This design comes from an exercise in tuning for small area on the open sky130 flow, not from production work. Where RTL was checked, it was by simulation tests only, not by an equivalence proof against the original. Not every run is shown, and edits may drop behaviour that the tests do not exercise. Only the layout flow was run in runs 2, 3 and 5; the RTL was not checked for function there.

$ cat flow/config.mk
export PLATFORM = sky130hd
export DESIGN_NAME = FORTRESS
export DESIGN_NICKNAME = FORTRESS
export VERILOG_FILES = /design/flow/design.v
export SDC_FILE = /design/flow/constraint.sdc
export NUM_CORES = 4
export LEC_CHECK = 0
export CAP_MARGIN = 20
export CORE_MARGIN = 2
export CORE_UTILIZATION = 40
export PLACE_DENSITY = 0.6
export SLEW_MARGIN = 20
$ cat flow/constraint.sdc
create_clock -name core_clock -period 10.0 [get_ports {i_clk}]
set_input_delay 2.0000 -clock core_clock [delete_from_list [all_inputs] [get_ports {i_clk}]]
set_output_delay 2.0000 -clock core_clock [all_outputs]
set_load 0.01 [all_outputs]
$ cat flow/design.v
module FORTRESS(i_clk, i_nrst, i_key_4, i_key_5, i_key_6,
    o_piezo, o_LED, o_COM, o_ENS);
input i_clk, i_nrst, i_key_4, i_key_5, i_key_6;
output o_piezo;
output [7:0] o_LED, o_COM, o_ENS;
reg  [11:0] C;
wire [11:0] Cn = C + 12'd1;
wire tick = &C[6:0];
always @(posedge i_clk or posedge i_nrst)
    if (i_nrst) C <= 12'd64;
    else C <= Cn;
reg [3:0] led_cnt;
reg g_prev;
reg kp_en;
reg [2:0] scan;            
reg [1:0] b1, b2;          
reg [1:0] l1, l2;          
reg turn, en_fire, fire, hit;
reg [10:0] fcnt;           
reg [2:0] sh;              
reg started;               
reg E7, E5, E1, E0;        
wire a1 = |l1;
wire a2 = |l2;
wire gl = C[11] & ~fire;
always @(posedge i_clk or posedge i_nrst)
    if (i_nrst) begin
        g_prev <= 1'b0;
        led_cnt <= 4'd0;
    end else begin
        g_prev <= gl;
        if (gl & ~g_prev) led_cnt <= led_cnt + 4'd1;
    end
wire [3:0] c = led_cnt;
assign o_LED[7] = 1'b1;
assign o_LED[6] = !((!c[3] & !c[2] & !c[1] & !c[0]) | (c[3] & c[2] & c[1] & c[0]));
assign o_LED[5] = o_LED[6] & !(!c[3] & !c[2] & !c[1] & c[0]) & !(c[3] & c[2] & c[1] & !c[0]);
assign o_LED[4] = o_LED[5] & !(!c[3] & !c[2] & c[1] & !c[0]) & !(c[3] & c[2] & !c[1] & c[0]);
assign o_LED[3] = o_LED[4] & !(!c[3] & !c[2] & c[1] & c[0]) & !(c[3] & c[2] & !c[1] & !c[0]);
assign o_LED[2] = o_LED[3] & !(!c[3] & c[2] & !c[1] & !c[0]) & !(c[3] & !c[2] & c[1] & c[0]);
assign o_LED[1] = o_LED[2] & !(!c[3] & c[2] & !c[1] & c[0]) & !(c[3] & !c[2] & c[1] & !c[0]);
assign o_LED[0] = o_LED[1] & !(!c[3] & c[2] & c[1] & !c[0]) & !(c[3] & !c[2] & !c[1] & c[0]);
wire [1:0] p2 = {o_LED[3], (!o_LED[3] & o_LED[5]) | o_LED[1]};
wire [2:0] keys = {i_key_4, i_key_5, i_key_6};
always @(posedge i_clk or posedge i_nrst)
    if (i_nrst) begin
        kp_en <= 1'b0;
        scan <= 3'b000;
    end else if (tick) begin
        kp_en <= |keys;
        scan <= (|keys & ~kp_en) ? keys : 3'b000;
    end
wire hitcond = ({1'b0, b1} + 3'd2) == ({1'b0, b2} + {1'b0, p2});
wire at_lim = (&fcnt[8:0]) & (fcnt[10:9] == p2);
wire endturn = ~fire & ~en_fire;               
wire both = a1 & a2;
wire dec1 = endturn & both & hit & turn;
wire dec2 = endturn & both & hit & ~turn;
wire kill = (dec1 & (l1 == 2'd1)) | (dec2 & (l2 == 2'd1));
wire [1:0] pf = fcnt[10:9];
always @(posedge i_clk or posedge i_nrst)
    if (i_nrst) begin
        b1 <= 2'd2;
        b2 <= 2'd1;
        l1 <= 2'd3;
        l2 <= 2'd3;
        turn <= 1'b1;
        en_fire <= 1'b0;
        fire <= 1'b0;
        hit <= 1'b0;
        sh <= 3'd5;
    end else if (tick) begin
        if (dec1) l1 <= l1 - 2'd1;
        if (dec2) l2 <= l2 - 2'd1;
        if (endturn & both & ~kill) turn <= ~turn;
        en_fire <= ~fire;
        if (~fire) begin
            if (~turn) begin
                if (scan[2] & (b1 != 2'd3)) b1 <= b1 + 2'd1;
                else if (scan[0] & (b1 != 2'd1)) b1 <= b1 - 2'd1;
            end else begin
                if (scan[2] & (b2 != 2'd2)) b2 <= b2 + 2'd1;
                else if (scan[0] & (b2 != 2'd0)) b2 <= b2 - 2'd1;
            end
        end
        fire <= fire ? ~at_lim : scan[1];
        hit <= fire & hitcond;
        if (fire) sh <= turn ? {1'b0, b2} + 3'd2 + {1'b0, pf} : {1'b0, b1} + 3'd2 - {1'b0, pf};
        else      sh <= turn ? {1'b0, b2} + 3'd1 : {1'b0, b1} + 3'd3;
    end
always @(posedge i_clk)
    if (~fire) fcnt <= 11'd0;
    else if (tick) fcnt <= at_lim ? 11'd0 : fcnt + 11'd1;
wire [3:1] t1 = {a1 & (b1 == 2'd3), a1 & (b1 == 2'd2), a1 & (b1 == 2'd1)};
wire [2:0] t2 = {a2 & (b2 == 2'd2), a2 & (b2 == 2'd1), a2 & (b2 == 2'd0)};
wire [2:0] nd = Cn[9:7];                       
reg s7, s5, s1, s0;
always @(*) begin
    case (nd)
    3'd7: begin s7 = a1;              s5 = t1[3]; s1 = t1[3]; s0 = t1[3] | t1[2]; end
    3'd6: begin s7 = l1[1];           s5 = t1[2]; s1 = t1[2]; s0 = t1[2] | t1[1]; end
    3'd5: begin s7 = l1[1] & l1[0];   s5 = t1[1]; s1 = t1[1]; s0 = t1[1]; end
    3'd4: begin s7 = 1'b0;            s5 = 1'b0;  s1 = 1'b0;  s0 = 1'b0; end
    3'd3: begin s7 = 1'b0;            s5 = 1'b0;  s1 = 1'b0;  s0 = t2[2]; end
    3'd2: begin s7 = l2[1] & l2[0];   s5 = t2[2]; s1 = t2[2]; s0 = t2[2] | t2[1]; end
    3'd1: begin s7 = l2[1];           s5 = t2[1]; s1 = t2[1]; s0 = t2[1] | t2[0]; end
    default: begin s7 = a2;           s5 = t2[0]; s1 = t2[0]; s0 = t2[0]; end
    endcase
end
always @(posedge i_clk or posedge i_nrst)
    if (i_nrst) begin
        started <= 1'b0;
        E7 <= 1'b0; E5 <= 1'b0; E1 <= 1'b0; E0 <= 1'b0;
    end else if (tick) begin
        started <= 1'b1;
        E7 <= s7;
        E5 <= s5;
        E1 <= s1 ^ (sh == nd);
        E0 <= s0;
    end
assign o_COM = started ? ~(8'd1 << C[9:7]) : 8'd0;
assign o_ENS = {E7, 1'b0, E5, E5, E5, 1'b0, E1, E0};
reg fs_en;
reg [2:0] rsh;
reg [6:0] fs_lo, fs_hi;
wire fs_trig = fire & (sh != rsh);
wire fs_act = fs_en | fs_trig;
wire fs_end = (fs_hi == 7'd99) & (fs_lo == 7'd26);
always @(posedge i_clk or posedge i_nrst)
    if (i_nrst) begin
        fs_en <= 1'b0;
        rsh <= 3'd5;
    end else begin
        if (fire) rsh <= sh;
        fs_en <= fs_act & ~fs_end;
    end
always @(posedge i_clk)
    if (~fs_act | fs_end) begin
        fs_lo <= 7'd0;
        fs_hi <= 7'd0;
    end else if (fs_lo == 7'd125) begin
        fs_lo <= 7'd0;
        fs_hi <= fs_hi + 7'd1;
    end else
        fs_lo <= fs_lo + 7'd1;
wire tune = ~both;
reg hs_en, tbuff;
reg [12:0] R_cnt;
reg [9:0] R_cs;
reg [8:0] R_i;
wire hs_trig = tick & endturn & both & hit & ~kill;
wire hs_end = (R_i == 9'd396) & (R_cs[5:0] == 6'd51);
always @(posedge i_clk or posedge i_nrst)
    if (i_nrst) hs_en <= 1'b0;
    else hs_en <= hs_trig | (hs_en & ~hs_end);
wire [8:0] ti = R_i;
reg [2:0] note;
always @(*) begin
        case (ti)
        9'd0: note = 3'd4;
        9'd1: note = 3'd0;
        9'd2: note = 3'd4;
        9'd3: note = 3'd4;
        9'd4: note = 3'd0;
        9'd5: note = 3'd0;
        9'd6: note = 3'd5;
        9'd7: note = 3'd5;
        9'd8: note = 3'd4;
        9'd9: note = 3'd4;
        9'd10: note = 3'd4;
        9'd11: note = 3'd4;
        9'd12: note = 3'd0;
        9'd13: note = 3'd0;
        9'd14: note = 3'd0;
        9'd15: note = 3'd0;
        9'd16: note = 3'd5;
        9'd17: note = 3'd0;
        9'd18: note = 3'd5;
        9'd19: note = 3'd5;
        9'd20: note = 3'd0;
        9'd21: note = 3'd0;
        9'd22: note = 3'd2;
        9'd23: note = 3'd2;
        9'd24: note = 3'd4;
        9'd25: note = 3'd0;
        9'd26: note = 3'd4;
        9'd27: note = 3'd4;
        9'd28: note = 3'd0;
        9'd29: note = 3'd0;
        9'd30: note = 3'd0;
        9'd31: note = 3'd0;
        9'd32: note = 3'd1;
        9'd33: note = 3'd0;
        9'd34: note = 3'd1;
        9'd35: note = 3'd1;
        9'd36: note = 3'd0;
        9'd37: note = 3'd0;
        9'd38: note = 3'd6;
        9'd39: note = 3'd6;
        9'd40: note = 3'd3;
        9'd41: note = 3'd0;
        9'd42: note = 3'd3;
        9'd43: note = 3'd3;
        9'd44: note = 3'd2;
        9'd45: note = 3'd2;
        9'd46: note = 3'd2;
        9'd47: note = 3'd2;
        9'd48: note = 3'd1;
        9'd49: note = 3'd1;
        9'd50: note = 3'd1;
        9'd51: note = 3'd1;
        9'd52: note = 3'd1;
        9'd53: note = 3'd1;
        9'd54: note = 3'd1;
        9'd55: note = 3'd1;
        9'd56: note = 3'd1;
        9'd57: note = 3'd1;
        9'd58: note = 3'd1;
        9'd59: note = 3'd1;
        9'd60: note = 3'd0;
        9'd61: note = 3'd0;
        9'd62: note = 3'd0;
        9'd63: note = 3'd0;
        9'd64: note = 3'd1;
        9'd65: note = 3'd0;
        9'd66: note = 3'd1;
        9'd67: note = 3'd1;
        9'd68: note = 3'd0;
        9'd69: note = 3'd0;
        9'd70: note = 3'd1;
        9'd71: note = 3'd1;
        9'd72: note = 3'd2;
        9'd73: note = 3'd2;
        9'd74: note = 3'd1;
        9'd75: note = 3'd1;
        9'd76: note = 3'd0;
        9'd77: note = 3'd0;
        9'd78: note = 3'd2;
        9'd79: note = 3'd2;
        9'd80: note = 3'd5;
        9'd81: note = 3'd0;
        9'd82: note = 3'd5;
        9'd83: note = 3'd5;
        9'd84: note = 3'd0;
        9'd85: note = 3'd0;
        9'd86: note = 3'd2;
        9'd87: note = 3'd2;
        9'd88: note = 3'd4;
        9'd89: note = 3'd0;
        9'd90: note = 3'd4;
        9'd91: note = 3'd4;
        9'd92: note = 3'd0;
        9'd93: note = 3'd0;
        9'd94: note = 3'd0;
        9'd95: note = 3'd0;
        9'd96: note = 3'd1;
        9'd97: note = 3'd0;
        9'd98: note = 3'd1;
        9'd99: note = 3'd1;
        9'd100: note = 3'd0;
        9'd101: note = 3'd0;
        9'd102: note = 3'd6;
        9'd103: note = 3'd6;
        9'd104: note = 3'd3;
        9'd105: note = 3'd3;
        9'd106: note = 3'd3;
        9'd107: note = 3'd3;
        9'd108: note = 3'd2;
        9'd109: note = 3'd2;
        9'd110: note = 3'd2;
        9'd111: note = 3'd2;
        9'd112: note = 3'd1;
        9'd113: note = 3'd1;
        9'd114: note = 3'd1;
        9'd115: note = 3'd1;
        9'd116: note = 3'd1;
        9'd117: note = 3'd1;
        9'd118: note = 3'd1;
        9'd119: note = 3'd1;
        9'd120: note = 3'd1;
        9'd121: note = 3'd1;
        9'd122: note = 3'd1;
        9'd123: note = 3'd1;
        9'd124: note = 3'd0;
        9'd125: note = 3'd0;
        9'd126: note = 3'd0;
        9'd127: note = 3'd0;
        9'd128: note = 3'd1;
        9'd129: note = 3'd0;
        9'd130: note = 3'd1;
        9'd131: note = 3'd1;
        9'd132: note = 3'd0;
        9'd133: note = 3'd0;
        9'd134: note = 3'd1;
        9'd135: note = 3'd1;
        9'd136: note = 3'd2;
        9'd137: note = 3'd2;
        9'd138: note = 3'd1;
        9'd139: note = 3'd1;
        9'd140: note = 3'd0;
        9'd141: note = 3'd0;
        9'd142: note = 3'd6;
        9'd143: note = 3'd6;
        9'd144: note = 3'd3;
        9'd145: note = 3'd3;
        9'd146: note = 3'd3;
        9'd147: note = 3'd3;
        9'd148: note = 3'd3;
        9'd149: note = 3'd3;
        9'd150: note = 3'd3;
        9'd151: note = 3'd3;
        9'd152: note = 3'd3;
        9'd153: note = 3'd3;
        9'd154: note = 3'd3;
        9'd155: note = 3'd3;
        9'd156: note = 3'd3;
        9'd157: note = 3'd3;
        9'd158: note = 3'd3;
        9'd159: note = 3'd3;
        9'd160: note = 3'd1;
        9'd161: note = 3'd0;
        9'd162: note = 3'd1;
        9'd163: note = 3'd1;
        9'd164: note = 3'd0;
        9'd165: note = 3'd0;
        9'd166: note = 3'd1;
        9'd167: note = 3'd1;
        9'd168: note = 3'd2;
        9'd169: note = 3'd2;
        9'd170: note = 3'd1;
        9'd171: note = 3'd1;
        9'd172: note = 3'd0;
        9'd173: note = 3'd0;
        9'd174: note = 3'd2;
        9'd175: note = 3'd2;
        9'd176: note = 3'd5;
        9'd177: note = 3'd0;
        9'd178: note = 3'd5;
        9'd179: note = 3'd5;
        9'd180: note = 3'd0;
        9'd181: note = 3'd0;
        9'd182: note = 3'd2;
        9'd183: note = 3'd2;
        9'd184: note = 3'd4;
        9'd185: note = 3'd0;
        9'd186: note = 3'd4;
        9'd187: note = 3'd4;
        9'd188: note = 3'd4;
        9'd189: note = 3'd4;
        9'd190: note = 3'd0;
        9'd191: note = 3'd0;
        9'd192: note = 3'd1;
        9'd193: note = 3'd0;
        9'd194: note = 3'd1;
        9'd195: note = 3'd1;
        9'd196: note = 3'd0;
        9'd197: note = 3'd0;
        9'd198: note = 3'd6;
        9'd199: note = 3'd6;
        9'd200: note = 3'd3;
        9'd201: note = 3'd3;
        9'd202: note = 3'd3;
        9'd203: note = 3'd3;
        9'd204: note = 3'd2;
        9'd205: note = 3'd2;
        9'd206: note = 3'd2;
        9'd207: note = 3'd2;
        9'd208: note = 3'd1;
        9'd209: note = 3'd1;
        9'd210: note = 3'd1;
        9'd211: note = 3'd1;
        9'd212: note = 3'd1;
        9'd213: note = 3'd1;
        9'd214: note = 3'd1;
        9'd215: note = 3'd1;
        9'd216: note = 3'd1;
        9'd217: note = 3'd1;
        9'd218: note = 3'd1;
        9'd219: note = 3'd1;
        9'd220: note = 3'd0;
        9'd221: note = 3'd0;
        9'd222: note = 3'd0;
        9'd223: note = 3'd0;
        9'd224: note = 3'd4;
        9'd225: note = 3'd0;
        9'd226: note = 3'd4;
        9'd227: note = 3'd4;
        9'd228: note = 3'd0;
        9'd229: note = 3'd0;
        9'd230: note = 3'd5;
        9'd231: note = 3'd5;
        9'd232: note = 3'd4;
        9'd233: note = 3'd4;
        9'd234: note = 3'd4;
        9'd235: note = 3'd4;
        9'd236: note = 3'd0;
        9'd237: note = 3'd0;
        9'd238: note = 3'd0;
        9'd239: note = 3'd0;
        9'd240: note = 3'd5;
        9'd241: note = 3'd0;
        9'd242: note = 3'd5;
        9'd243: note = 3'd5;
        9'd244: note = 3'd0;
        9'd245: note = 3'd0;
        9'd246: note = 3'd2;
        9'd247: note = 3'd2;
        9'd248: note = 3'd4;
        9'd249: note = 3'd0;
        9'd250: note = 3'd4;
        9'd251: note = 3'd4;
        9'd252: note = 3'd0;
        9'd253: note = 3'd0;
        9'd254: note = 3'd0;
        9'd255: note = 3'd0;
        9'd256: note = 3'd1;
        9'd257: note = 3'd0;
        9'd258: note = 3'd1;
        9'd259: note = 3'd1;
        9'd260: note = 3'd0;
        9'd261: note = 3'd0;
        9'd262: note = 3'd6;
        9'd263: note = 3'd6;
        9'd264: note = 3'd3;
        9'd265: note = 3'd0;
        9'd266: note = 3'd3;
        9'd267: note = 3'd3;
        9'd268: note = 3'd2;
        9'd269: note = 3'd2;
        9'd270: note = 3'd2;
        9'd271: note = 3'd2;
        9'd272: note = 3'd1;
        9'd273: note = 3'd1;
        9'd274: note = 3'd1;
        9'd275: note = 3'd1;
        9'd276: note = 3'd1;
        9'd277: note = 3'd1;
        9'd278: note = 3'd1;
        9'd279: note = 3'd1;
        9'd280: note = 3'd1;
        9'd281: note = 3'd1;
        9'd282: note = 3'd1;
        9'd283: note = 3'd1;
        9'd284: note = 3'd0;
        9'd285: note = 3'd0;
        9'd286: note = 3'd0;
        9'd287: note = 3'd0;
        9'd288: note = 3'd1;
        9'd289: note = 3'd0;
        9'd290: note = 3'd1;
        9'd291: note = 3'd1;
        9'd292: note = 3'd0;
        9'd293: note = 3'd0;
        9'd294: note = 3'd1;
        9'd295: note = 3'd1;
        9'd296: note = 3'd2;
        9'd297: note = 3'd2;
        9'd298: note = 3'd1;
        9'd299: note = 3'd1;
        9'd300: note = 3'd0;
        9'd301: note = 3'd0;
        9'd302: note = 3'd2;
        9'd303: note = 3'd2;
        9'd304: note = 3'd5;
        9'd305: note = 3'd0;
        9'd306: note = 3'd5;
        9'd307: note = 3'd5;
        9'd308: note = 3'd0;
        9'd309: note = 3'd0;
        9'd310: note = 3'd2;
        9'd311: note = 3'd2;
        9'd312: note = 3'd4;
        9'd313: note = 3'd0;
        9'd314: note = 3'd4;
        9'd315: note = 3'd4;
        9'd316: note = 3'd0;
        9'd317: note = 3'd0;
        9'd318: note = 3'd0;
        9'd319: note = 3'd0;
        9'd320: note = 3'd1;
        9'd321: note = 3'd0;
        9'd322: note = 3'd1;
        9'd323: note = 3'd1;
        9'd324: note = 3'd0;
        9'd325: note = 3'd0;
        9'd326: note = 3'd6;
        9'd327: note = 3'd6;
        9'd328: note = 3'd3;
        9'd329: note = 3'd3;
        9'd330: note = 3'd3;
        9'd331: note = 3'd3;
        9'd332: note = 3'd2;
        9'd333: note = 3'd2;
        9'd334: note = 3'd2;
        9'd335: note = 3'd2;
        9'd336: note = 3'd1;
        9'd337: note = 3'd1;
        9'd338: note = 3'd1;
        9'd339: note = 3'd1;
        9'd340: note = 3'd1;
        9'd341: note = 3'd1;
        9'd342: note = 3'd1;
        9'd343: note = 3'd1;
        9'd344: note = 3'd1;
        9'd345: note = 3'd1;
        9'd346: note = 3'd1;
        9'd347: note = 3'd1;
        9'd348: note = 3'd0;
        9'd349: note = 3'd0;
        9'd350: note = 3'd0;
        9'd351: note = 3'd0;
        9'd352: note = 3'd1;
        9'd353: note = 3'd0;
        9'd354: note = 3'd1;
        9'd355: note = 3'd1;
        9'd356: note = 3'd0;
        9'd357: note = 3'd0;
        9'd358: note = 3'd1;
        9'd359: note = 3'd1;
        9'd360: note = 3'd2;
        9'd361: note = 3'd2;
        9'd362: note = 3'd1;
        9'd363: note = 3'd1;
        9'd364: note = 3'd0;
        9'd365: note = 3'd0;
        9'd366: note = 3'd6;
        9'd367: note = 3'd6;
        9'd368: note = 3'd3;
        9'd369: note = 3'd3;
        9'd370: note = 3'd3;
        9'd371: note = 3'd3;
        9'd372: note = 3'd3;
        9'd373: note = 3'd3;
        9'd374: note = 3'd3;
        9'd375: note = 3'd3;
        9'd376: note = 3'd3;
        9'd377: note = 3'd3;
        9'd378: note = 3'd3;
        9'd379: note = 3'd3;
        9'd380: note = 3'd3;
        9'd381: note = 3'd3;
        9'd382: note = 3'd3;
        9'd383: note = 3'd3;
        9'd384: note = 3'd1;
        9'd385: note = 3'd0;
        9'd386: note = 3'd1;
        9'd387: note = 3'd1;
        9'd388: note = 3'd0;
        9'd389: note = 3'd0;
        9'd390: note = 3'd1;
        9'd391: note = 3'd1;
        9'd392: note = 3'd2;
        9'd393: note = 3'd2;
        9'd394: note = 3'd1;
        9'd395: note = 3'd1;
        9'd396: note = 3'd0;
        9'd397: note = 3'd0;
        9'd398: note = 3'd2;
        9'd399: note = 3'd2;
        9'd400: note = 3'd5;
        9'd401: note = 3'd0;
        9'd402: note = 3'd5;
        9'd403: note = 3'd5;
        9'd404: note = 3'd0;
        9'd405: note = 3'd0;
        9'd406: note = 3'd2;
        9'd407: note = 3'd2;
        9'd408: note = 3'd4;
        9'd409: note = 3'd0;
        9'd410: note = 3'd4;
        9'd411: note = 3'd4;
        9'd412: note = 3'd4;
        9'd413: note = 3'd4;
        9'd414: note = 3'd0;
        9'd415: note = 3'd0;
        9'd416: note = 3'd1;
        9'd417: note = 3'd0;
        9'd418: note = 3'd1;
        9'd419: note = 3'd1;
        9'd420: note = 3'd0;
        9'd421: note = 3'd0;
        9'd422: note = 3'd6;
        9'd423: note = 3'd6;
        9'd424: note = 3'd3;
        9'd425: note = 3'd3;
        9'd426: note = 3'd3;
        9'd427: note = 3'd3;
        9'd428: note = 3'd2;
        9'd429: note = 3'd2;
        9'd430: note = 3'd2;
        9'd431: note = 3'd2;
        9'd432: note = 3'd1;
        9'd433: note = 3'd1;
        9'd434: note = 3'd1;
        9'd435: note = 3'd1;
        9'd436: note = 3'd1;
        9'd437: note = 3'd1;
        9'd438: note = 3'd1;
        9'd439: note = 3'd1;
        9'd440: note = 3'd1;
        9'd441: note = 3'd1;
        9'd442: note = 3'd1;
        9'd443: note = 3'd1;
        9'd444: note = 3'd0;
        9'd445: note = 3'd0;
        9'd446: note = 3'd0;
        9'd447: note = 3'd0;
        default: note = 3'd0;
        endcase
end
reg [9:0] lim;
always @(*)
    case (note)
    3'd1: lim = 10'd398;    
    3'd2: lim = 10'd335;    
    3'd3: lim = 10'd531;    
    3'd4: lim = 10'd266;    
    3'd5: lim = 10'd298;    
    3'd6: lim = 10'd446;    
    default: lim = 10'd421; 
    endcase
wire step = &R_cnt;
wire tog = ~step & (note != 3'd0) & (R_cs == lim);
always @(posedge i_clk or posedge i_nrst)
    if (i_nrst) tbuff <= 1'b0;
    else tbuff <= tune & (tbuff ^ tog);
always @(posedge i_clk)
    if (tune) begin
        R_cnt <= step ? 13'd1 : R_cnt + 13'd1;
        R_cs <= step ? 10'd1 : tog ? 10'd0 : R_cs + 10'd1;
        if (step) R_i <= (R_i == 9'd447) ? 9'd0 : R_i + 9'd1;
    end else begin
        R_cnt <= 13'd0;
        if (~hs_en | hs_end) begin
            R_cs <= 10'd0;
            R_i <= 9'd0;
        end else if (R_cs[5:0] == 6'd62) begin
            R_cs <= 10'd0;
            R_i <= R_i + 9'd1;
        end else
            R_cs <= R_cs + 10'd1;
    end
assign o_piezo = (fs_hi[0] & fs_en) | tbuff | (R_i[0] & hs_en);
endmodule
$ cat flow/run.sh
#!/bin/bash
# synth_recipe.tcl (not shown) runs the flow's synth.tcl, then flattens the netlist and writes it again
# the make line also repeats each setting of config.mk as NAME=value (left out here)
make -C /OpenROAD-flow-scripts/flow DESIGN_CONFIG=/design/flow/config.mk WORK_HOME=/design/flow/orfs CLKGATE_MAP_FILE= SYNTH_SCRIPT=/design/flow/synth_recipe.tcl finish
==> results.txt, run 1 <==
DRT Wirelength 13840 um; CP max FO 11; ranking of synthesized cells by area dfxtp_1 15%, dfrtp_1 13%, ha_1 6.3%, xnor2_1 5.0%, xor2_1 4.9%; FP Rows 47; I/O Buffers 26; DP Worst Slack 5.807 ns; Crit-path slowest cell o41ai_2; grt peak-use layer met2; ys async rst share approximately 44%; top cell type's share of synthesized area 15.09%; Post-synth EDFFs 9; CTS Sinks 107; die height 134.1 um; Yosys Warn Count 1; Final Cycle Share 42.59%; CP Cell Sequence ha_1 > nand4bb_1 > o41ai_2 > o31ai_2 > inv_1 > mux2_2 > ha_1 > nand2_1 > o22ai_1 > nor4b_1 > a311oi_1 > a22o_1; Inst Count DP approximately 990; vias in the first global route 4888; pin count of the biggest net entering global routing 48; critical path class register to register; main flop type after synthesis dfxtp_1; critical path's largest stage delay 0.89 ns; CP Depth 12; Critical Path End note[0]; CTS tree done; Worst Setup SP R_cs[1]; I/O Pins 30; root buf cell clkbuf_16; crit path launch type register; cell count after synthesis 780; non-filler instance count after layout 1001; layout cells sized above 1 9.475%; synthesized area between 6000 and 7000 um2; cts hold-fix bufs 0; starting density of the core between 40 and 50%; routed vias/inst 5.193; Fin Clk Skew 0.008167 ns; GPL Wtd Cong 0.8102; DP Wirelength between 9000 and 10000 um; FF-to-FF setup slack 5.74 ns; met1 Use GR roughly 22%; post-route antenna net violation count 0; most common cell after layout, fill and taps aside nand2_1; status timing/DRC/antenna clean
-- run 1: flip-flops by register name (all words and copies together) (netlist names), 3 cells and up --
signal,cells
scan,3
fs_lo,7
R_cnt,13
fs_hi,7
R_i,9
note,3
fcnt,11
C,12
led_cnt,4
sh,3
rsh,3
R_cs,10
-- run 1: cells in the mapped netlist (3+ instances only) --
cell      count
nand2_1      82
nor2_1       80
dfxtp_1      51
o21ai_0      45
xnor2_1      39
xor2_1       38
nand3_1      37
dfrtp_1      35
inv_1        35
ha_1         34
a21oi_1      33
clkbuf_1     25
and3_1       15
nor3_1       14
dfstp_2      12
nand4_1      11
buf_4        10
edfxtp_1      9
nor2b_1       9
a211oi_1      8
a31oi_1       8
mux2_2        7
nand2b_1      7
o21ai_1       7
or3_1         7
buf_2         6
a21o_1        5
and2_1        5
o22ai_1       5
and4_1        4
mux2i_1       4
nor4b_1       4
or2_2         4
a21oi_2       3
a311oi_1      3
buf_1         3
buf_6         3
mux4_2        3
nand2_2       3
nand3b_1      3
o21a_1        3
o31ai_1       3
o31ai_2       3
-- run 1: final cells by class --
| cell class | count | area (um2) |
|---|---|---|
| well taps | 220 | 275.3 |
| flip-flops and latches | 107 | 2482 |
| repair buffers | 32 | 305.3 |
| clock inverters | 6 | 65.06 |
| clock buffers | 10 | 229.0 |
| inverters | 38 | 148.9 |
| multi-input cells | 588 | 3900 |
| fillers | 1651 | 9178 |
-- run 1: through the flow --
stage               area (um2)  hold slack [ns]  utilization [%]
CTS                       7405           0.4781            44.65
global placement          7111           0.4577            42.88
global route              7406           0.4899            44.66
finish                    7406           0.4753            44.66
floorplan                 6771           0.4366                -
detailed placement        7111           0.4613            42.88
-- run 1: kinds of logic after synthesis --
logic type / count (synthesis) / synth area share [%]
xor gates and xnor gates: 77 / 9.965
muxes: 14 / 2.755
other: 2 / 0.1110
DFF: 107 / 36.68
AOI/OAI and AO/OA: 157 / 15.81
and+or+nand+nor: 300 / 21.80
buffers and inverters: 86 / 5.861
adders and majority gates: 37 / 7.025
Figure 1. Supply voltage drop heat map (run 1).
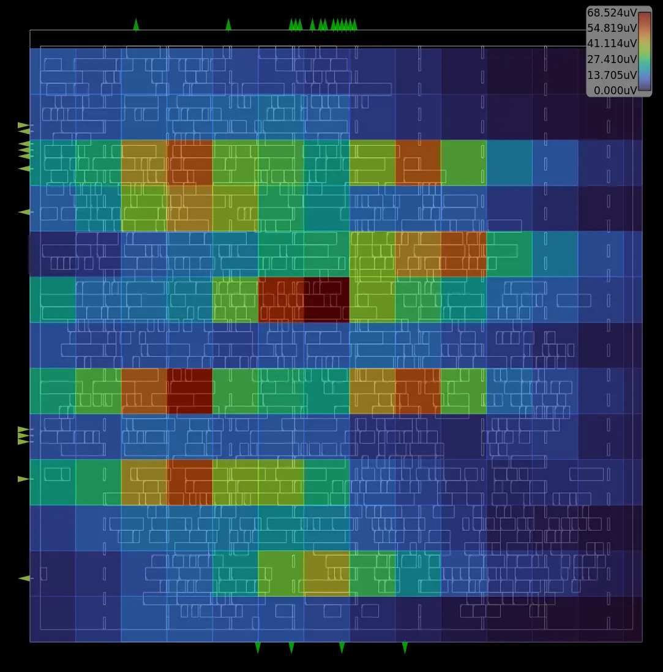

Figure 2. Routed clock nets over the placement (run 1).
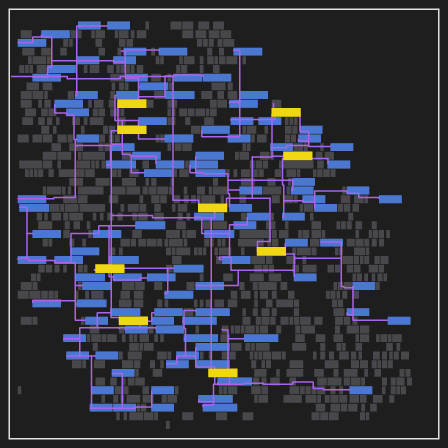
clock-net drivers: in yellow, count 9. clock wires: in purple, length 1450 um. flip-flops: in blue, count 107.
There are 10 routed clock nets.

Figure 3. Routed metal, one colour a layer (run 1).
Scale bar: 50 um.
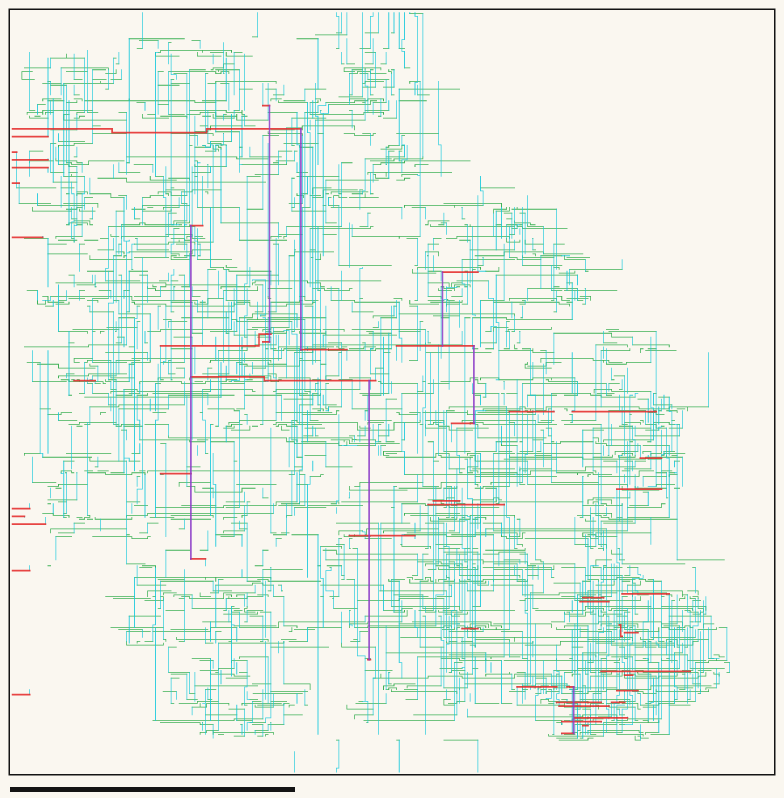
M3: in red, wire length 352 um. M1: in green, wire length 6880 um. M2: in cyan, wire length 6390 um. M4: in purple, wire length 222 um.

## Run 2: what changed since run 1
--- a/flow/design.v
+++ b/flow/design.v
@@ -3,12 +3,18 @@
 input i_clk, i_nrst, i_key_4, i_key_5, i_key_6;
 output o_piezo;
 output [7:0] o_LED, o_COM, o_ENS;
-reg  [11:0] C;
-wire [11:0] Cn = C + 12'd1;
-wire tick = &C[6:0];
+reg [6:0] Cp;
+reg [4:0] D;
+wire tick = (Cp == 7'b1000100);
+wire [4:0] Dn = D + 5'd1;
 always @(posedge i_clk or posedge i_nrst)
-    if (i_nrst) C <= 12'd64;
-    else C <= Cn;
+    if (i_nrst) begin
+        Cp <= 7'd0;
+        D <= 5'd0;
+    end else begin
+        Cp <= {Cp[5:0], Cp[6] ^ Cp[5] ^ (Cp[5:0] == 6'd0)};
+        if (tick) D <= Dn;
+    end
 reg [3:0] led_cnt;
 reg g_prev;
 reg kp_en;
@@ -16,13 +22,14 @@
 reg [1:0] b1, b2;          
 reg [1:0] l1, l2;          
 reg turn, en_fire, fire, hit;
-reg [10:0] fcnt;           
+reg [8:0] F;               
+reg [1:0] pf;              
 reg [2:0] sh;              
 reg started;               
 reg E7, E5, E1, E0;        
 wire a1 = |l1;
 wire a2 = |l2;
-wire gl = C[11] & ~fire;
+wire gl = D[4] & ~fire;
 always @(posedge i_clk or posedge i_nrst)
     if (i_nrst) begin
         g_prev <= 1'b0;
@@ -51,13 +58,13 @@
         scan <= (|keys & ~kp_en) ? keys : 3'b000;
     end
 wire hitcond = ({1'b0, b1} + 3'd2) == ({1'b0, b2} + {1'b0, p2});
-wire at_lim = (&fcnt[8:0]) & (fcnt[10:9] == p2);
+wire seg_end = (F == 9'b100000000);
+wire at_lim = seg_end & (pf == p2);
 wire endturn = ~fire & ~en_fire;               
 wire both = a1 & a2;
 wire dec1 = endturn & both & hit & turn;
 wire dec2 = endturn & both & hit & ~turn;
 wire kill = (dec1 & (l1 == 2'd1)) | (dec2 & (l2 == 2'd1));
-wire [1:0] pf = fcnt[10:9];
 always @(posedge i_clk or posedge i_nrst)
     if (i_nrst) begin
         b1 <= 2'd2;
@@ -89,11 +96,16 @@
         else      sh <= turn ? {1'b0, b2} + 3'd1 : {1'b0, b1} + 3'd3;
     end
 always @(posedge i_clk)
-    if (~fire) fcnt <= 11'd0;
-    else if (tick) fcnt <= at_lim ? 11'd0 : fcnt + 11'd1;
+    if (~fire | (tick & at_lim)) begin
+        F <= 9'd0;
+        pf <= 2'd0;
+    end else if (tick) begin
+        F <= {F[7:0], F[8] ^ F[4] ^ (F[7:0] == 8'd0)};
+        if (seg_end) pf <= pf + 2'd1;
+    end
 wire [3:1] t1 = {a1 & (b1 == 2'd3), a1 & (b1 == 2'd2), a1 & (b1 == 2'd1)};
 wire [2:0] t2 = {a2 & (b2 == 2'd2), a2 & (b2 == 2'd1), a2 & (b2 == 2'd0)};
-wire [2:0] nd = Cn[9:7];                       
+wire [2:0] nd = Dn[2:0];                       
 reg s7, s5, s1, s0;
 always @(*) begin
     case (nd)
@@ -118,45 +130,41 @@
         E1 <= s1 ^ (sh == nd);
         E0 <= s0;
     end
-assign o_COM = started ? ~(8'd1 << C[9:7]) : 8'd0;
+assign o_COM = started ? ~(8'd1 << D[2:0]) : 8'd0;
 assign o_ENS = {E7, 1'b0, E5, E5, E5, 1'b0, E1, E0};
-reg fs_en;
+reg fs_en, fs_buff;
 reg [2:0] rsh;
-reg [6:0] fs_lo, fs_hi;
+reg [6:0] S;
 wire fs_trig = fire & (sh != rsh);
 wire fs_act = fs_en | fs_trig;
-wire fs_end = (fs_hi == 7'd99) & (fs_lo == 7'd26);
+wire s_wrap = (S == 7'b0100000);
+wire fs_end = fs_en & (Cp == 7'b0100011) & (S == 7'b1011100) & ((F == 9'b010010110) | (F == 9'b100101101));
 always @(posedge i_clk or posedge i_nrst)
     if (i_nrst) begin
         fs_en <= 1'b0;
+        fs_buff <= 1'b0;
         rsh <= 3'd5;
     end else begin
         if (fire) rsh <= sh;
         fs_en <= fs_act & ~fs_end;
+        fs_buff <= fs_act & ~fs_end & (fs_buff ^ s_wrap);
     end
 always @(posedge i_clk)
-    if (~fs_act | fs_end) begin
-        fs_lo <= 7'd0;
-        fs_hi <= 7'd0;
-    end else if (fs_lo == 7'd125) begin
-        fs_lo <= 7'd0;
-        fs_hi <= fs_hi + 7'd1;
-    end else
-        fs_lo <= fs_lo + 7'd1;
+    if (~fs_act | s_wrap) S <= 7'd0;
+    else S <= {S[5:0], ~(S[6] ^ S[5])};
 wire tune = ~both;
 reg hs_en, tbuff;
-reg [12:0] R_cnt;
-reg [9:0] R_cs;
+reg [12:0] Q;
+reg [9:0] T;
 reg [8:0] R_i;
 wire hs_trig = tick & endturn & both & hit & ~kill;
-wire hs_end = (R_i == 9'd396) & (R_cs[5:0] == 6'd51);
+wire hs_end = R_i[8] & R_i[7] & R_i[3] & R_i[2];    
 always @(posedge i_clk or posedge i_nrst)
     if (i_nrst) hs_en <= 1'b0;
     else hs_en <= hs_trig | (hs_en & ~hs_end);
-wire [8:0] ti = R_i;
 reg [2:0] note;
 always @(*) begin
-        case (ti)
+        case (R_i)
         9'd0: note = 3'd4;
         9'd1: note = 3'd0;
         9'd2: note = 3'd4;
@@ -608,37 +616,31 @@
         default: note = 3'd0;
         endcase
 end
-reg [9:0] lim;
+reg [9:0] klim;
 always @(*)
     case (note)
-    3'd1: lim = 10'd398;    
-    3'd2: lim = 10'd335;    
-    3'd3: lim = 10'd531;    
-    3'd4: lim = 10'd266;    
-    3'd5: lim = 10'd298;    
-    3'd6: lim = 10'd446;    
-    default: lim = 10'd421; 
+    3'd1: klim = 10'b1000111000;
+    3'd2: klim = 10'b1010000000;
+    3'd3: klim = 10'b0101111000;
+    3'd4: klim = 10'b0101100000;
+    3'd5: klim = 10'b0100101100;
+    3'd6: klim = 10'b0000111001;
+    default: klim = 10'b1000111100;
     endcase
-wire step = &R_cnt;
-wire tog = ~step & (note != 3'd0) & (R_cs == lim);
+wire step = tune & (Q == 13'd0) & T[0];
+wire tog = tune ? ((note != 3'd0) & (T == klim)) : (hs_en & (T == 10'b0000010110));
 always @(posedge i_clk or posedge i_nrst)
     if (i_nrst) tbuff <= 1'b0;
-    else tbuff <= tune & (tbuff ^ tog);
-always @(posedge i_clk)
-    if (tune) begin
-        R_cnt <= step ? 13'd1 : R_cnt + 13'd1;
-        R_cs <= step ? 10'd1 : tog ? 10'd0 : R_cs + 10'd1;
-        if (step) R_i <= (R_i == 9'd447) ? 9'd0 : R_i + 9'd1;
-    end else begin
-        R_cnt <= 13'd0;
-        if (~hs_en | hs_end) begin
-            R_cs <= 10'd0;
-            R_i <= 9'd0;
-        end else if (R_cs[5:0] == 6'd62) begin
-            R_cs <= 10'd0;
-            R_i <= R_i + 9'd1;
-        end else
-            R_cs <= R_cs + 10'd1;
-    end
-assign o_piezo = (fs_hi[0] & fs_en) | tbuff | (R_i[0] & hs_en);
+    else tbuff <= tbuff ^ tog;
+always @(posedge i_clk) begin
+    if (~tune) Q <= 13'd0;
+    else Q <= {Q[11:0], ~(Q[12] ^ Q[4] ^ Q[1] ^ Q[0])};
+    if (~tune & ~hs_en) T <= 10'b0000000100;
+    else if (step) T <= 10'b0000001001;
+    else if (tog) T <= 10'b0000000100;
+    else T <= {T[8:0], ~(T[9] ^ T[6])};
+    if (~tune & ~hs_en) R_i <= 9'd0;
+    else if (tune ? step : tog) R_i <= (tune & (R_i == 9'd447)) ? 9'd0 : R_i + 9'd1;
+end
+assign o_piezo = fs_buff | tbuff;
 endmodule
--- a/flow/config.mk
+++ b/flow/config.mk
@@ -5,6 +5,7 @@
 export SDC_FILE = /design/flow/constraint.sdc
 export NUM_CORES = 4
 export LEC_CHECK = 0
+export ABC_AREA = 1
 export CAP_MARGIN = 20
 export CORE_MARGIN = 2
 export CORE_UTILIZATION = 40
==> run 2 against run 1 <==
Compared with the run above: register-to-register slack gained 1.0 ns; flip-flop and latch count shrank 6; cell area shrank 11%; core utilization grew 0.82 points; still clean on timing, DRC and antenna; highest routed layer unchanged.
==> results.txt, run 2 <==
critical path class register to output pin; ranking of synthesized cells by area dfxtp_1 18%, dfrtp_1 16%, nand2_1 9.7%, inv_1 6.7%, ha_1 6.3%; GPL Wtd Cong 0.8647 (+6.7%); CTS tree done; status timing/DRC/antenna clean; Worst Setup SP D[0]; root buf cell clkbuf_16; layout cells sized above 1 8.889% (-0.59 points); placed cell area 6330 um2 (-11%); max FFs per register 13 (unchanged); flops & latches, synth ~100; Post-synth EDFFs 0 (-9); pin count of the biggest net entering global routing 49 (+2.1%); ys async rst share 47.52% (+3.6 points); CTS Sinks 101 (-5.6%); I/O Pins 30 (unchanged); cts hold-fix bufs 0 (unchanged); post-route antenna net violation count 0 (unchanged); top cell type's share of synthesized area 17.81% (+2.7 points); CP Depth 4 (-8); final hold vios 0; Crit-path slowest cell clkdlybuf4s50_1; top cells by count, synth 154 x nand2_1, 107 x inv_1, 97 x nor2_1, 56 x nand3_1, 53 x dfxtp_1; Biggest register Q; DP Worst Slack 6.435 ns (+0.6273 ns); synthesized area 5958 um2 (-12%); die height 126.0 um (-6.0%); most common cell in the netlist nand2_1; setup TNS 0 ns; starting density of the core 41.00% (+0.18 points); Top Registers Q x13, T x10; main flop type after synthesis dfxtp_1; fin area 6610 um2 (-11%); I/O Buffers 26 (unchanged); Yosys Warn Count 1 (unchanged); CP max FO 7 (-4); critical path's largest stage delay 0.56 ns (-0.33 ns); routed vias/inst 4.855 (-6.5%); FP Rows 44 (-6.4%); Final Cycle Share 39.34% (-3.2 points)
[run 2: changes by cell type after synthesis, moves of 8 or more]
| cell | before | now |
|---|---|---|
| and3_1 | 15 | 0 |
| nand2_1 | 82 | 154 |
| nor2b_1 | 9 | 0 |
| xnor2_1 | 39 | 10 |
| a211oi_1 | 8 | 0 |
| clkbuf_1 | 25 | 8 |
| nand3_1 | 37 | 56 |
| nor2_1 | 80 | 97 |
| edfxtp_1 | 9 | 0 |
| inv_1 | 35 | 107 |
| xor2_1 | 38 | 29 |
[run 2: layout make-up]
type,count,area (um2)
fillers,1481,7924
inverters,118,447.9
clock buffers,12,246.5
multi-input cells,546,3094
repair buffers,29,282.8
clock inverters,4,32.53
well taps,184,230.2
flip-flops and latches,101,2276
[run 2: logic make-up (layout without fill, tap and decap cells)]
group	Yosys count	in the layout	synth area share, %
and+or+nand+nor	363	363	27.64
DFF	101	101	38.20
xor gates and xnor gates	39	39	5.733
buffers and inverters	141	163	9.933
other	2	3	0.1260
muxes	2	2	0.3570
AOI/OAI and AO/OA	107	107	11.05
adders and majority gates	32	32	6.972
[run 2: layer usage]
layer / part of all wire (%) / track usage, %
met1: 51 / 21.96
met2: 44 / 26.15
met3: 3.7 / 4.248
met4: 1.0 / 3.685
met5: 0 / 0
[run 2: worst paths after layout]
check	to	slack, ns
min in group asynchronous	E5	2.12
max reg2reg	note[0]	6.77
min reg2reg	Cp[3]	0.41
max in group asynchronous	hit	7.37
min	Cp[3]	0.41
max	o_COM[0]	6.07
[run 2: worst register-to-register path: cells and delay by family (launching register included)]
family,cells,cell delay (ns)
and+or+nand+nor,14,1.64
buffers and inverters,5,0.51
DFF,1,0.55
adders and majority gates,2,0.49
[run 2: stage by stage]
stage | cells | util (%)
final | 994 | 45.48
after CTS | 994 | 45.47
after detailed placement | 978 | 43.55
after global routing | 994 | 45.48
after floorplan | 788 | -
after global placement | 978 | 43.55
Figure 4. Routed clock nets over the placement (run 2).
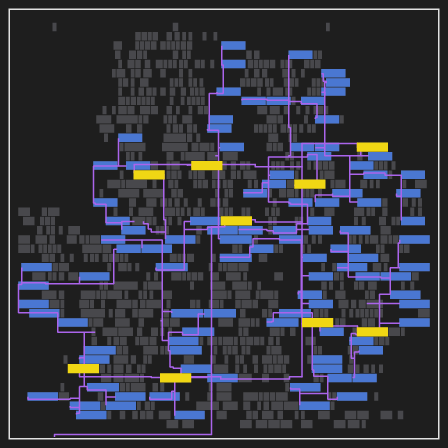
clock-net drivers: in yellow, count 9. flip-flops: in blue, count 101. clock wires: in purple, length 1320 um.
Position of the flops: spread over the die.
Clk Latency, worst-skew pair: 0.35 ns
Fin Clk Skew: 0.009176 ns

Figure 5. Routed metal, one colour a layer (run 2).
Scale bar: 50 um.
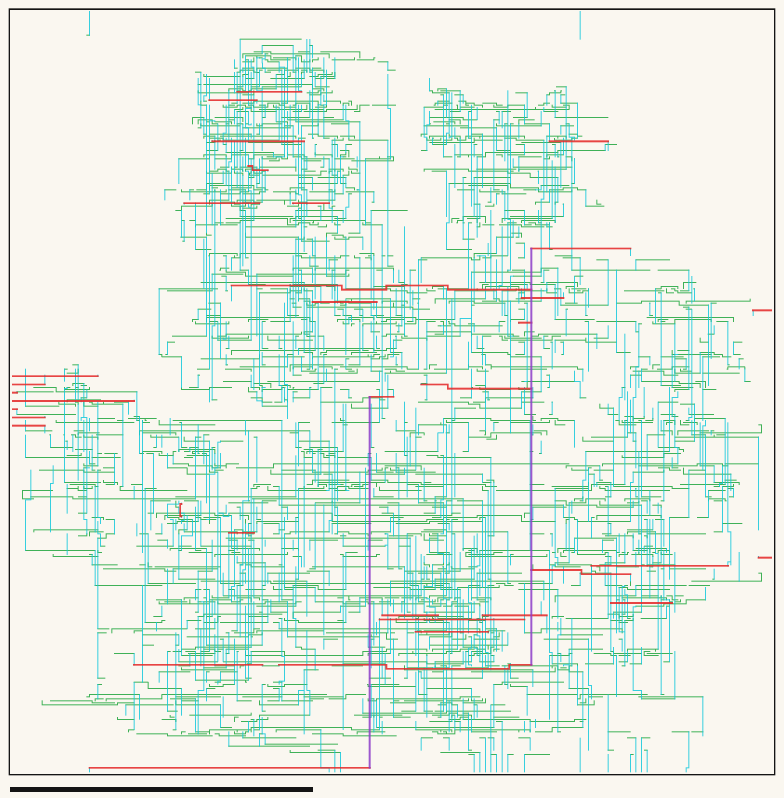
M2: in cyan, wire length 5450 um. M4: in purple, wire length 130 um. M1: in green, wire length 6270 um. M3: in red, wire length 454 um.
vias: 4826
GRT Util Overall: 16.23%
Avg WL per Cell: 12.38 um
DRT Wirelength: 12310 um

Figure 6. Gate families picked out (run 2).
Scale bar: 50 um.
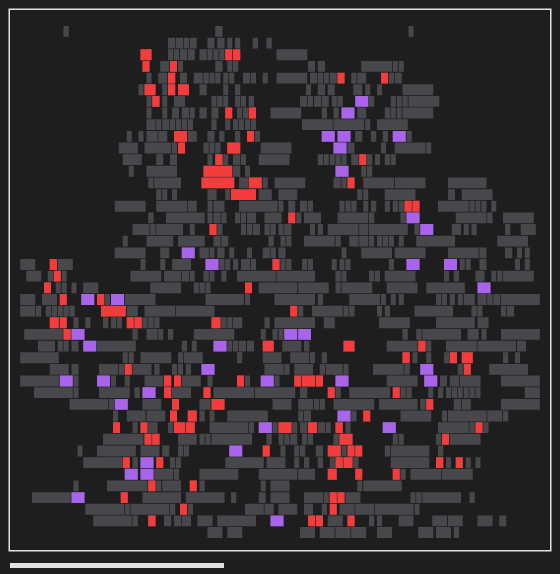
xor and xnor cells: in purple, cells 39, most used xor2_1, where spread over the die. aoi and oai cells: in red, cells 104, most used o21ai_0.
non-filler instance count after layout: 994
most common cell after layout, fill and taps aside: nand2_1
multi-input gate share of total cell area: 46.81%

## Run 3: files that changed since run 2, shown whole
==> flow/design.v <==
module FORTRESS(i_clk, i_nrst, i_key_4, i_key_5, i_key_6,
    o_piezo, o_LED, o_COM, o_ENS);
input i_clk, i_nrst, i_key_4, i_key_5, i_key_6;
output o_piezo;
output [7:0] o_LED, o_COM, o_ENS;
reg [6:0] Cp;
reg [4:0] D;
wire tick = (Cp == 7'b1000100);
wire [4:0] Dn = D + 5'd1;
always @(posedge i_clk or posedge i_nrst)
    if (i_nrst) begin
        Cp <= 7'd0;
        D <= 5'd0;
    end else begin
        Cp <= {Cp[5:0], Cp[6] ^ Cp[5] ^ (Cp[5:0] == 6'd0)};
        if (tick) D <= Dn;
    end
reg [3:0] led_cnt;
reg g_prev;
reg kp_en;
reg [2:0] scan;            
reg [1:0] b1, b2;          
reg [1:0] l1, l2;          
reg turn, en_fire, fire, hit;
reg [8:0] F;               
reg [1:0] pf;              
reg [2:0] sh;              
reg started;               
reg E7, E5, E1, E0;        
wire a1 = |l1;
wire a2 = |l2;
wire gl = D[4] & ~fire;
always @(posedge i_clk or posedge i_nrst)
    if (i_nrst) begin
        g_prev <= 1'b0;
        led_cnt <= 4'd0;
    end else begin
        g_prev <= gl;
        if (gl & ~g_prev) led_cnt <= led_cnt + 4'd1;
    end
wire [3:0] c = led_cnt;
assign o_LED[7] = 1'b1;
assign o_LED[6] = !((!c[3] & !c[2] & !c[1] & !c[0]) | (c[3] & c[2] & c[1] & c[0]));
assign o_LED[5] = o_LED[6] & !(!c[3] & !c[2] & !c[1] & c[0]) & !(c[3] & c[2] & c[1] & !c[0]);
assign o_LED[4] = o_LED[5] & !(!c[3] & !c[2] & c[1] & !c[0]) & !(c[3] & c[2] & !c[1] & c[0]);
assign o_LED[3] = o_LED[4] & !(!c[3] & !c[2] & c[1] & c[0]) & !(c[3] & c[2] & !c[1] & !c[0]);
assign o_LED[2] = o_LED[3] & !(!c[3] & c[2] & !c[1] & !c[0]) & !(c[3] & !c[2] & c[1] & c[0]);
assign o_LED[1] = o_LED[2] & !(!c[3] & c[2] & !c[1] & c[0]) & !(c[3] & !c[2] & c[1] & !c[0]);
assign o_LED[0] = o_LED[1] & !(!c[3] & c[2] & c[1] & !c[0]) & !(c[3] & !c[2] & !c[1] & c[0]);
wire [1:0] p2 = {o_LED[3], (!o_LED[3] & o_LED[5]) | o_LED[1]};
wire [2:0] keys = {i_key_4, i_key_5, i_key_6};
always @(posedge i_clk or posedge i_nrst)
    if (i_nrst) begin
        kp_en <= 1'b0;
        scan <= 3'b000;
    end else if (tick) begin
        kp_en <= |keys;
        scan <= (|keys & ~kp_en) ? keys : 3'b000;
    end
wire hitcond = ({1'b0, b1} + 3'd2) == ({1'b0, b2} + {1'b0, p2});
wire seg_end = (F == 9'b100000000);
wire at_lim = seg_end & (pf == p2);
wire endturn = ~fire & ~en_fire;               
wire both = a1 & a2;
wire dec1 = endturn & both & hit & turn;
wire dec2 = endturn & both & hit & ~turn;
wire kill = (dec1 & (l1 == 2'd1)) | (dec2 & (l2 == 2'd1));
always @(posedge i_clk or posedge i_nrst)
    if (i_nrst) begin
        b1 <= 2'd2;
        b2 <= 2'd1;
        l1 <= 2'd3;
        l2 <= 2'd3;
        turn <= 1'b1;
        en_fire <= 1'b0;
        fire <= 1'b0;
        hit <= 1'b0;
        sh <= 3'd5;
    end else if (tick) begin
        if (dec1) l1 <= l1 - 2'd1;
        if (dec2) l2 <= l2 - 2'd1;
        if (endturn & both & ~kill) turn <= ~turn;
        en_fire <= ~fire;
        if (~fire) begin
            if (~turn) begin
                if (scan[2] & (b1 != 2'd3)) b1 <= b1 + 2'd1;
                else if (scan[0] & (b1 != 2'd1)) b1 <= b1 - 2'd1;
            end else begin
                if (scan[2] & (b2 != 2'd2)) b2 <= b2 + 2'd1;
                else if (scan[0] & (b2 != 2'd0)) b2 <= b2 - 2'd1;
            end
        end
        fire <= fire ? ~at_lim : scan[1];
        hit <= fire & hitcond;
        if (fire) sh <= turn ? {1'b0, b2} + 3'd2 + {1'b0, pf} : {1'b0, b1} + 3'd2 - {1'b0, pf};
        else      sh <= turn ? {1'b0, b2} + 3'd1 : {1'b0, b1} + 3'd3;
    end
always @(posedge i_clk)
    if (~fire | (tick & at_lim)) begin
        F <= 9'd0;
        pf <= 2'd0;
    end else if (tick) begin
        F <= {F[7:0], F[8] ^ F[4] ^ (F[7:0] == 8'd0)};
        if (seg_end) pf <= pf + 2'd1;
    end
wire [3:1] t1 = {a1 & (b1 == 2'd3), a1 & (b1 == 2'd2), a1 & (b1 == 2'd1)};
wire [2:0] t2 = {a2 & (b2 == 2'd2), a2 & (b2 == 2'd1), a2 & (b2 == 2'd0)};
wire [2:0] nd = Dn[2:0];                       
reg s7, s5, s1, s0;
always @(*) begin
    case (nd)
    3'd7: begin s7 = a1;              s5 = t1[3]; s1 = t1[3]; s0 = t1[3] | t1[2]; end
    3'd6: begin s7 = l1[1];           s5 = t1[2]; s1 = t1[2]; s0 = t1[2] | t1[1]; end
    3'd5: begin s7 = l1[1] & l1[0];   s5 = t1[1]; s1 = t1[1]; s0 = t1[1]; end
    3'd4: begin s7 = 1'b0;            s5 = 1'b0;  s1 = 1'b0;  s0 = 1'b0; end
    3'd3: begin s7 = 1'b0;            s5 = 1'b0;  s1 = 1'b0;  s0 = t2[2]; end
    3'd2: begin s7 = l2[1] & l2[0];   s5 = t2[2]; s1 = t2[2]; s0 = t2[2] | t2[1]; end
    3'd1: begin s7 = l2[1];           s5 = t2[1]; s1 = t2[1]; s0 = t2[1] | t2[0]; end
    default: begin s7 = a2;           s5 = t2[0]; s1 = t2[0]; s0 = t2[0]; end
    endcase
end
always @(posedge i_clk or posedge i_nrst)
    if (i_nrst) begin
        started <= 1'b0;
        E7 <= 1'b0; E5 <= 1'b0; E1 <= 1'b0; E0 <= 1'b0;
    end else if (tick) begin
        started <= 1'b1;
        E7 <= s7;
        E5 <= s5;
        E1 <= s1 ^ (sh == nd);
        E0 <= s0;
    end
assign o_COM = started ? ~(8'd1 << D[2:0]) : 8'd0;
assign o_ENS = {E7, 1'b0, E5, E5, E5, 1'b0, E1, E0};
reg fs_en, fs_buff;
reg [2:0] rsh;
reg [6:0] S;
wire fs_trig = fire & (sh != rsh);
wire fs_act = fs_en | fs_trig;
wire s_wrap = (S == 7'b0100000);
wire fs_end = fs_en & (Cp == 7'b0100011) & (S == 7'b1011100) & ((F == 9'b010010110) | (F == 9'b100101101));
always @(posedge i_clk or posedge i_nrst)
    if (i_nrst) begin
        fs_en <= 1'b0;
        fs_buff <= 1'b0;
        rsh <= 3'd5;
    end else begin
        if (fire) rsh <= sh;
        fs_en <= fs_act & ~fs_end;
        fs_buff <= fs_act & ~fs_end & (fs_buff ^ s_wrap);
    end
always @(posedge i_clk)
    if (~fs_act | s_wrap) S <= 7'd0;
    else S <= {S[5:0], ~(S[6] ^ S[5])};
wire tune = ~both;
reg hs_en, tbuff;
reg [12:0] Q;
reg [9:0] T;
reg [7:0] R_i;
wire hs_trig = tick & endturn & both & hit & ~kill;
wire hs_end = R_i[7] & R_i[6] & R_i[2] & R_i[1];    
always @(posedge i_clk or posedge i_nrst)
    if (i_nrst) hs_en <= 1'b0;
    else hs_en <= hs_trig | (hs_en & ~hs_end);
reg [2:0] note;
always @(*) begin
        case (R_i)
        8'd0: note = 3'd4;
        8'd1: note = 3'd0;
        8'd2: note = 3'd4;
        8'd3: note = 3'd4;
        8'd4: note = 3'd0;
        8'd5: note = 3'd0;
        8'd6: note = 3'd5;
        8'd7: note = 3'd5;
        8'd8: note = 3'd4;
        8'd9: note = 3'd4;
        8'd10: note = 3'd4;
        8'd11: note = 3'd4;
        8'd12: note = 3'd0;
        8'd13: note = 3'd0;
        8'd14: note = 3'd0;
        8'd15: note = 3'd0;
        8'd16: note = 3'd5;
        8'd17: note = 3'd0;
        8'd18: note = 3'd5;
        8'd19: note = 3'd5;
        8'd20: note = 3'd0;
        8'd21: note = 3'd0;
        8'd22: note = 3'd2;
        8'd23: note = 3'd2;
        8'd24: note = 3'd4;
        8'd25: note = 3'd0;
        8'd26: note = 3'd4;
        8'd27: note = 3'd4;
        8'd28: note = 3'd0;
        8'd29: note = 3'd0;
        8'd30: note = 3'd0;
        8'd31: note = 3'd0;
        8'd32: note = 3'd1;
        8'd33: note = 3'd0;
        8'd34: note = 3'd1;
        8'd35: note = 3'd1;
        8'd36: note = 3'd0;
        8'd37: note = 3'd0;
        8'd38: note = 3'd6;
        8'd39: note = 3'd6;
        8'd40: note = 3'd3;
        8'd41: note = 3'd0;
        8'd42: note = 3'd3;
        8'd43: note = 3'd3;
        8'd44: note = 3'd2;
        8'd45: note = 3'd2;
        8'd46: note = 3'd2;
        8'd47: note = 3'd2;
        8'd48: note = 3'd1;
        8'd49: note = 3'd1;
        8'd50: note = 3'd1;
        8'd51: note = 3'd1;
        8'd52: note = 3'd1;
        8'd53: note = 3'd1;
        8'd54: note = 3'd1;
        8'd55: note = 3'd1;
        8'd56: note = 3'd1;
        8'd57: note = 3'd1;
        8'd58: note = 3'd1;
        8'd59: note = 3'd1;
        8'd60: note = 3'd0;
        8'd61: note = 3'd0;
        8'd62: note = 3'd0;
        8'd63: note = 3'd0;
        8'd64: note = 3'd1;
        8'd65: note = 3'd0;
        8'd66: note = 3'd1;
        8'd67: note = 3'd1;
        8'd68: note = 3'd0;
        8'd69: note = 3'd0;
        8'd70: note = 3'd1;
        8'd71: note = 3'd1;
        8'd72: note = 3'd2;
        8'd73: note = 3'd2;
        8'd74: note = 3'd1;
        8'd75: note = 3'd1;
        8'd76: note = 3'd0;
        8'd77: note = 3'd0;
        8'd78: note = 3'd2;
        8'd79: note = 3'd2;
        8'd80: note = 3'd5;
        8'd81: note = 3'd0;
        8'd82: note = 3'd5;
        8'd83: note = 3'd5;
        8'd84: note = 3'd0;
        8'd85: note = 3'd0;
        8'd86: note = 3'd2;
        8'd87: note = 3'd2;
        8'd88: note = 3'd4;
        8'd89: note = 3'd0;
        8'd90: note = 3'd4;
        8'd91: note = 3'd4;
        8'd92: note = 3'd0;
        8'd93: note = 3'd0;
        8'd94: note = 3'd0;
        8'd95: note = 3'd0;
        8'd96: note = 3'd1;
        8'd97: note = 3'd0;
        8'd98: note = 3'd1;
        8'd99: note = 3'd1;
        8'd100: note = 3'd0;
        8'd101: note = 3'd0;
        8'd102: note = 3'd6;
        8'd103: note = 3'd6;
        8'd104: note = 3'd3;
        8'd105: note = 3'd3;
        8'd106: note = 3'd3;
        8'd107: note = 3'd3;
        8'd108: note = 3'd2;
        8'd109: note = 3'd2;
        8'd110: note = 3'd2;
        8'd111: note = 3'd2;
        8'd112: note = 3'd1;
        8'd113: note = 3'd1;
        8'd114: note = 3'd1;
        8'd115: note = 3'd1;
        8'd116: note = 3'd1;
        8'd117: note = 3'd1;
        8'd118: note = 3'd1;
        8'd119: note = 3'd1;
        8'd120: note = 3'd1;
        8'd121: note = 3'd1;
        8'd122: note = 3'd1;
        8'd123: note = 3'd1;
        8'd124: note = 3'd0;
        8'd125: note = 3'd0;
        8'd126: note = 3'd0;
        8'd127: note = 3'd0;
        8'd128: note = 3'd1;
        8'd129: note = 3'd0;
        8'd130: note = 3'd1;
        8'd131: note = 3'd1;
        8'd132: note = 3'd0;
        8'd133: note = 3'd0;
        8'd134: note = 3'd1;
        8'd135: note = 3'd1;
        8'd136: note = 3'd2;
        8'd137: note = 3'd2;
        8'd138: note = 3'd1;
        8'd139: note = 3'd1;
        8'd140: note = 3'd0;
        8'd141: note = 3'd0;
        8'd142: note = 3'd6;
        8'd143: note = 3'd6;
        8'd144: note = 3'd3;
        8'd145: note = 3'd3;
        8'd146: note = 3'd3;
        8'd147: note = 3'd3;
        8'd148: note = 3'd3;
        8'd149: note = 3'd3;
        8'd150: note = 3'd3;
        8'd151: note = 3'd3;
        8'd152: note = 3'd3;
        8'd153: note = 3'd3;
        8'd154: note = 3'd3;
        8'd155: note = 3'd3;
        8'd156: note = 3'd3;
        8'd157: note = 3'd3;
        8'd158: note = 3'd3;
        8'd159: note = 3'd3;
        8'd160: note = 3'd1;
        8'd161: note = 3'd0;
        8'd162: note = 3'd1;
        8'd163: note = 3'd1;
        8'd164: note = 3'd0;
        8'd165: note = 3'd0;
        8'd166: note = 3'd1;
        8'd167: note = 3'd1;
        8'd168: note = 3'd2;
        8'd169: note = 3'd2;
        8'd170: note = 3'd1;
        8'd171: note = 3'd1;
        8'd172: note = 3'd0;
        8'd173: note = 3'd0;
        8'd174: note = 3'd2;
        8'd175: note = 3'd2;
        8'd176: note = 3'd5;
        8'd177: note = 3'd0;
        8'd178: note = 3'd5;
        8'd179: note = 3'd5;
        8'd180: note = 3'd0;
        8'd181: note = 3'd0;
        8'd182: note = 3'd2;
        8'd183: note = 3'd2;
        8'd184: note = 3'd4;
        8'd185: note = 3'd0;
        8'd186: note = 3'd4;
        8'd187: note = 3'd4;
        8'd188: note = 3'd4;
        8'd189: note = 3'd4;
        8'd190: note = 3'd0;
        8'd191: note = 3'd0;
        8'd192: note = 3'd1;
        8'd193: note = 3'd0;
        8'd194: note = 3'd1;
        8'd195: note = 3'd1;
        8'd196: note = 3'd0;
        8'd197: note = 3'd0;
        8'd198: note = 3'd6;
        8'd199: note = 3'd6;
        8'd200: note = 3'd3;
        8'd201: note = 3'd3;
        8'd202: note = 3'd3;
        8'd203: note = 3'd3;
        8'd204: note = 3'd2;
        8'd205: note = 3'd2;
        8'd206: note = 3'd2;
        8'd207: note = 3'd2;
        8'd208: note = 3'd1;
        8'd209: note = 3'd1;
        8'd210: note = 3'd1;
        8'd211: note = 3'd1;
        8'd212: note = 3'd1;
        8'd213: note = 3'd1;
        8'd214: note = 3'd1;
        8'd215: note = 3'd1;
        8'd216: note = 3'd1;
        8'd217: note = 3'd1;
        8'd218: note = 3'd1;
        8'd219: note = 3'd1;
        8'd220: note = 3'd0;
        8'd221: note = 3'd0;
        8'd222: note = 3'd0;
        8'd223: note = 3'd0;
        default: note = 3'd0;
        endcase
end
reg [9:0] klim;
always @(*)
    case (note)
    3'd1: klim = 10'b1000111000;
    3'd2: klim = 10'b1010000000;
    3'd3: klim = 10'b0101111000;
    3'd4: klim = 10'b0101100000;
    3'd5: klim = 10'b0100101100;
    3'd6: klim = 10'b0000111001;
    default: klim = 10'b1000111100;
    endcase
wire step = tune & (Q == 13'd0) & T[0];
wire tog = tune ? ((note != 3'd0) & (T == klim)) : (hs_en & (T == 10'b0000010110));
always @(posedge i_clk or posedge i_nrst)
    if (i_nrst) tbuff <= 1'b0;
    else tbuff <= tbuff ^ tog;
always @(posedge i_clk) begin
    if (~tune) Q <= 13'd0;
    else Q <= {Q[11:0], ~(Q[12] ^ Q[4] ^ Q[1] ^ Q[0])};
    if (~tune & ~hs_en) T <= 10'b0000000100;
    else if (step) T <= 10'b0000001001;
    else if (tog) T <= 10'b0000000100;
    else T <= {T[8:0], ~(T[9] ^ T[6])};
    if (~tune & ~hs_en) R_i <= 8'd0;
    else if (tune ? step : (tog & tbuff)) R_i <= (tune & (R_i == 8'd223)) ? 8'd0 : R_i + 8'd1;
end
assign o_piezo = fs_buff | tbuff;
endmodule
==> flow/config.mk <==
export PLATFORM = sky130hd
export DESIGN_NAME = FORTRESS
export DESIGN_NICKNAME = FORTRESS
export VERILOG_FILES = /design/flow/design.v
export SDC_FILE = /design/flow/constraint.sdc
export NUM_CORES = 4
export LEC_CHECK = 0
export ABC_AREA = 1
export CAP_MARGIN = 20
export CORE_MARGIN = 2
export CORE_UTILIZATION = 40
export CTS_BUF_LIST = sky130_fd_sc_hd__clkbuf_8
export PLACE_DENSITY = 0.6
export SLEW_MARGIN = 20
==> run 3 against run 2 <==
Compared with the run above: routed wire length fell by 3.2%; final cell count decreased by 4.7%; maximum frequency fell by 1.2%; critical path depth unchanged; register-to-register slack lost 0.33 ns; synthesized cell count down 5.6%; setup slack worse by 0.046 ns; flip-flop and latch count fell by 1; critical endpoint is now o_COM[4].
==> results.txt, run 3 <==
cts hold-fix bufs 0 (unchanged); status timing/DRC/antenna clean; critical path's largest stage delay 0.56 ns (about the same); Fin Clk Skew 0.01124 ns (+0.002066 ns); synthesized area 5675 um2 (-4.7%); ranking of synthesized cells by area dfxtp_1 18%, dfrtp_1 16%, nand2_1 8.6%, inv_1 7.1%, ha_1 6.8%; Fillers 1355 (-8.5%); DP Worst Slack 6.415 ns (-0.02013 ns); starting density of the core 40.89% (-0.11 points); root buf cell clkbuf_8; final hold vios 0 (unchanged); register area 2256 um2 (-0.88%); I/O Pins 30 (unchanged); die height 123.1 um (-2.3%); Avg WL per Cell 12.57 um (+1.6%); CTS tree done; CTS Sinks 100 (-0.99%); Post-synth EDFFs 0 (unchanged); CP max FO 6 (-1); max FFs per register 13 (unchanged); Clk Latency, worst-skew pair 0.38 ns (+0.03 ns); critical path class register to output pin; setup TNS 0 ns (unchanged); GPL Wtd Cong 0.8859 (+2.5%); main flop type after synthesis dfxtp_1; Final Cycle Share 39.81% (+0.46 points); Biggest register Q; final core occ 45.11% (-0.37 points); FP Rows 43 (-2.3%); GRT Util Overall 16.82% (+0.59 points); I/O Buffers 26 (unchanged)
==> run 3: cell type report <==
type,instances,share of cell area [%]
tap,180,3.596
inverter,119,7.313
clock inverter,6,0.9990
timing repair buffer,27,4.276
sequential,100,36.02
clock buffer,10,2.198
multi-input combinational,505,45.59
==> run 3: cell families after synthesis <==
logic type,after synthesis,share of synthesized area (%)
adder cells (fa/ha/maj),33,7.540
buffers and inverters,139,10.01
other,2,0.1323
AND/OR/NAND/NOR,329,26.46
flip-flops,100,39.75
AO/OA/AOI/OAI,106,10.78
multiplexers,2,0.3968
XOR/XNOR,32,4.938
==> run 3: critical path: cells and delay by family, from the launching register on <==
kind | cells | cell delay [ns]
AOI/OAI and AO/OA | 1 | 0.17
adders and majority gates | 1 | 0.30
buffers and inverters | 2 | 0.69
DFF | 1 | 0.45
==> run 3: worst max-delay path by stage <==
stage | start | to | slack, ns | depth (start not counted)
2_1_floorplan | i_nrst | Cp[0] | 6.87 | 1
3_3_place_gp | D[0] | o_COM[4] | 6.45 | 4
3_5_place_dp | D[0] | o_COM[4] | 6.41 | 4
4_1_cts | D[0] | o_COM[4] | 5.99 | 4
5_1_grt | D[0] | o_COM[4] | 5.86 | 4
6_report | D[0] | o_COM[4] | 6.02 | 4
==> run 3: per-layer routing <==
metal  wire length, um  GRT usage (%)  up-vias
li1                  -              -     2400
met1              5918          22.65     2162
met2              5347          26.59       70
met3               384          2.998       18
met4               257          7.173        0
met5                 0              0        -
==> run 3: per-stage QoR <==
step / instance area [um2] / hold slack, ns
6_report: 6262 / 0.4143
5_1_grt: 6262 / 0.4438
4_1_cts: 6261 / 0.4180
3_5_place_dp: 6061 / 0.3967
3_3_place_gp: 6061 / 0.3886
2_1_floorplan: 5679 / 0.3747
Figure 7. Metal 3 (run 3).
Scale bar: 20 um.
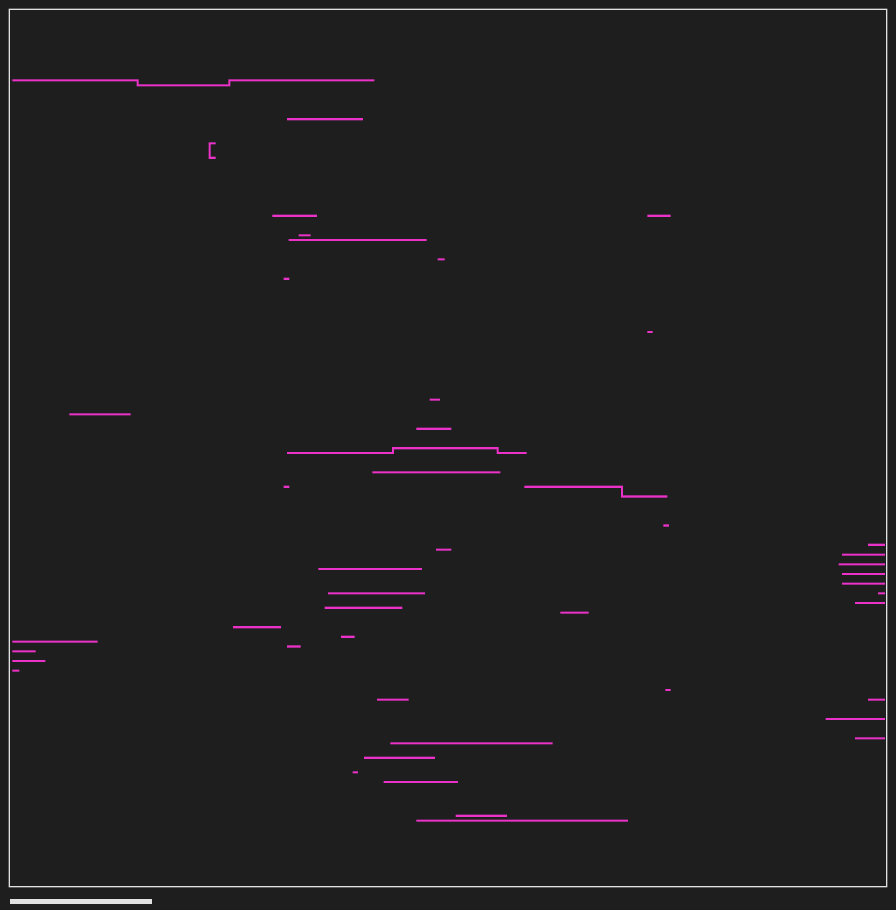
33 nets have wire on it. The layer holds 3.2% of the routed length. The wires run mostly horizontal. The longest straight run is 29.4 um. The layer carries 385 um of wire.
DRT Wirelength: 11910 um
vias: 4650

Figure 8. Gate families picked out (run 3).
Scale bar: 20 um.
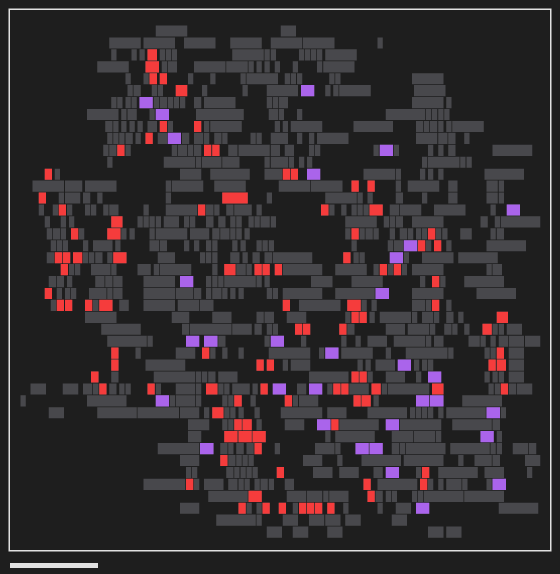
aoi and oai cells: in red, cells 104, most used o21ai_0, where spread over the die. xor and xnor cells: in purple, cells 32, most used xor2_1.
non-filler instance count after layout: 947
multi-input gate share of total cell area: 45.59%

Figure 9. Routed metal, one colour a layer (run 3).
Scale bar: 20 um.
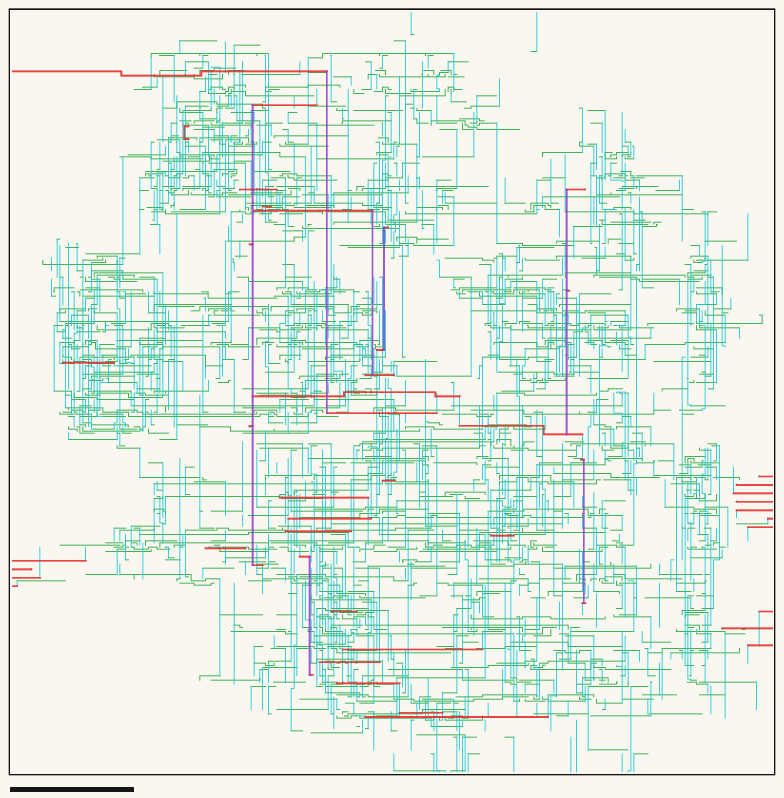
M4: in purple, wire length 257 um. M2: in cyan, wire length 5350 um. M3: in red, wire length 385 um. M1: in green, wire length 5920 um.

## Run 4: what changed since run 3
--- a/flow/design.v
+++ b/flow/design.v
@@ -57,7 +57,74 @@
         kp_en <= |keys;
         scan <= (|keys & ~kp_en) ? keys : 3'b000;
     end
-wire hitcond = ({1'b0, b1} + 3'd2) == ({1'b0, b2} + {1'b0, p2});
+reg hitcond;
+always @(*)
+    case ({b1, b2, p2})
+    6'b000000: hitcond = 1'b0;
+    6'b000001: hitcond = 1'b0;
+    6'b000010: hitcond = 1'b1;
+    6'b000011: hitcond = 1'b0;
+    6'b000100: hitcond = 1'b0;
+    6'b000101: hitcond = 1'b1;
+    6'b000110: hitcond = 1'b0;
+    6'b000111: hitcond = 1'b0;
+    6'b001000: hitcond = 1'b1;
+    6'b001001: hitcond = 1'b0;
+    6'b001010: hitcond = 1'b0;
+    6'b001011: hitcond = 1'b0;
+    6'b001100: hitcond = 1'b0;
+    6'b001101: hitcond = 1'b0;
+    6'b001110: hitcond = 1'b0;
+    6'b001111: hitcond = 1'b0;
+    6'b010000: hitcond = 1'b0;
+    6'b010001: hitcond = 1'b0;
+    6'b010010: hitcond = 1'b0;
+    6'b010011: hitcond = 1'b1;
+    6'b010100: hitcond = 1'b0;
+    6'b010101: hitcond = 1'b0;
+    6'b010110: hitcond = 1'b1;
+    6'b010111: hitcond = 1'b0;
+    6'b011000: hitcond = 1'b0;
+    6'b011001: hitcond = 1'b1;
+    6'b011010: hitcond = 1'b0;
+    6'b011011: hitcond = 1'b0;
+    6'b011100: hitcond = 1'b1;
+    6'b011101: hitcond = 1'b0;
+    6'b011110: hitcond = 1'b0;
+    6'b011111: hitcond = 1'b0;
+    6'b100000: hitcond = 1'b0;
+    6'b100001: hitcond = 1'b0;
+    6'b100010: hitcond = 1'b0;
+    6'b100011: hitcond = 1'b0;
+    6'b100100: hitcond = 1'b0;
+    6'b100101: hitcond = 1'b0;
+    6'b100110: hitcond = 1'b0;
+    6'b100111: hitcond = 1'b1;
+    6'b101000: hitcond = 1'b0;
+    6'b101001: hitcond = 1'b0;
+    6'b101010: hitcond = 1'b1;
+    6'b101011: hitcond = 1'b0;
+    6'b101100: hitcond = 1'b0;
+    6'b101101: hitcond = 1'b1;
+    6'b101110: hitcond = 1'b0;
+    6'b101111: hitcond = 1'b0;
+    6'b110000: hitcond = 1'b0;
+    6'b110001: hitcond = 1'b0;
+    6'b110010: hitcond = 1'b0;
+    6'b110011: hitcond = 1'b0;
+    6'b110100: hitcond = 1'b0;
+    6'b110101: hitcond = 1'b0;
+    6'b110110: hitcond = 1'b0;
+    6'b110111: hitcond = 1'b0;
+    6'b111000: hitcond = 1'b0;
+    6'b111001: hitcond = 1'b0;
+    6'b111010: hitcond = 1'b0;
+    6'b111011: hitcond = 1'b1;
+    6'b111100: hitcond = 1'b0;
+    6'b111101: hitcond = 1'b0;
+    6'b111110: hitcond = 1'b1;
+    6'b111111: hitcond = 1'b0;
+    endcase
 wire seg_end = (F == 9'b100000000);
 wire at_lim = seg_end & (pf == p2);
 wire endturn = ~fire & ~en_fire;               
@@ -65,6 +132,266 @@
 wire dec1 = endturn & both & hit & turn;
 wire dec2 = endturn & both & hit & ~turn;
 wire kill = (dec1 & (l1 == 2'd1)) | (dec2 & (l2 == 2'd1));
+reg [2:0] shn;
+always @(*)
+    case ({fire, turn, b1, b2, pf})
+    8'b00000000: shn = 3'd3;
+    8'b00000001: shn = 3'd3;
+    8'b00000010: shn = 3'd3;
+    8'b00000011: shn = 3'd3;
+    8'b00000100: shn = 3'd3;
+    8'b00000101: shn = 3'd3;
+    8'b00000110: shn = 3'd3;
+    8'b00000111: shn = 3'd3;
+    8'b00001000: shn = 3'd3;
+    8'b00001001: shn = 3'd3;
+    8'b00001010: shn = 3'd3;
+    8'b00001011: shn = 3'd3;
+    8'b00001100: shn = 3'd3;
+    8'b00001101: shn = 3'd3;
+    8'b00001110: shn = 3'd3;
+    8'b00001111: shn = 3'd3;
+    8'b00010000: shn = 3'd4;
+    8'b00010001: shn = 3'd4;
+    8'b00010010: shn = 3'd4;
+    8'b00010011: shn = 3'd4;
+    8'b00010100: shn = 3'd4;
+    8'b00010101: shn = 3'd4;
+    8'b00010110: shn = 3'd4;
+    8'b00010111: shn = 3'd4;
+    8'b00011000: shn = 3'd4;
+    8'b00011001: shn = 3'd4;
+    8'b00011010: shn = 3'd4;
+    8'b00011011: shn = 3'd4;
+    8'b00011100: shn = 3'd4;
+    8'b00011101: shn = 3'd4;
+    8'b00011110: shn = 3'd4;
+    8'b00011111: shn = 3'd4;
+    8'b00100000: shn = 3'd5;
+    8'b00100001: shn = 3'd5;
+    8'b00100010: shn = 3'd5;
+    8'b00100011: shn = 3'd5;
+    8'b00100100: shn = 3'd5;
+    8'b00100101: shn = 3'd5;
+    8'b00100110: shn = 3'd5;
+    8'b00100111: shn = 3'd5;
+    8'b00101000: shn = 3'd5;
+    8'b00101001: shn = 3'd5;
+    8'b00101010: shn = 3'd5;
+    8'b00101011: shn = 3'd5;
+    8'b00101100: shn = 3'd5;
+    8'b00101101: shn = 3'd5;
+    8'b00101110: shn = 3'd5;
+    8'b00101111: shn = 3'd5;
+    8'b00110000: shn = 3'd6;
+    8'b00110001: shn = 3'd6;
+    8'b00110010: shn = 3'd6;
+    8'b00110011: shn = 3'd6;
+    8'b00110100: shn = 3'd6;
+    8'b00110101: shn = 3'd6;
+    8'b00110110: shn = 3'd6;
+    8'b00110111: shn = 3'd6;
+    8'b00111000: shn = 3'd6;
+    8'b00111001: shn = 3'd6;
+    8'b00111010: shn = 3'd6;
+    8'b00111011: shn = 3'd6;
+    8'b00111100: shn = 3'd6;
+    8'b00111101: shn = 3'd6;
+    8'b00111110: shn = 3'd6;
+    8'b00111111: shn = 3'd6;
+    8'b01000000: shn = 3'd1;
+    8'b01000001: shn = 3'd1;
+    8'b01000010: shn = 3'd1;
+    8'b01000011: shn = 3'd1;
+    8'b01000100: shn = 3'd2;
+    8'b01000101: shn = 3'd2;
+    8'b01000110: shn = 3'd2;
+    8'b01000111: shn = 3'd2;
+    8'b01001000: shn = 3'd3;
+    8'b01001001: shn = 3'd3;
+    8'b01001010: shn = 3'd3;
+    8'b01001011: shn = 3'd3;
+    8'b01001100: shn = 3'd4;
+    8'b01001101: shn = 3'd4;
+    8'b01001110: shn = 3'd4;
+    8'b01001111: shn = 3'd4;
+    8'b01010000: shn = 3'd1;
+    8'b01010001: shn = 3'd1;
+    8'b01010010: shn = 3'd1;
+    8'b01010011: shn = 3'd1;
+    8'b01010100: shn = 3'd2;
+    8'b01010101: shn = 3'd2;
+    8'b01010110: shn = 3'd2;
+    8'b01010111: shn = 3'd2;
+    8'b01011000: shn = 3'd3;
+    8'b01011001: shn = 3'd3;
+    8'b01011010: shn = 3'd3;
+    8'b01011011: shn = 3'd3;
+    8'b01011100: shn = 3'd4;
+    8'b01011101: shn = 3'd4;
+    8'b01011110: shn = 3'd4;
+    8'b01011111: shn = 3'd4;
+    8'b01100000: shn = 3'd1;
+    8'b01100001: shn = 3'd1;
+    8'b01100010: shn = 3'd1;
+    8'b01100011: shn = 3'd1;
+    8'b01100100: shn = 3'd2;
+    8'b01100101: shn = 3'd2;
+    8'b01100110: shn = 3'd2;
+    8'b01100111: shn = 3'd2;
+    8'b01101000: shn = 3'd3;
+    8'b01101001: shn = 3'd3;
+    8'b01101010: shn = 3'd3;
+    8'b01101011: shn = 3'd3;
+    8'b01101100: shn = 3'd4;
+    8'b01101101: shn = 3'd4;
+    8'b01101110: shn = 3'd4;
+    8'b01101111: shn = 3'd4;
+    8'b01110000: shn = 3'd1;
+    8'b01110001: shn = 3'd1;
+    8'b01110010: shn = 3'd1;
+    8'b01110011: shn = 3'd1;
+    8'b01110100: shn = 3'd2;
+    8'b01110101: shn = 3'd2;
+    8'b01110110: shn = 3'd2;
+    8'b01110111: shn = 3'd2;
+    8'b01111000: shn = 3'd3;
+    8'b01111001: shn = 3'd3;
+    8'b01111010: shn = 3'd3;
+    8'b01111011: shn = 3'd3;
+    8'b01111100: shn = 3'd4;
+    8'b01111101: shn = 3'd4;
+    8'b01111110: shn = 3'd4;
+    8'b01111111: shn = 3'd4;
+    8'b10000000: shn = 3'd2;
+    8'b10000001: shn = 3'd1;
+    8'b10000010: shn = 3'd0;
+    8'b10000011: shn = 3'd7;
+    8'b10000100: shn = 3'd2;
+    8'b10000101: shn = 3'd1;
+    8'b10000110: shn = 3'd0;
+    8'b10000111: shn = 3'd7;
+    8'b10001000: shn = 3'd2;
+    8'b10001001: shn = 3'd1;
+    8'b10001010: shn = 3'd0;
+    8'b10001011: shn = 3'd7;
+    8'b10001100: shn = 3'd2;
+    8'b10001101: shn = 3'd1;
+    8'b10001110: shn = 3'd0;
+    8'b10001111: shn = 3'd7;
+    8'b10010000: shn = 3'd3;
+    8'b10010001: shn = 3'd2;
+    8'b10010010: shn = 3'd1;
+    8'b10010011: shn = 3'd0;
+    8'b10010100: shn = 3'd3;
+    8'b10010101: shn = 3'd2;
+    8'b10010110: shn = 3'd1;
+    8'b10010111: shn = 3'd0;
+    8'b10011000: shn = 3'd3;
+    8'b10011001: shn = 3'd2;
+    8'b10011010: shn = 3'd1;
+    8'b10011011: shn = 3'd0;
+    8'b10011100: shn = 3'd3;
+    8'b10011101: shn = 3'd2;
+    8'b10011110: shn = 3'd1;
+    8'b10011111: shn = 3'd0;
+    8'b10100000: shn = 3'd4;
+    8'b10100001: shn = 3'd3;
+    8'b10100010: shn = 3'd2;
+    8'b10100011: shn = 3'd1;
+    8'b10100100: shn = 3'd4;
+    8'b10100101: shn = 3'd3;
+    8'b10100110: shn = 3'd2;
+    8'b10100111: shn = 3'd1;
+    8'b10101000: shn = 3'd4;
+    8'b10101001: shn = 3'd3;
+    8'b10101010: shn = 3'd2;
+    8'b10101011: shn = 3'd1;
+    8'b10101100: shn = 3'd4;
+    8'b10101101: shn = 3'd3;
+    8'b10101110: shn = 3'd2;
+    8'b10101111: shn = 3'd1;
+    8'b10110000: shn = 3'd5;
+    8'b10110001: shn = 3'd4;
+    8'b10110010: shn = 3'd3;
+    8'b10110011: shn = 3'd2;
+    8'b10110100: shn = 3'd5;
+    8'b10110101: shn = 3'd4;
+    8'b10110110: shn = 3'd3;
+    8'b10110111: shn = 3'd2;
+    8'b10111000: shn = 3'd5;
+    8'b10111001: shn = 3'd4;
+    8'b10111010: shn = 3'd3;
+    8'b10111011: shn = 3'd2;
+    8'b10111100: shn = 3'd5;
+    8'b10111101: shn = 3'd4;
+    8'b10111110: shn = 3'd3;
+    8'b10111111: shn = 3'd2;
+    8'b11000000: shn = 3'd2;
+    8'b11000001: shn = 3'd3;
+    8'b11000010: shn = 3'd4;
+    8'b11000011: shn = 3'd5;
+    8'b11000100: shn = 3'd3;
+    8'b11000101: shn = 3'd4;
+    8'b11000110: shn = 3'd5;
+    8'b11000111: shn = 3'd6;
+    8'b11001000: shn = 3'd4;
+    8'b11001001: shn = 3'd5;
+    8'b11001010: shn = 3'd6;
+    8'b11001011: shn = 3'd7;
+    8'b11001100: shn = 3'd5;
+    8'b11001101: shn = 3'd6;
+    8'b11001110: shn = 3'd7;
+    8'b11001111: shn = 3'd0;
+    8'b11010000: shn = 3'd2;
+    8'b11010001: shn = 3'd3;
+    8'b11010010: shn = 3'd4;
+    8'b11010011: shn = 3'd5;
+    8'b11010100: shn = 3'd3;
+    8'b11010101: shn = 3'd4;
+    8'b11010110: shn = 3'd5;
+    8'b11010111: shn = 3'd6;
+    8'b11011000: shn = 3'd4;
+    8'b11011001: shn = 3'd5;
+    8'b11011010: shn = 3'd6;
+    8'b11011011: shn = 3'd7;
+    8'b11011100: shn = 3'd5;
+    8'b11011101: shn = 3'd6;
+    8'b11011110: shn = 3'd7;
+    8'b11011111: shn = 3'd0;
+    8'b11100000: shn = 3'd2;
+    8'b11100001: shn = 3'd3;
+    8'b11100010: shn = 3'd4;
+    8'b11100011: shn = 3'd5;
+    8'b11100100: shn = 3'd3;
+    8'b11100101: shn = 3'd4;
+    8'b11100110: shn = 3'd5;
+    8'b11100111: shn = 3'd6;
+    8'b11101000: shn = 3'd4;
+    8'b11101001: shn = 3'd5;
+    8'b11101010: shn = 3'd6;
+    8'b11101011: shn = 3'd7;
+    8'b11101100: shn = 3'd5;
+    8'b11101101: shn = 3'd6;
+    8'b11101110: shn = 3'd7;
+    8'b11101111: shn = 3'd0;
+    8'b11110000: shn = 3'd2;
+    8'b11110001: shn = 3'd3;
+    8'b11110010: shn = 3'd4;
+    8'b11110011: shn = 3'd5;
+    8'b11110100: shn = 3'd3;
+    8'b11110101: shn = 3'd4;
+    8'b11110110: shn = 3'd5;
+    8'b11110111: shn = 3'd6;
+    8'b11111000: shn = 3'd4;
+    8'b11111001: shn = 3'd5;
+    8'b11111010: shn = 3'd6;
+    8'b11111011: shn = 3'd7;
+    8'b11111100: shn = 3'd5;
+    8'b11111101: shn = 3'd6;
+    8'b11111110: shn = 3'd7;
+    8'b11111111: shn = 3'd0;
+    endcase
 always @(posedge i_clk or posedge i_nrst)
     if (i_nrst) begin
         b1 <= 2'd2;
@@ -92,8 +419,7 @@
         end
         fire <= fire ? ~at_lim : scan[1];
         hit <= fire & hitcond;
-        if (fire) sh <= turn ? {1'b0, b2} + 3'd2 + {1'b0, pf} : {1'b0, b1} + 3'd2 - {1'b0, pf};
-        else      sh <= turn ? {1'b0, b2} + 3'd1 : {1'b0, b1} + 3'd3;
+        sh <= shn;
     end
 always @(posedge i_clk)
     if (~fire | (tick & at_lim)) begin
@@ -134,11 +460,12 @@
 assign o_ENS = {E7, 1'b0, E5, E5, E5, 1'b0, E1, E0};
 reg fs_en, fs_buff;
 reg [2:0] rsh;
-reg [6:0] S;
+reg [5:0] S;
+reg h;
 wire fs_trig = fire & (sh != rsh);
 wire fs_act = fs_en | fs_trig;
-wire s_wrap = (S == 7'b0100000);
-wire fs_end = fs_en & (Cp == 7'b0100011) & (S == 7'b1011100) & ((F == 9'b010010110) | (F == 9'b100101101));
+wire s_wrap = (S == 6'b100000);           
+wire fs_end = fs_en & (Cp == 7'b0100011) & (S == 6'b000010) & ((F == 9'b010010110) | (F == 9'b100101101));
 always @(posedge i_clk or posedge i_nrst)
     if (i_nrst) begin
         fs_en <= 1'b0;
@@ -147,11 +474,12 @@
     end else begin
         if (fire) rsh <= sh;
         fs_en <= fs_act & ~fs_end;
-        fs_buff <= fs_act & ~fs_end & (fs_buff ^ s_wrap);
+        fs_buff <= fs_act & ~fs_end & (fs_buff ^ (s_wrap & h));
     end
-always @(posedge i_clk)
-    if (~fs_act | s_wrap) S <= 7'd0;
-    else S <= {S[5:0], ~(S[6] ^ S[5])};
+always @(posedge i_clk) begin
+    S <= {S[4:0], fs_act & ~(S[5] ^ S[4])};
+    h <= fs_act & (h ^ s_wrap);
+end
 wire tune = ~both;
 reg hs_en, tbuff;
 reg [12:0] Q;
@@ -395,13 +723,13 @@
 reg [9:0] klim;
 always @(*)
     case (note)
+    3'd5: klim = 10'b0100101100;
+    3'd4: klim = 10'b0101100000;
+    3'd6: klim = 10'b0000111001;
     3'd1: klim = 10'b1000111000;
     3'd2: klim = 10'b1010000000;
     3'd3: klim = 10'b0101111000;
-    3'd4: klim = 10'b0101100000;
-    3'd5: klim = 10'b0100101100;
-    3'd6: klim = 10'b0000111001;
-    default: klim = 10'b1000111100;
+    default: klim = 10'b1000111000;
     endcase
 wire step = tune & (Q == 13'd0) & T[0];
 wire tog = tune ? ((note != 3'd0) & (T == klim)) : (hs_en & (T == 10'b0000010110));
@@ -409,8 +737,7 @@
     if (i_nrst) tbuff <= 1'b0;
     else tbuff <= tbuff ^ tog;
 always @(posedge i_clk) begin
-    if (~tune) Q <= 13'd0;
-    else Q <= {Q[11:0], ~(Q[12] ^ Q[4] ^ Q[1] ^ Q[0])};
+    Q <= {Q[11:0], tune & ~(Q[12] ^ Q[4] ^ Q[1] ^ Q[0])};
     if (~tune & ~hs_en) T <= 10'b0000000100;
     else if (step) T <= 10'b0000001001;
     else if (tog) T <= 10'b0000000100;
==> run 4 against run 3 <==
Compared with the run above: synthesized cell count up 0.81%; sequential share of layout area up 0.49 points; non-clock buffer count unchanged; maximum frequency up 0.27%; first-iteration DRC count down 7.7%; worst hold slack worse by 0.061 ns; critical path type unchanged.
==> results.txt, run 4 <==
fin area 6178 um2 (-1.3%); ys async rst share a little under half; synthesized area 5633 um2 (-0.75%); CP max FO 5 (-1); register area 2256 um2 (unchanged); max FFs per register 13 (unchanged); CTS Sinks 100 (unchanged); critical path class register to output pin; setup TNS 0 ns (unchanged); critical path's largest stage delay 0.55 ns (about the same); starting density of the core 40.74% (-0.15 points); ranking of synthesized cells by area dfxtp_1 18%, dfrtp_1 16%, nand2_1 10%, ha_1 7.3%, inv_1 6.1%; Final Cycle Share 39.70% (-0.11 points); GPL Wtd Cong 0.8757 (-1.2%); Biggest register Q; main flop type after synthesis dfxtp_1; GRT Util Overall 17.34% (+0.52 points); Top Registers Q x13, T x10, F x9; DRT Wirelength 11920 um (+0.13%); cts hold-fix bufs 0 (unchanged); Post-synth EDFFs 0 (unchanged); FP Rows 43 (unchanged); Fin Clk Skew 0.007972 ns (-0.003270 ns); status timing/DRC/antenna clean; I/O Pins 30 (unchanged); CTS tree done; Fillers 1386 (+2.3%)
[run 4: cell count changes in the layout (fill, tap and decap cells not counted), sizes merged, moves of 3 or more]
cell	change
a21oi	+3
a31oi	-3
nor4	+5
nand2	+25
inv	-16
nand3	+14
nor2	-20
[run 4: final cells by class]
type,count,area share (%)
Multi-Input combinational cell,525,46.33
Timing Repair Buffer,27,4.334
Tap cell,180,3.645
Inverter,102,6.217
Clock buffer,10,2.228
Clock inverter,6,0.7290
Sequential cell,100,36.51
[run 4: through the flow]
step	utilization, %	setup WS (ns)	hold WS (ns)	std cells
finish	44.68	6.030	0.3532	950
floorplan	-	6.874	0.3308	750
CTS	44.67	5.985	0.3546	950
global route	44.68	5.791	0.3607	950
detailed placement	43.35	6.427	0.3357	934
global placement	43.35	6.474	0.3341	934
[run 4: logic make-up after synthesis]
logic type / synth area share [%]
and+or+nand+nor: 27.70
buffers and inverters: 9.196
AOI/OAI and AO/OA: 10.31
DFF: 40.05
xor gates and xnor gates: 5.286
adders and majority gates: 7.330
other: 0.1333
[run 4: metal layers]
layer / part of all wire, % / up-vias / global-route usage (%)
met5: 0 / - / 0
met4: 0.89 / 0 / 4.670
met3: 3.7 / 9 / 4.647
met2: 45 / 76 / 26.42
met1: 51 / 2153 / 24.22
li1: - / 2441 / -
[run 4: path summary, 6_finish.rpt]
check	start	end	slack [ns]
worst max register to register	l1[1]	note[2]	6.51
worst min-delay path	S[0]	S[1]	0.35
worst max-delay path	D[0]	o_COM[3]	6.03
max in group asynchronous	i_nrst	D[4]	7.41
worst min register to register	S[0]	S[1]	0.35
min in group asynchronous	i_nrst	Cp[4]	2.08
[run 4: worst max-delay path: cells and delay by family, from the launching register on]
family,cells,cell delay [ns]
buffers and inverters,1,0.55
adders and majority gates,2,0.49
DFF,1,0.44
and+or+nand+nor,1,0.11
Figure 10. Supply voltage drop heat map (run 4).
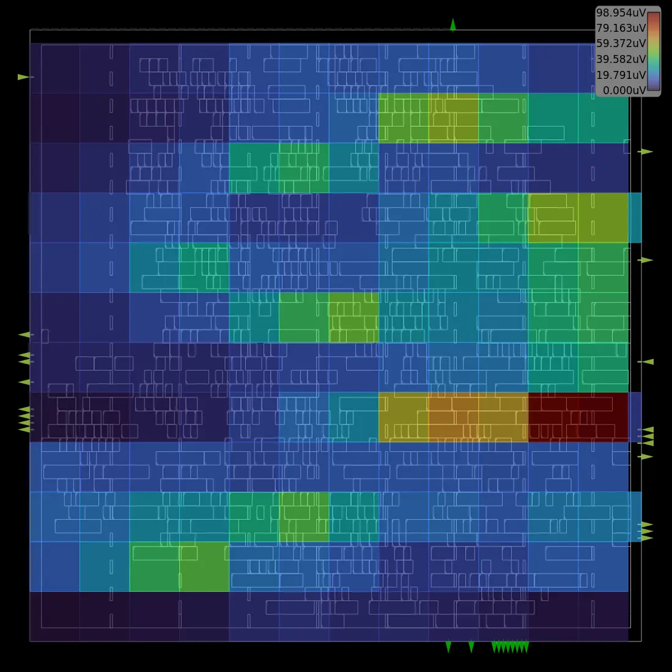

Figure 11. Metal 3 (run 4).
Scale bar: 20 um.
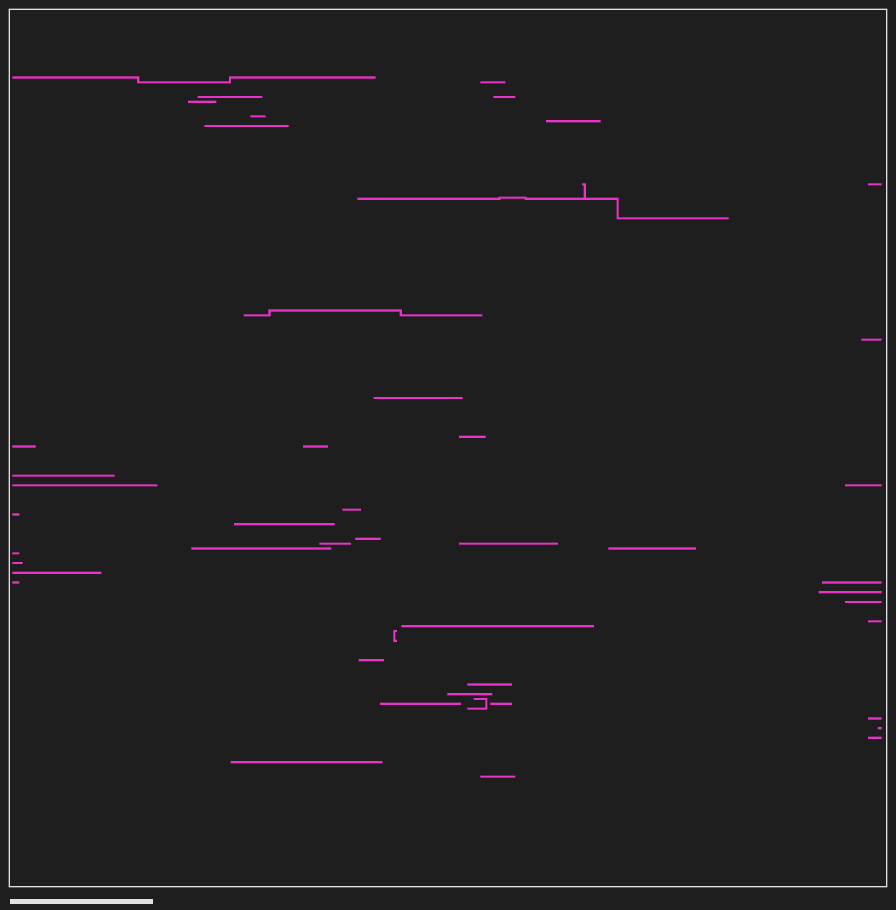
The layer carries 446 um of wire. The wires run mostly horizontal. The layer holds 3.7% of the routed length. The longest straight run is 26.7 um.

Figure 12. Routed metal, one colour a layer (run 4).
Scale bar: 20 um.
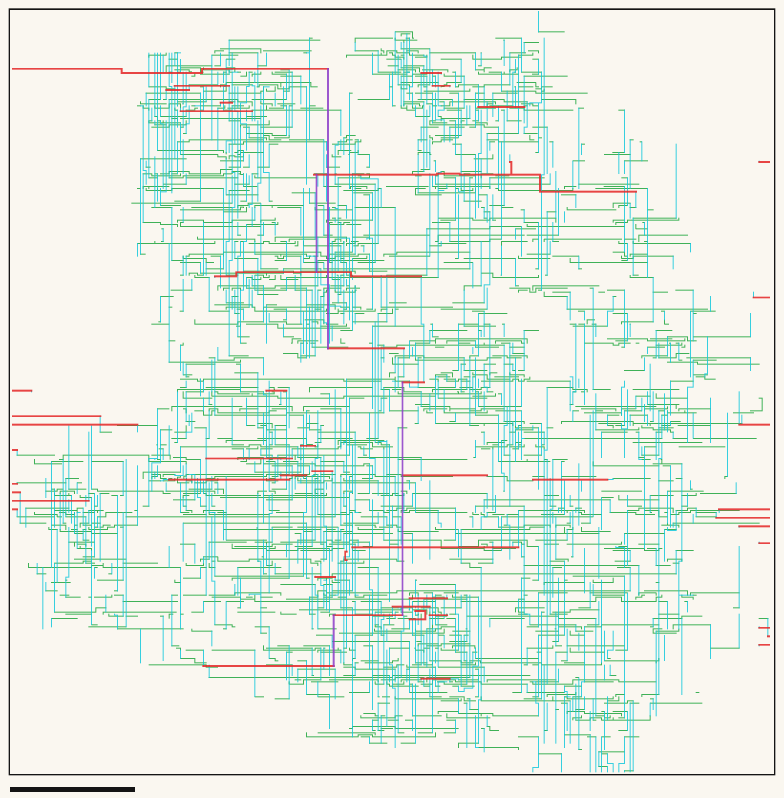
M4: in purple, wire length 106 um. M1: in green, wire length 6030 um. M3: in red, wire length 446 um. M2: in cyan, wire length 5340 um.
vias: 4679
Avg WL per Cell: 12.55 um

--- run 5: outline of the changes from run 4 ---
flow/design.v: 749 -> 1144 lines; modules unchanged: 0
  LED: new, 19 lines
  counter: new, 9 lines
  clk_devider: new, 25 lines
  SevenSeg_CTRL: new, 84 lines
  Keypad_Scan: new, 25 lines
  TANK: new, 40 lines
  Tank_State_Memory: new, 54 lines
  Tank_Controller: new, 16 lines
  Shell_State_Memory: new, 55 lines
  Shell_Controller: new, 42 lines
  Piezo: new, 14 lines
  fire_feedback: new, 47 lines
  hit_feedback: new, 45 lines
  congratulation: new, 640 lines
  FORTRESS: edited, 749 -> 29 lines
==> module Tank_Controller as of run 5 <==
module Tank_Controller(
    tank1_location, tank2_location,
    tank1_life, tank2_life,
    SEG0, SEG1, SEG2, SEG3, SEG4, SEG5, SEG6, SEG7);
    input[3:0] tank1_location, tank2_location;
    input [1:0] tank1_life, tank2_life;
    output [7:0] SEG0, SEG1,SEG2,SEG3,SEG4,SEG5,SEG6,SEG7;
    assign SEG7 = {tank1_life[0] | tank1_life[1], 1'b0, tank1_location[3], tank1_location[3], tank1_location[3], 1'b0, tank1_location[3], tank1_location[3] | tank1_location[2] };
    assign SEG6 = {tank1_life[1], 1'b0, tank1_location[2], tank1_location[2], tank1_location[2], 1'b0, tank1_location[2], tank1_location[2] | tank1_location[1] };
    assign SEG5 = {tank1_life[0] & tank1_life[1], 1'b0, tank1_location[1], tank1_location[1], tank1_location[1], 1'b0, tank1_location[1], tank1_location[1] };
    assign SEG4 = 8'b00000000;
    assign SEG3 = {7'b0000000, tank2_location[2] };
    assign SEG2 = {tank2_life[0] & tank2_life[1], 1'b0, tank2_location[2], tank2_location[2], tank2_location[2], 1'b0, tank2_location[2], tank2_location[2] | tank2_location[1]};
    assign SEG1 = {tank2_life[1], 1'b0, tank2_location[1], tank2_location[1], tank2_location[1], 1'b0, tank2_location[1], tank2_location[1] | tank2_location[0] };
    assign SEG0 = {tank2_life[0] | tank2_life[1], 1'b0, tank2_location[0], tank2_location[0], tank2_location[0], 1'b0, tank2_location[0], tank2_location[0]};
endmodule
==> module Piezo as of run 5 <==
module Piezo(clk, nrst, tank1_life, tank2_life, shell_location, fire, piezo_out);
    input clk, nrst;
    input [1:0] tank1_life, tank2_life;
	 input [7:0] shell_location;
	 input fire;
    output piezo_out;
    wire piezo1, piezo2, piezo3;
    wire cong_en;
    assign cong_en = (!tank1_life[1] & !tank1_life[0]) | (!tank2_life[0] & !tank2_life[1]);
    assign piezo_out = piezo1 | piezo2 | piezo3;
    hit_feedback hitFeedback(clk, nrst, tank1_life, tank2_life, piezo1);
    congratulation cong(clk, nrst, cong_en, piezo2);
	 fire_feedback fireFeedback(clk, nrst, shell_location, fire, piezo3);
endmodule
==> module clk_devider as of run 5 <==
module clk_devider(clk, nrst, ce, clk2, clk4, clk8, clk16, clk32, clk64, clk128, clk256, clk512, clk1024, tick128);
	input clk, nrst, ce;
	output clk2, clk4, clk8, clk16, clk32, clk64, clk128, clk256, clk512, clk1024;
	output tick128;
	reg [9:0] Q;
	always @(posedge clk or negedge nrst) begin
		if(!nrst) begin
			Q <= 10'b0;
		end
		else if(ce) begin
			Q <= Q + 1;
		end
	end
	assign tick128 = ce & (Q[6:0] == 7'd63);
	assign clk2 = Q[0];
	assign clk4 = Q[1];
	assign clk8 = Q[2];
	assign clk16 = Q[3];
	assign clk32 = Q[4];
	assign clk64 = Q[5];
	assign clk128 = Q[6];
	assign clk256 = Q[7];
	assign clk512 = Q[8];
	assign clk1024 = Q[9];
endmodule
==> module Tank_State_Memory as of run 5 <==
module Tank_State_Memory(clk, ce, nrst, button, fire, hit,
    tank1_location, tank2_location, tank1_life, tank2_life, turn);
  input clk, ce, nrst;
  input [1:0] button;
  input fire;
  input hit;
  output reg [3:0] tank1_location, tank2_location;
  output reg [1:0] tank1_life, tank2_life;
  output reg turn;
  reg en_fire;
  always @(posedge clk or negedge nrst) begin
    if(!nrst) begin
        tank1_location <= 4'b0100;
        tank2_location <= 4'b0010;
        tank1_life <= 2'b11;
        tank2_life <= 2'b11;
        turn <= 1'b1;
        en_fire <= 1'b0;
    end
    else if(ce) begin
    if(!fire) begin
        if(!en_fire) begin
				if(tank1_life != 2'b00 && tank2_life != 2'b00) begin
					if(hit && turn) tank1_life = tank1_life - 1;
					else if (hit && !turn) tank2_life = tank2_life - 1;
					if(tank1_life == 2'b00) tank1_location <= 4'b0000;
					else if (tank2_life == 2'b00) tank2_location <= 4'b0000;
					else turn <= !turn;
				end
            en_fire <= 1'b1;
        end
        if(turn == 1'b0) begin
            if(button[1] && !tank1_location[3]) begin
                tank1_location <= tank1_location << 1;
            end
            else if (button[0] && !tank1_location[1]) begin
                tank1_location <= tank1_location >> 1;
            end
        end
        else begin
            if(button[1] && !tank2_location[2]) begin
                tank2_location <= tank2_location << 1;
            end
            else if (button[0] && !tank2_location[0]) begin
                tank2_location <= tank2_location >> 1;
            end
        end
    end
    else begin
        en_fire <= 1'b0;
    end
    end
  end
endmodule
==> module fire_feedback as of run 5 <==
module fire_feedback(clk, nrst, shell_location, fire, piezo_out);
	input clk, nrst, fire;
	input [7:0] shell_location;
	output piezo_out;
	integer timePass, cnt, limit;
	reg buff, en;
	reg [7:0] reg_shell_loc;
	assign piezo_out = buff;
	always@(posedge clk or negedge nrst) begin
		if(!nrst) begin
			timePass = 0;
			cnt = 0;
			limit = 125;
			reg_shell_loc = 8'b00100000;
			buff = 1'b0;
			en = 1'b0;
			end
		else begin
			if(fire) begin
				if(shell_location != reg_shell_loc) begin
				reg_shell_loc = shell_location;
				en = 1'b1;
				end
			end
			if(en) begin
				timePass = timePass + 1;
				cnt = cnt + 1;
				if(cnt > limit) begin
					cnt = 0;
					buff = !buff;
				end
				if(timePass > 12500) begin
					cnt = 0;
					timePass = 0;
					en = 1'b0;
					buff = 1'b0;
				end
			end
			else begin
				cnt = 0;
				timePass = 0;
				en = 1'b0;
				buff = 1'b0;
			end
		end
	end
endmodule		
==> module Keypad_Scan as of run 5 <==
module Keypad_Scan(
input nrst, clk, ce,
input [2:0] keypad_in,
output reg [2:0] scan_out);
reg en;
always @(posedge clk or negedge nrst) begin
if (~nrst) begin		 
	en <= 0;
	scan_out <= 0;
end
else if (ce) begin
	if (keypad_in && ~en) begin	 
		scan_out <= keypad_in;
		en <= 1'b1;
	end
	else if (keypad_in && en) begin	 
		scan_out <= 0;
	end
	else begin		 
		en <= 0;
		scan_out <= 0;
	end
end
end
endmodule
==> module counter as of run 5 <==
module counter(CLK, nrst, inc, Q);
	input CLK, nrst, inc;
	output [3:0] Q;
	reg [3:0] Q;
	always@(posedge CLK or negedge nrst) begin
		if(!nrst) Q <= 4'b0000;
		else if(inc) Q <= Q + 1;
		end
endmodule
--- a/flow/config.mk
+++ b/flow/config.mk
@@ -6,9 +6,7 @@
 export NUM_CORES = 4
 export LEC_CHECK = 0
-export ABC_AREA = 1
 export CAP_MARGIN = 20
 export CORE_MARGIN = 2
 export CORE_UTILIZATION = 40
-export CTS_BUF_LIST = sky130_fd_sc_hd__clkbuf_8
 export PLACE_DENSITY = 0.6
 export SLEW_MARGIN = 20
==> run 5 against run 4 <==
Compared with the run above: still clean on timing, DRC and antenna; synthesized cell count grew to 3.6 times the previous value; setup slack worse by 1.9 ns; critical path depth up 14; final cell count rose to 3.6 times the previous value; non-clock buffer count increased by 25; register-to-register slack lost 2.4 ns; clock skew is 0.015 ns higher; cell area rose to 4.0 times the previous value; sequential share of layout area shrank 1.9 points; largest cell class unchanged.
==> results.txt, run 5 <==
status timing/DRC/antenna clean; met1 Use GR 28.25% (+4.0 points); CP max FO 27 (+22); FP Rows 87 (+100%); vias in the first global route 18895; GRT Util Overall 19.52% (+2.2 points); DRC 0; Post-synth EDFFs 0 (unchanged); grt met3 use 2.963% (-1.7 points); Routed met2 length 25890 um (+380%); DP Worst Slack 4.336 ns (-2.091 ns); final worst setup slack 4.138 ns (-1.892 ns); ranking of synthesized cells by area dfrtp_1 36%, nor2_1 5.7%, nand2_1 5.4%, xor2_1 4.8%, xnor2_1 4.7%; starting density of the core 40.28% (-0.46 points); Worst Hold End clkdev1.Q[0]; worst hold margin 0.4594 ns (+0.1063 ns); Reg clk slew, reported paths roughly 0.06 ns; cts hold-fix bufs 0 (unchanged); commonest non-fill, non-tap cells in the layout 345 x nor2_1, 327 x dfrtp_1, 325 x nand2_1, 142 x o21ai_0, 132 x nand3_1; vias 19676 (+320%); Worst Hold Path Cells 1; Fillers 5525 (+300%); grt peak-use layer met2; critical path class register to register; synthesized area 22620 um2 (+300%); ys async rst share 100.0% (+52 points); DR top layer met4; met2 usage 30.57% (+4.2 points); FF-to-FF setup slack 4.14 ns (-2.37 ns); CTS tree done; main flop type after synthesis dfrtp_1; Avg WL per Cell 16.82 um (+34%); R2R Path End piezo.cong.cn_sound[12]; setup TNS 0 ns (unchanged); Final Cycle Share 58.62% (+19 points); Metal-1 WL 28220 um (+370%); met3 wire len 2784 um (+530%); R2R Path Start piezo.cong.i[1]; htree depth 2; GPL Wtd Cong 0.9263 (+5.8%); CTS Sinks 342 (+240%); DRT Wirelength 57880 um (+390%); min-delay src clkdev1.Q[0]; Fin Clk Skew 0.02299 ns (+0.01502 ns)
-- run 5: changes by cell type after synthesis, sizes merged, moves of 60 or more --
cell	delta
nand2	+156
and3	+60
nor2	+275
xor2	+102
dfrtp	+290
o21ai	+99
clkbuf	+133
nor3	+85
xnor2	+111
nand4	+64
nand3	+80
-- run 5: kinds of logic (layout without fill, tap and decap cells) --
logic type / after synthesis / after routing / share of synthesized area [%]
xor+xnor: 247 / 247 / 9.563
buf+inv: 224 / 176 / 3.949
simple gates: 1323 / 1323 / 28.84
other cells: 2 / 3 / 0.03320
fa+ha+maj: 42 / 42 / 2.323
compound gates: 503 / 503 / 15.00
flops: 342 / 342 / 37.91
mux: 49 / 49 / 2.378
-- run 5: worst max-delay path: stages (launching register included) --
cell,delay [ns]
dfrtp_1,0.43
ha_1,0.58
o21ai_0,0.65
o32ai_1,0.16
a222oi_1,0.60
o211ai_1,0.18
o31a_1,0.35
nor4_1,0.55
a211oi_1,0.24
ha_1,0.35
a21o_1,0.19
a21oi_1,0.14
nor2b_1,0.06
o21ai_0,0.16
nand2_1,0.07
o21ai_0,0.21
o211ai_1,0.13
nand2b_1,0.48
nor2_1,0.24
-- run 5: worst max path at each step --
stage	start	to	slack, ns
4_1_cts	piezo.cong.i[1]	piezo.cong.cn_sound[12]	4.30
3_5_place_dp	piezo.cong.i[1]	piezo.cong.cn_sound[13]	4.34
2_1_floorplan	i_nrst	clkdev1.Q[0]	3.44
3_3_place_gp	piezo.cong.i[1]	piezo.cong.cn_sound[25]	4.33
5_1_grt	piezo.cong.i[0]	piezo.cong.cn_sound[13]	3.74
6_report	piezo.cong.i[1]	piezo.cong.cn_sound[12]	4.14
-- run 5: metrics by stage --
stage	utilization (%)	instance area [um2]	std cells
floorplan	-	22630	2733
global placement	41.59	23360	3366
detailed placement	41.59	23360	3366
CTS	44.14	24790	3441
global route	44.15	24800	3441
finish	44.15	24800	3441
-- run 5: layout make-up --
cell class	count	area (um2)	area share, %
Clock buffer	62	1227	4.950
Timing Repair Buffer	52	455.4	1.837
Clock inverter	13	206.4	0.8326
Inverter	49	187.7	0.7569
Tap cell	756	945.9	3.815
Multi-Input combinational cell	2167	13200	53.22
Sequential cell	342	8577	34.59
Figure 13. Routed metal, one colour a layer (run 5).
Scale bar: 50 um.
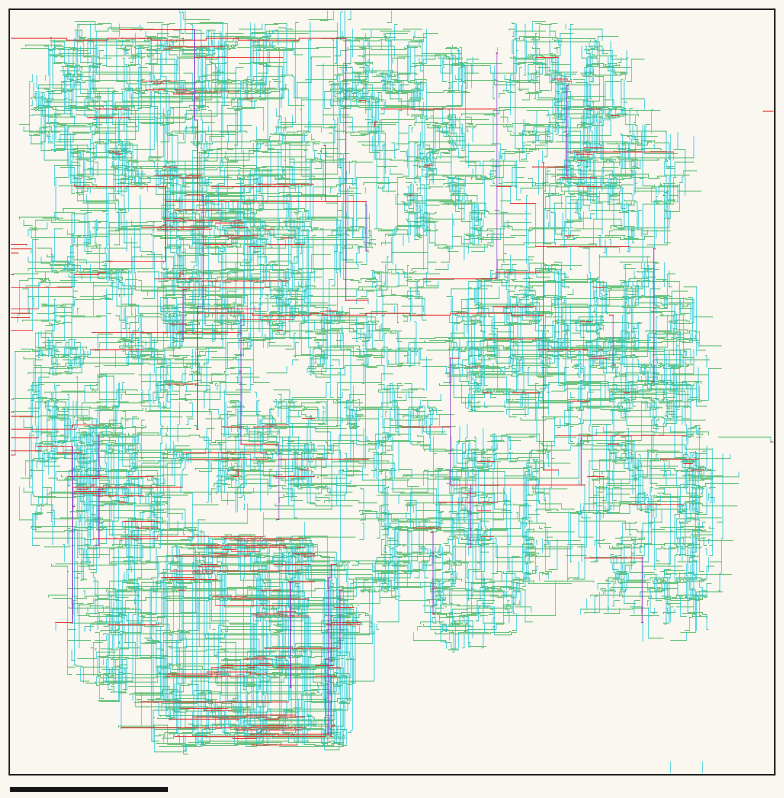
M1: in green, wire length 28.2 mm. M4: in purple, wire length 978 um. M3: in red, wire length 2780 um. M2: in cyan, wire length 25.9 mm.

Figure 14. Metal 3 (run 5).
Scale bar: 50 um.
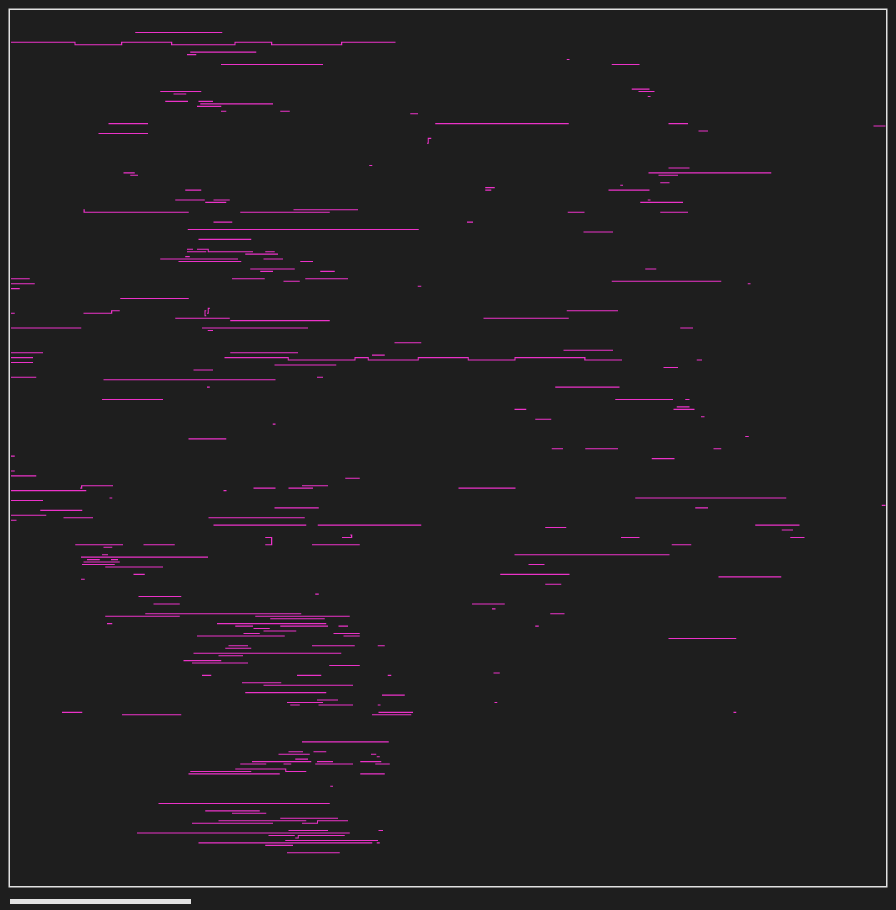
The wires run mostly horizontal. The longest straight run is 63.5 um. The layer carries 2780 um of wire.

Figure 15. Gate families picked out (run 5).
Scale bar: 50 um.
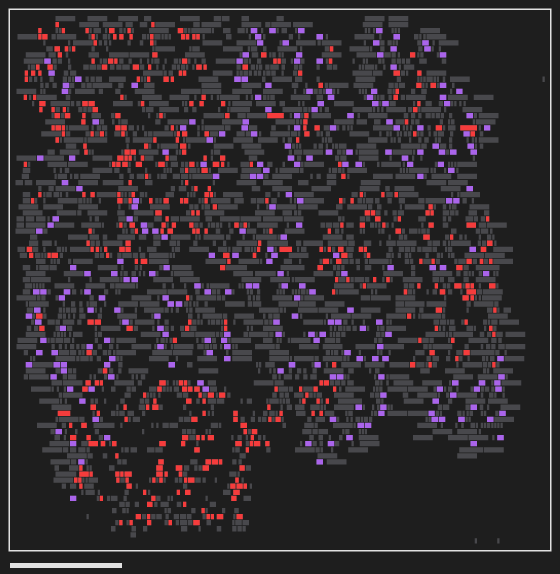
xor and xnor cells: in purple, cells 247, most used xor2_1, where spread over the die. aoi and oai cells: in red, cells 411, most used o21ai_0, where spread over the die.
non-filler instance count after layout: 3441
multi-input gate share of total cell area: 53.22%
most common cell after layout, fill and taps aside: nor2_1


## Gallery

Supply voltage drop heat map.
image #1
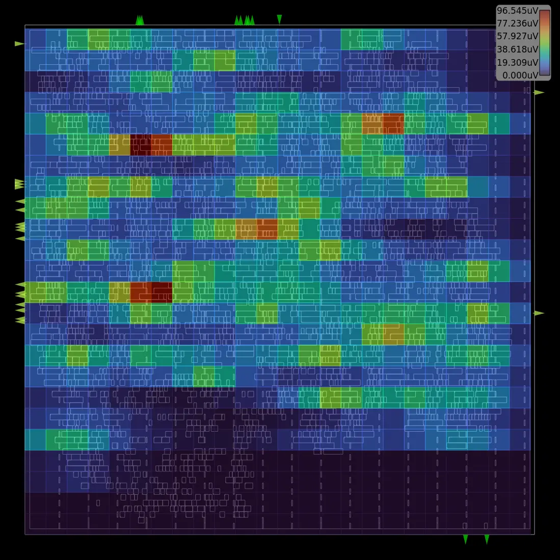
image #2
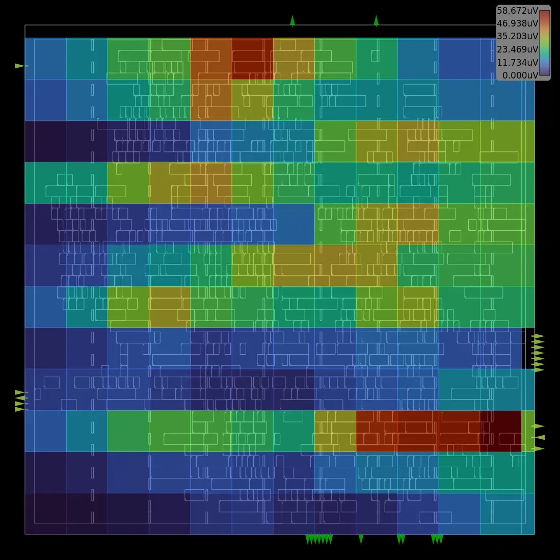
image #3
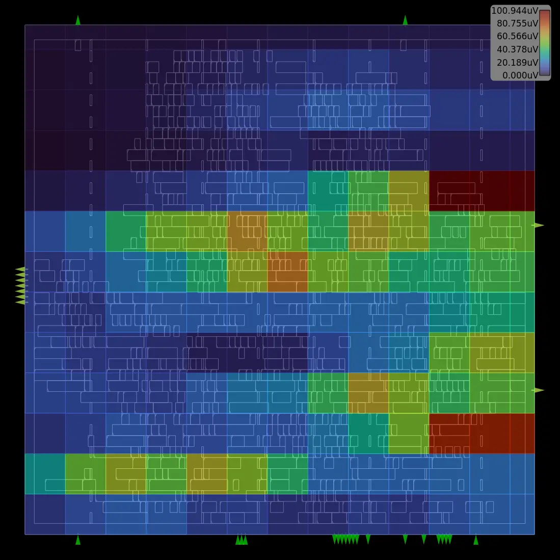
run 5: image #1
run 2: image #3
run 3: image #2


==> notes/layouts.md <==
Pictures saved along the way, in no particular order.

Routed clock nets over the placement.
(a)
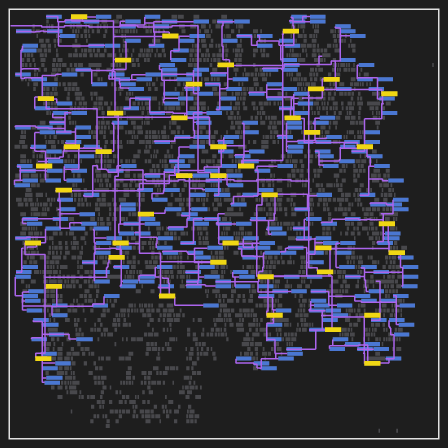
(b)
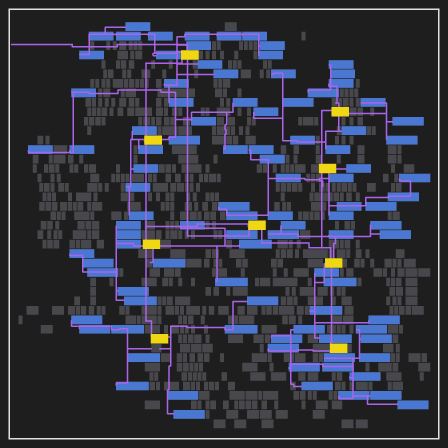
(c)
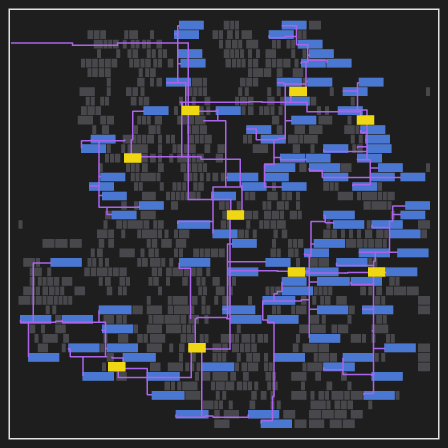
run 3: (b)
run 5: (a)
run 4: (c)
Of these, most sequential cells: (a)

==> afterwards: timing with drivers on the ports <==
The flow's constraints put no driver on any port. The routed layouts listed below were extracted and timed again, unchanged, in two steps.
Step 1: set_driving_cell puts a clkbuf_16 on i_clk and a buf_2 on each other input, an assumption about the parent block.
Step 2 moves the port delays by t, midway between the first and last clock arrival at a register: inputs arrive t later, outputs are due t later. That takes back most of the time a late clock gives input paths.
Three values: ideal, step 1, step 2; two values: the first two.
run | t, ns | slack for setup (ns) | hold slack, ns | latest minus earliest clock arrival (ns) | pins driven straight from the clock port
run 1 | 0.390 | 5.741 / 5.741 / 5.741 | 0.475 / 0.475 / 0.475 | 0.009 / 0.009 | 1
run 2 | 0.389 | 6.066 / 6.027 / 6.415 | 0.405 / 0.405 / 0.405 | 0.010 / 0.009 | 1
run 3 | 0.412 | 6.019 / 5.981 / 6.393 | 0.414 / 0.414 / 0.414 | 0.012 / 0.013 | 1
run 4 | 0.416 | 6.030 / 5.993 / 6.410 | 0.353 / 0.353 / 0.353 | 0.009 / 0.009 | 1
run 5 | 0.615 | 4.138 / 4.138 / 4.138 | 0.459 / 0.459 / 0.459 | 0.025 / 0.025 | 1
After both steps setup and hold are still met in every run listed.
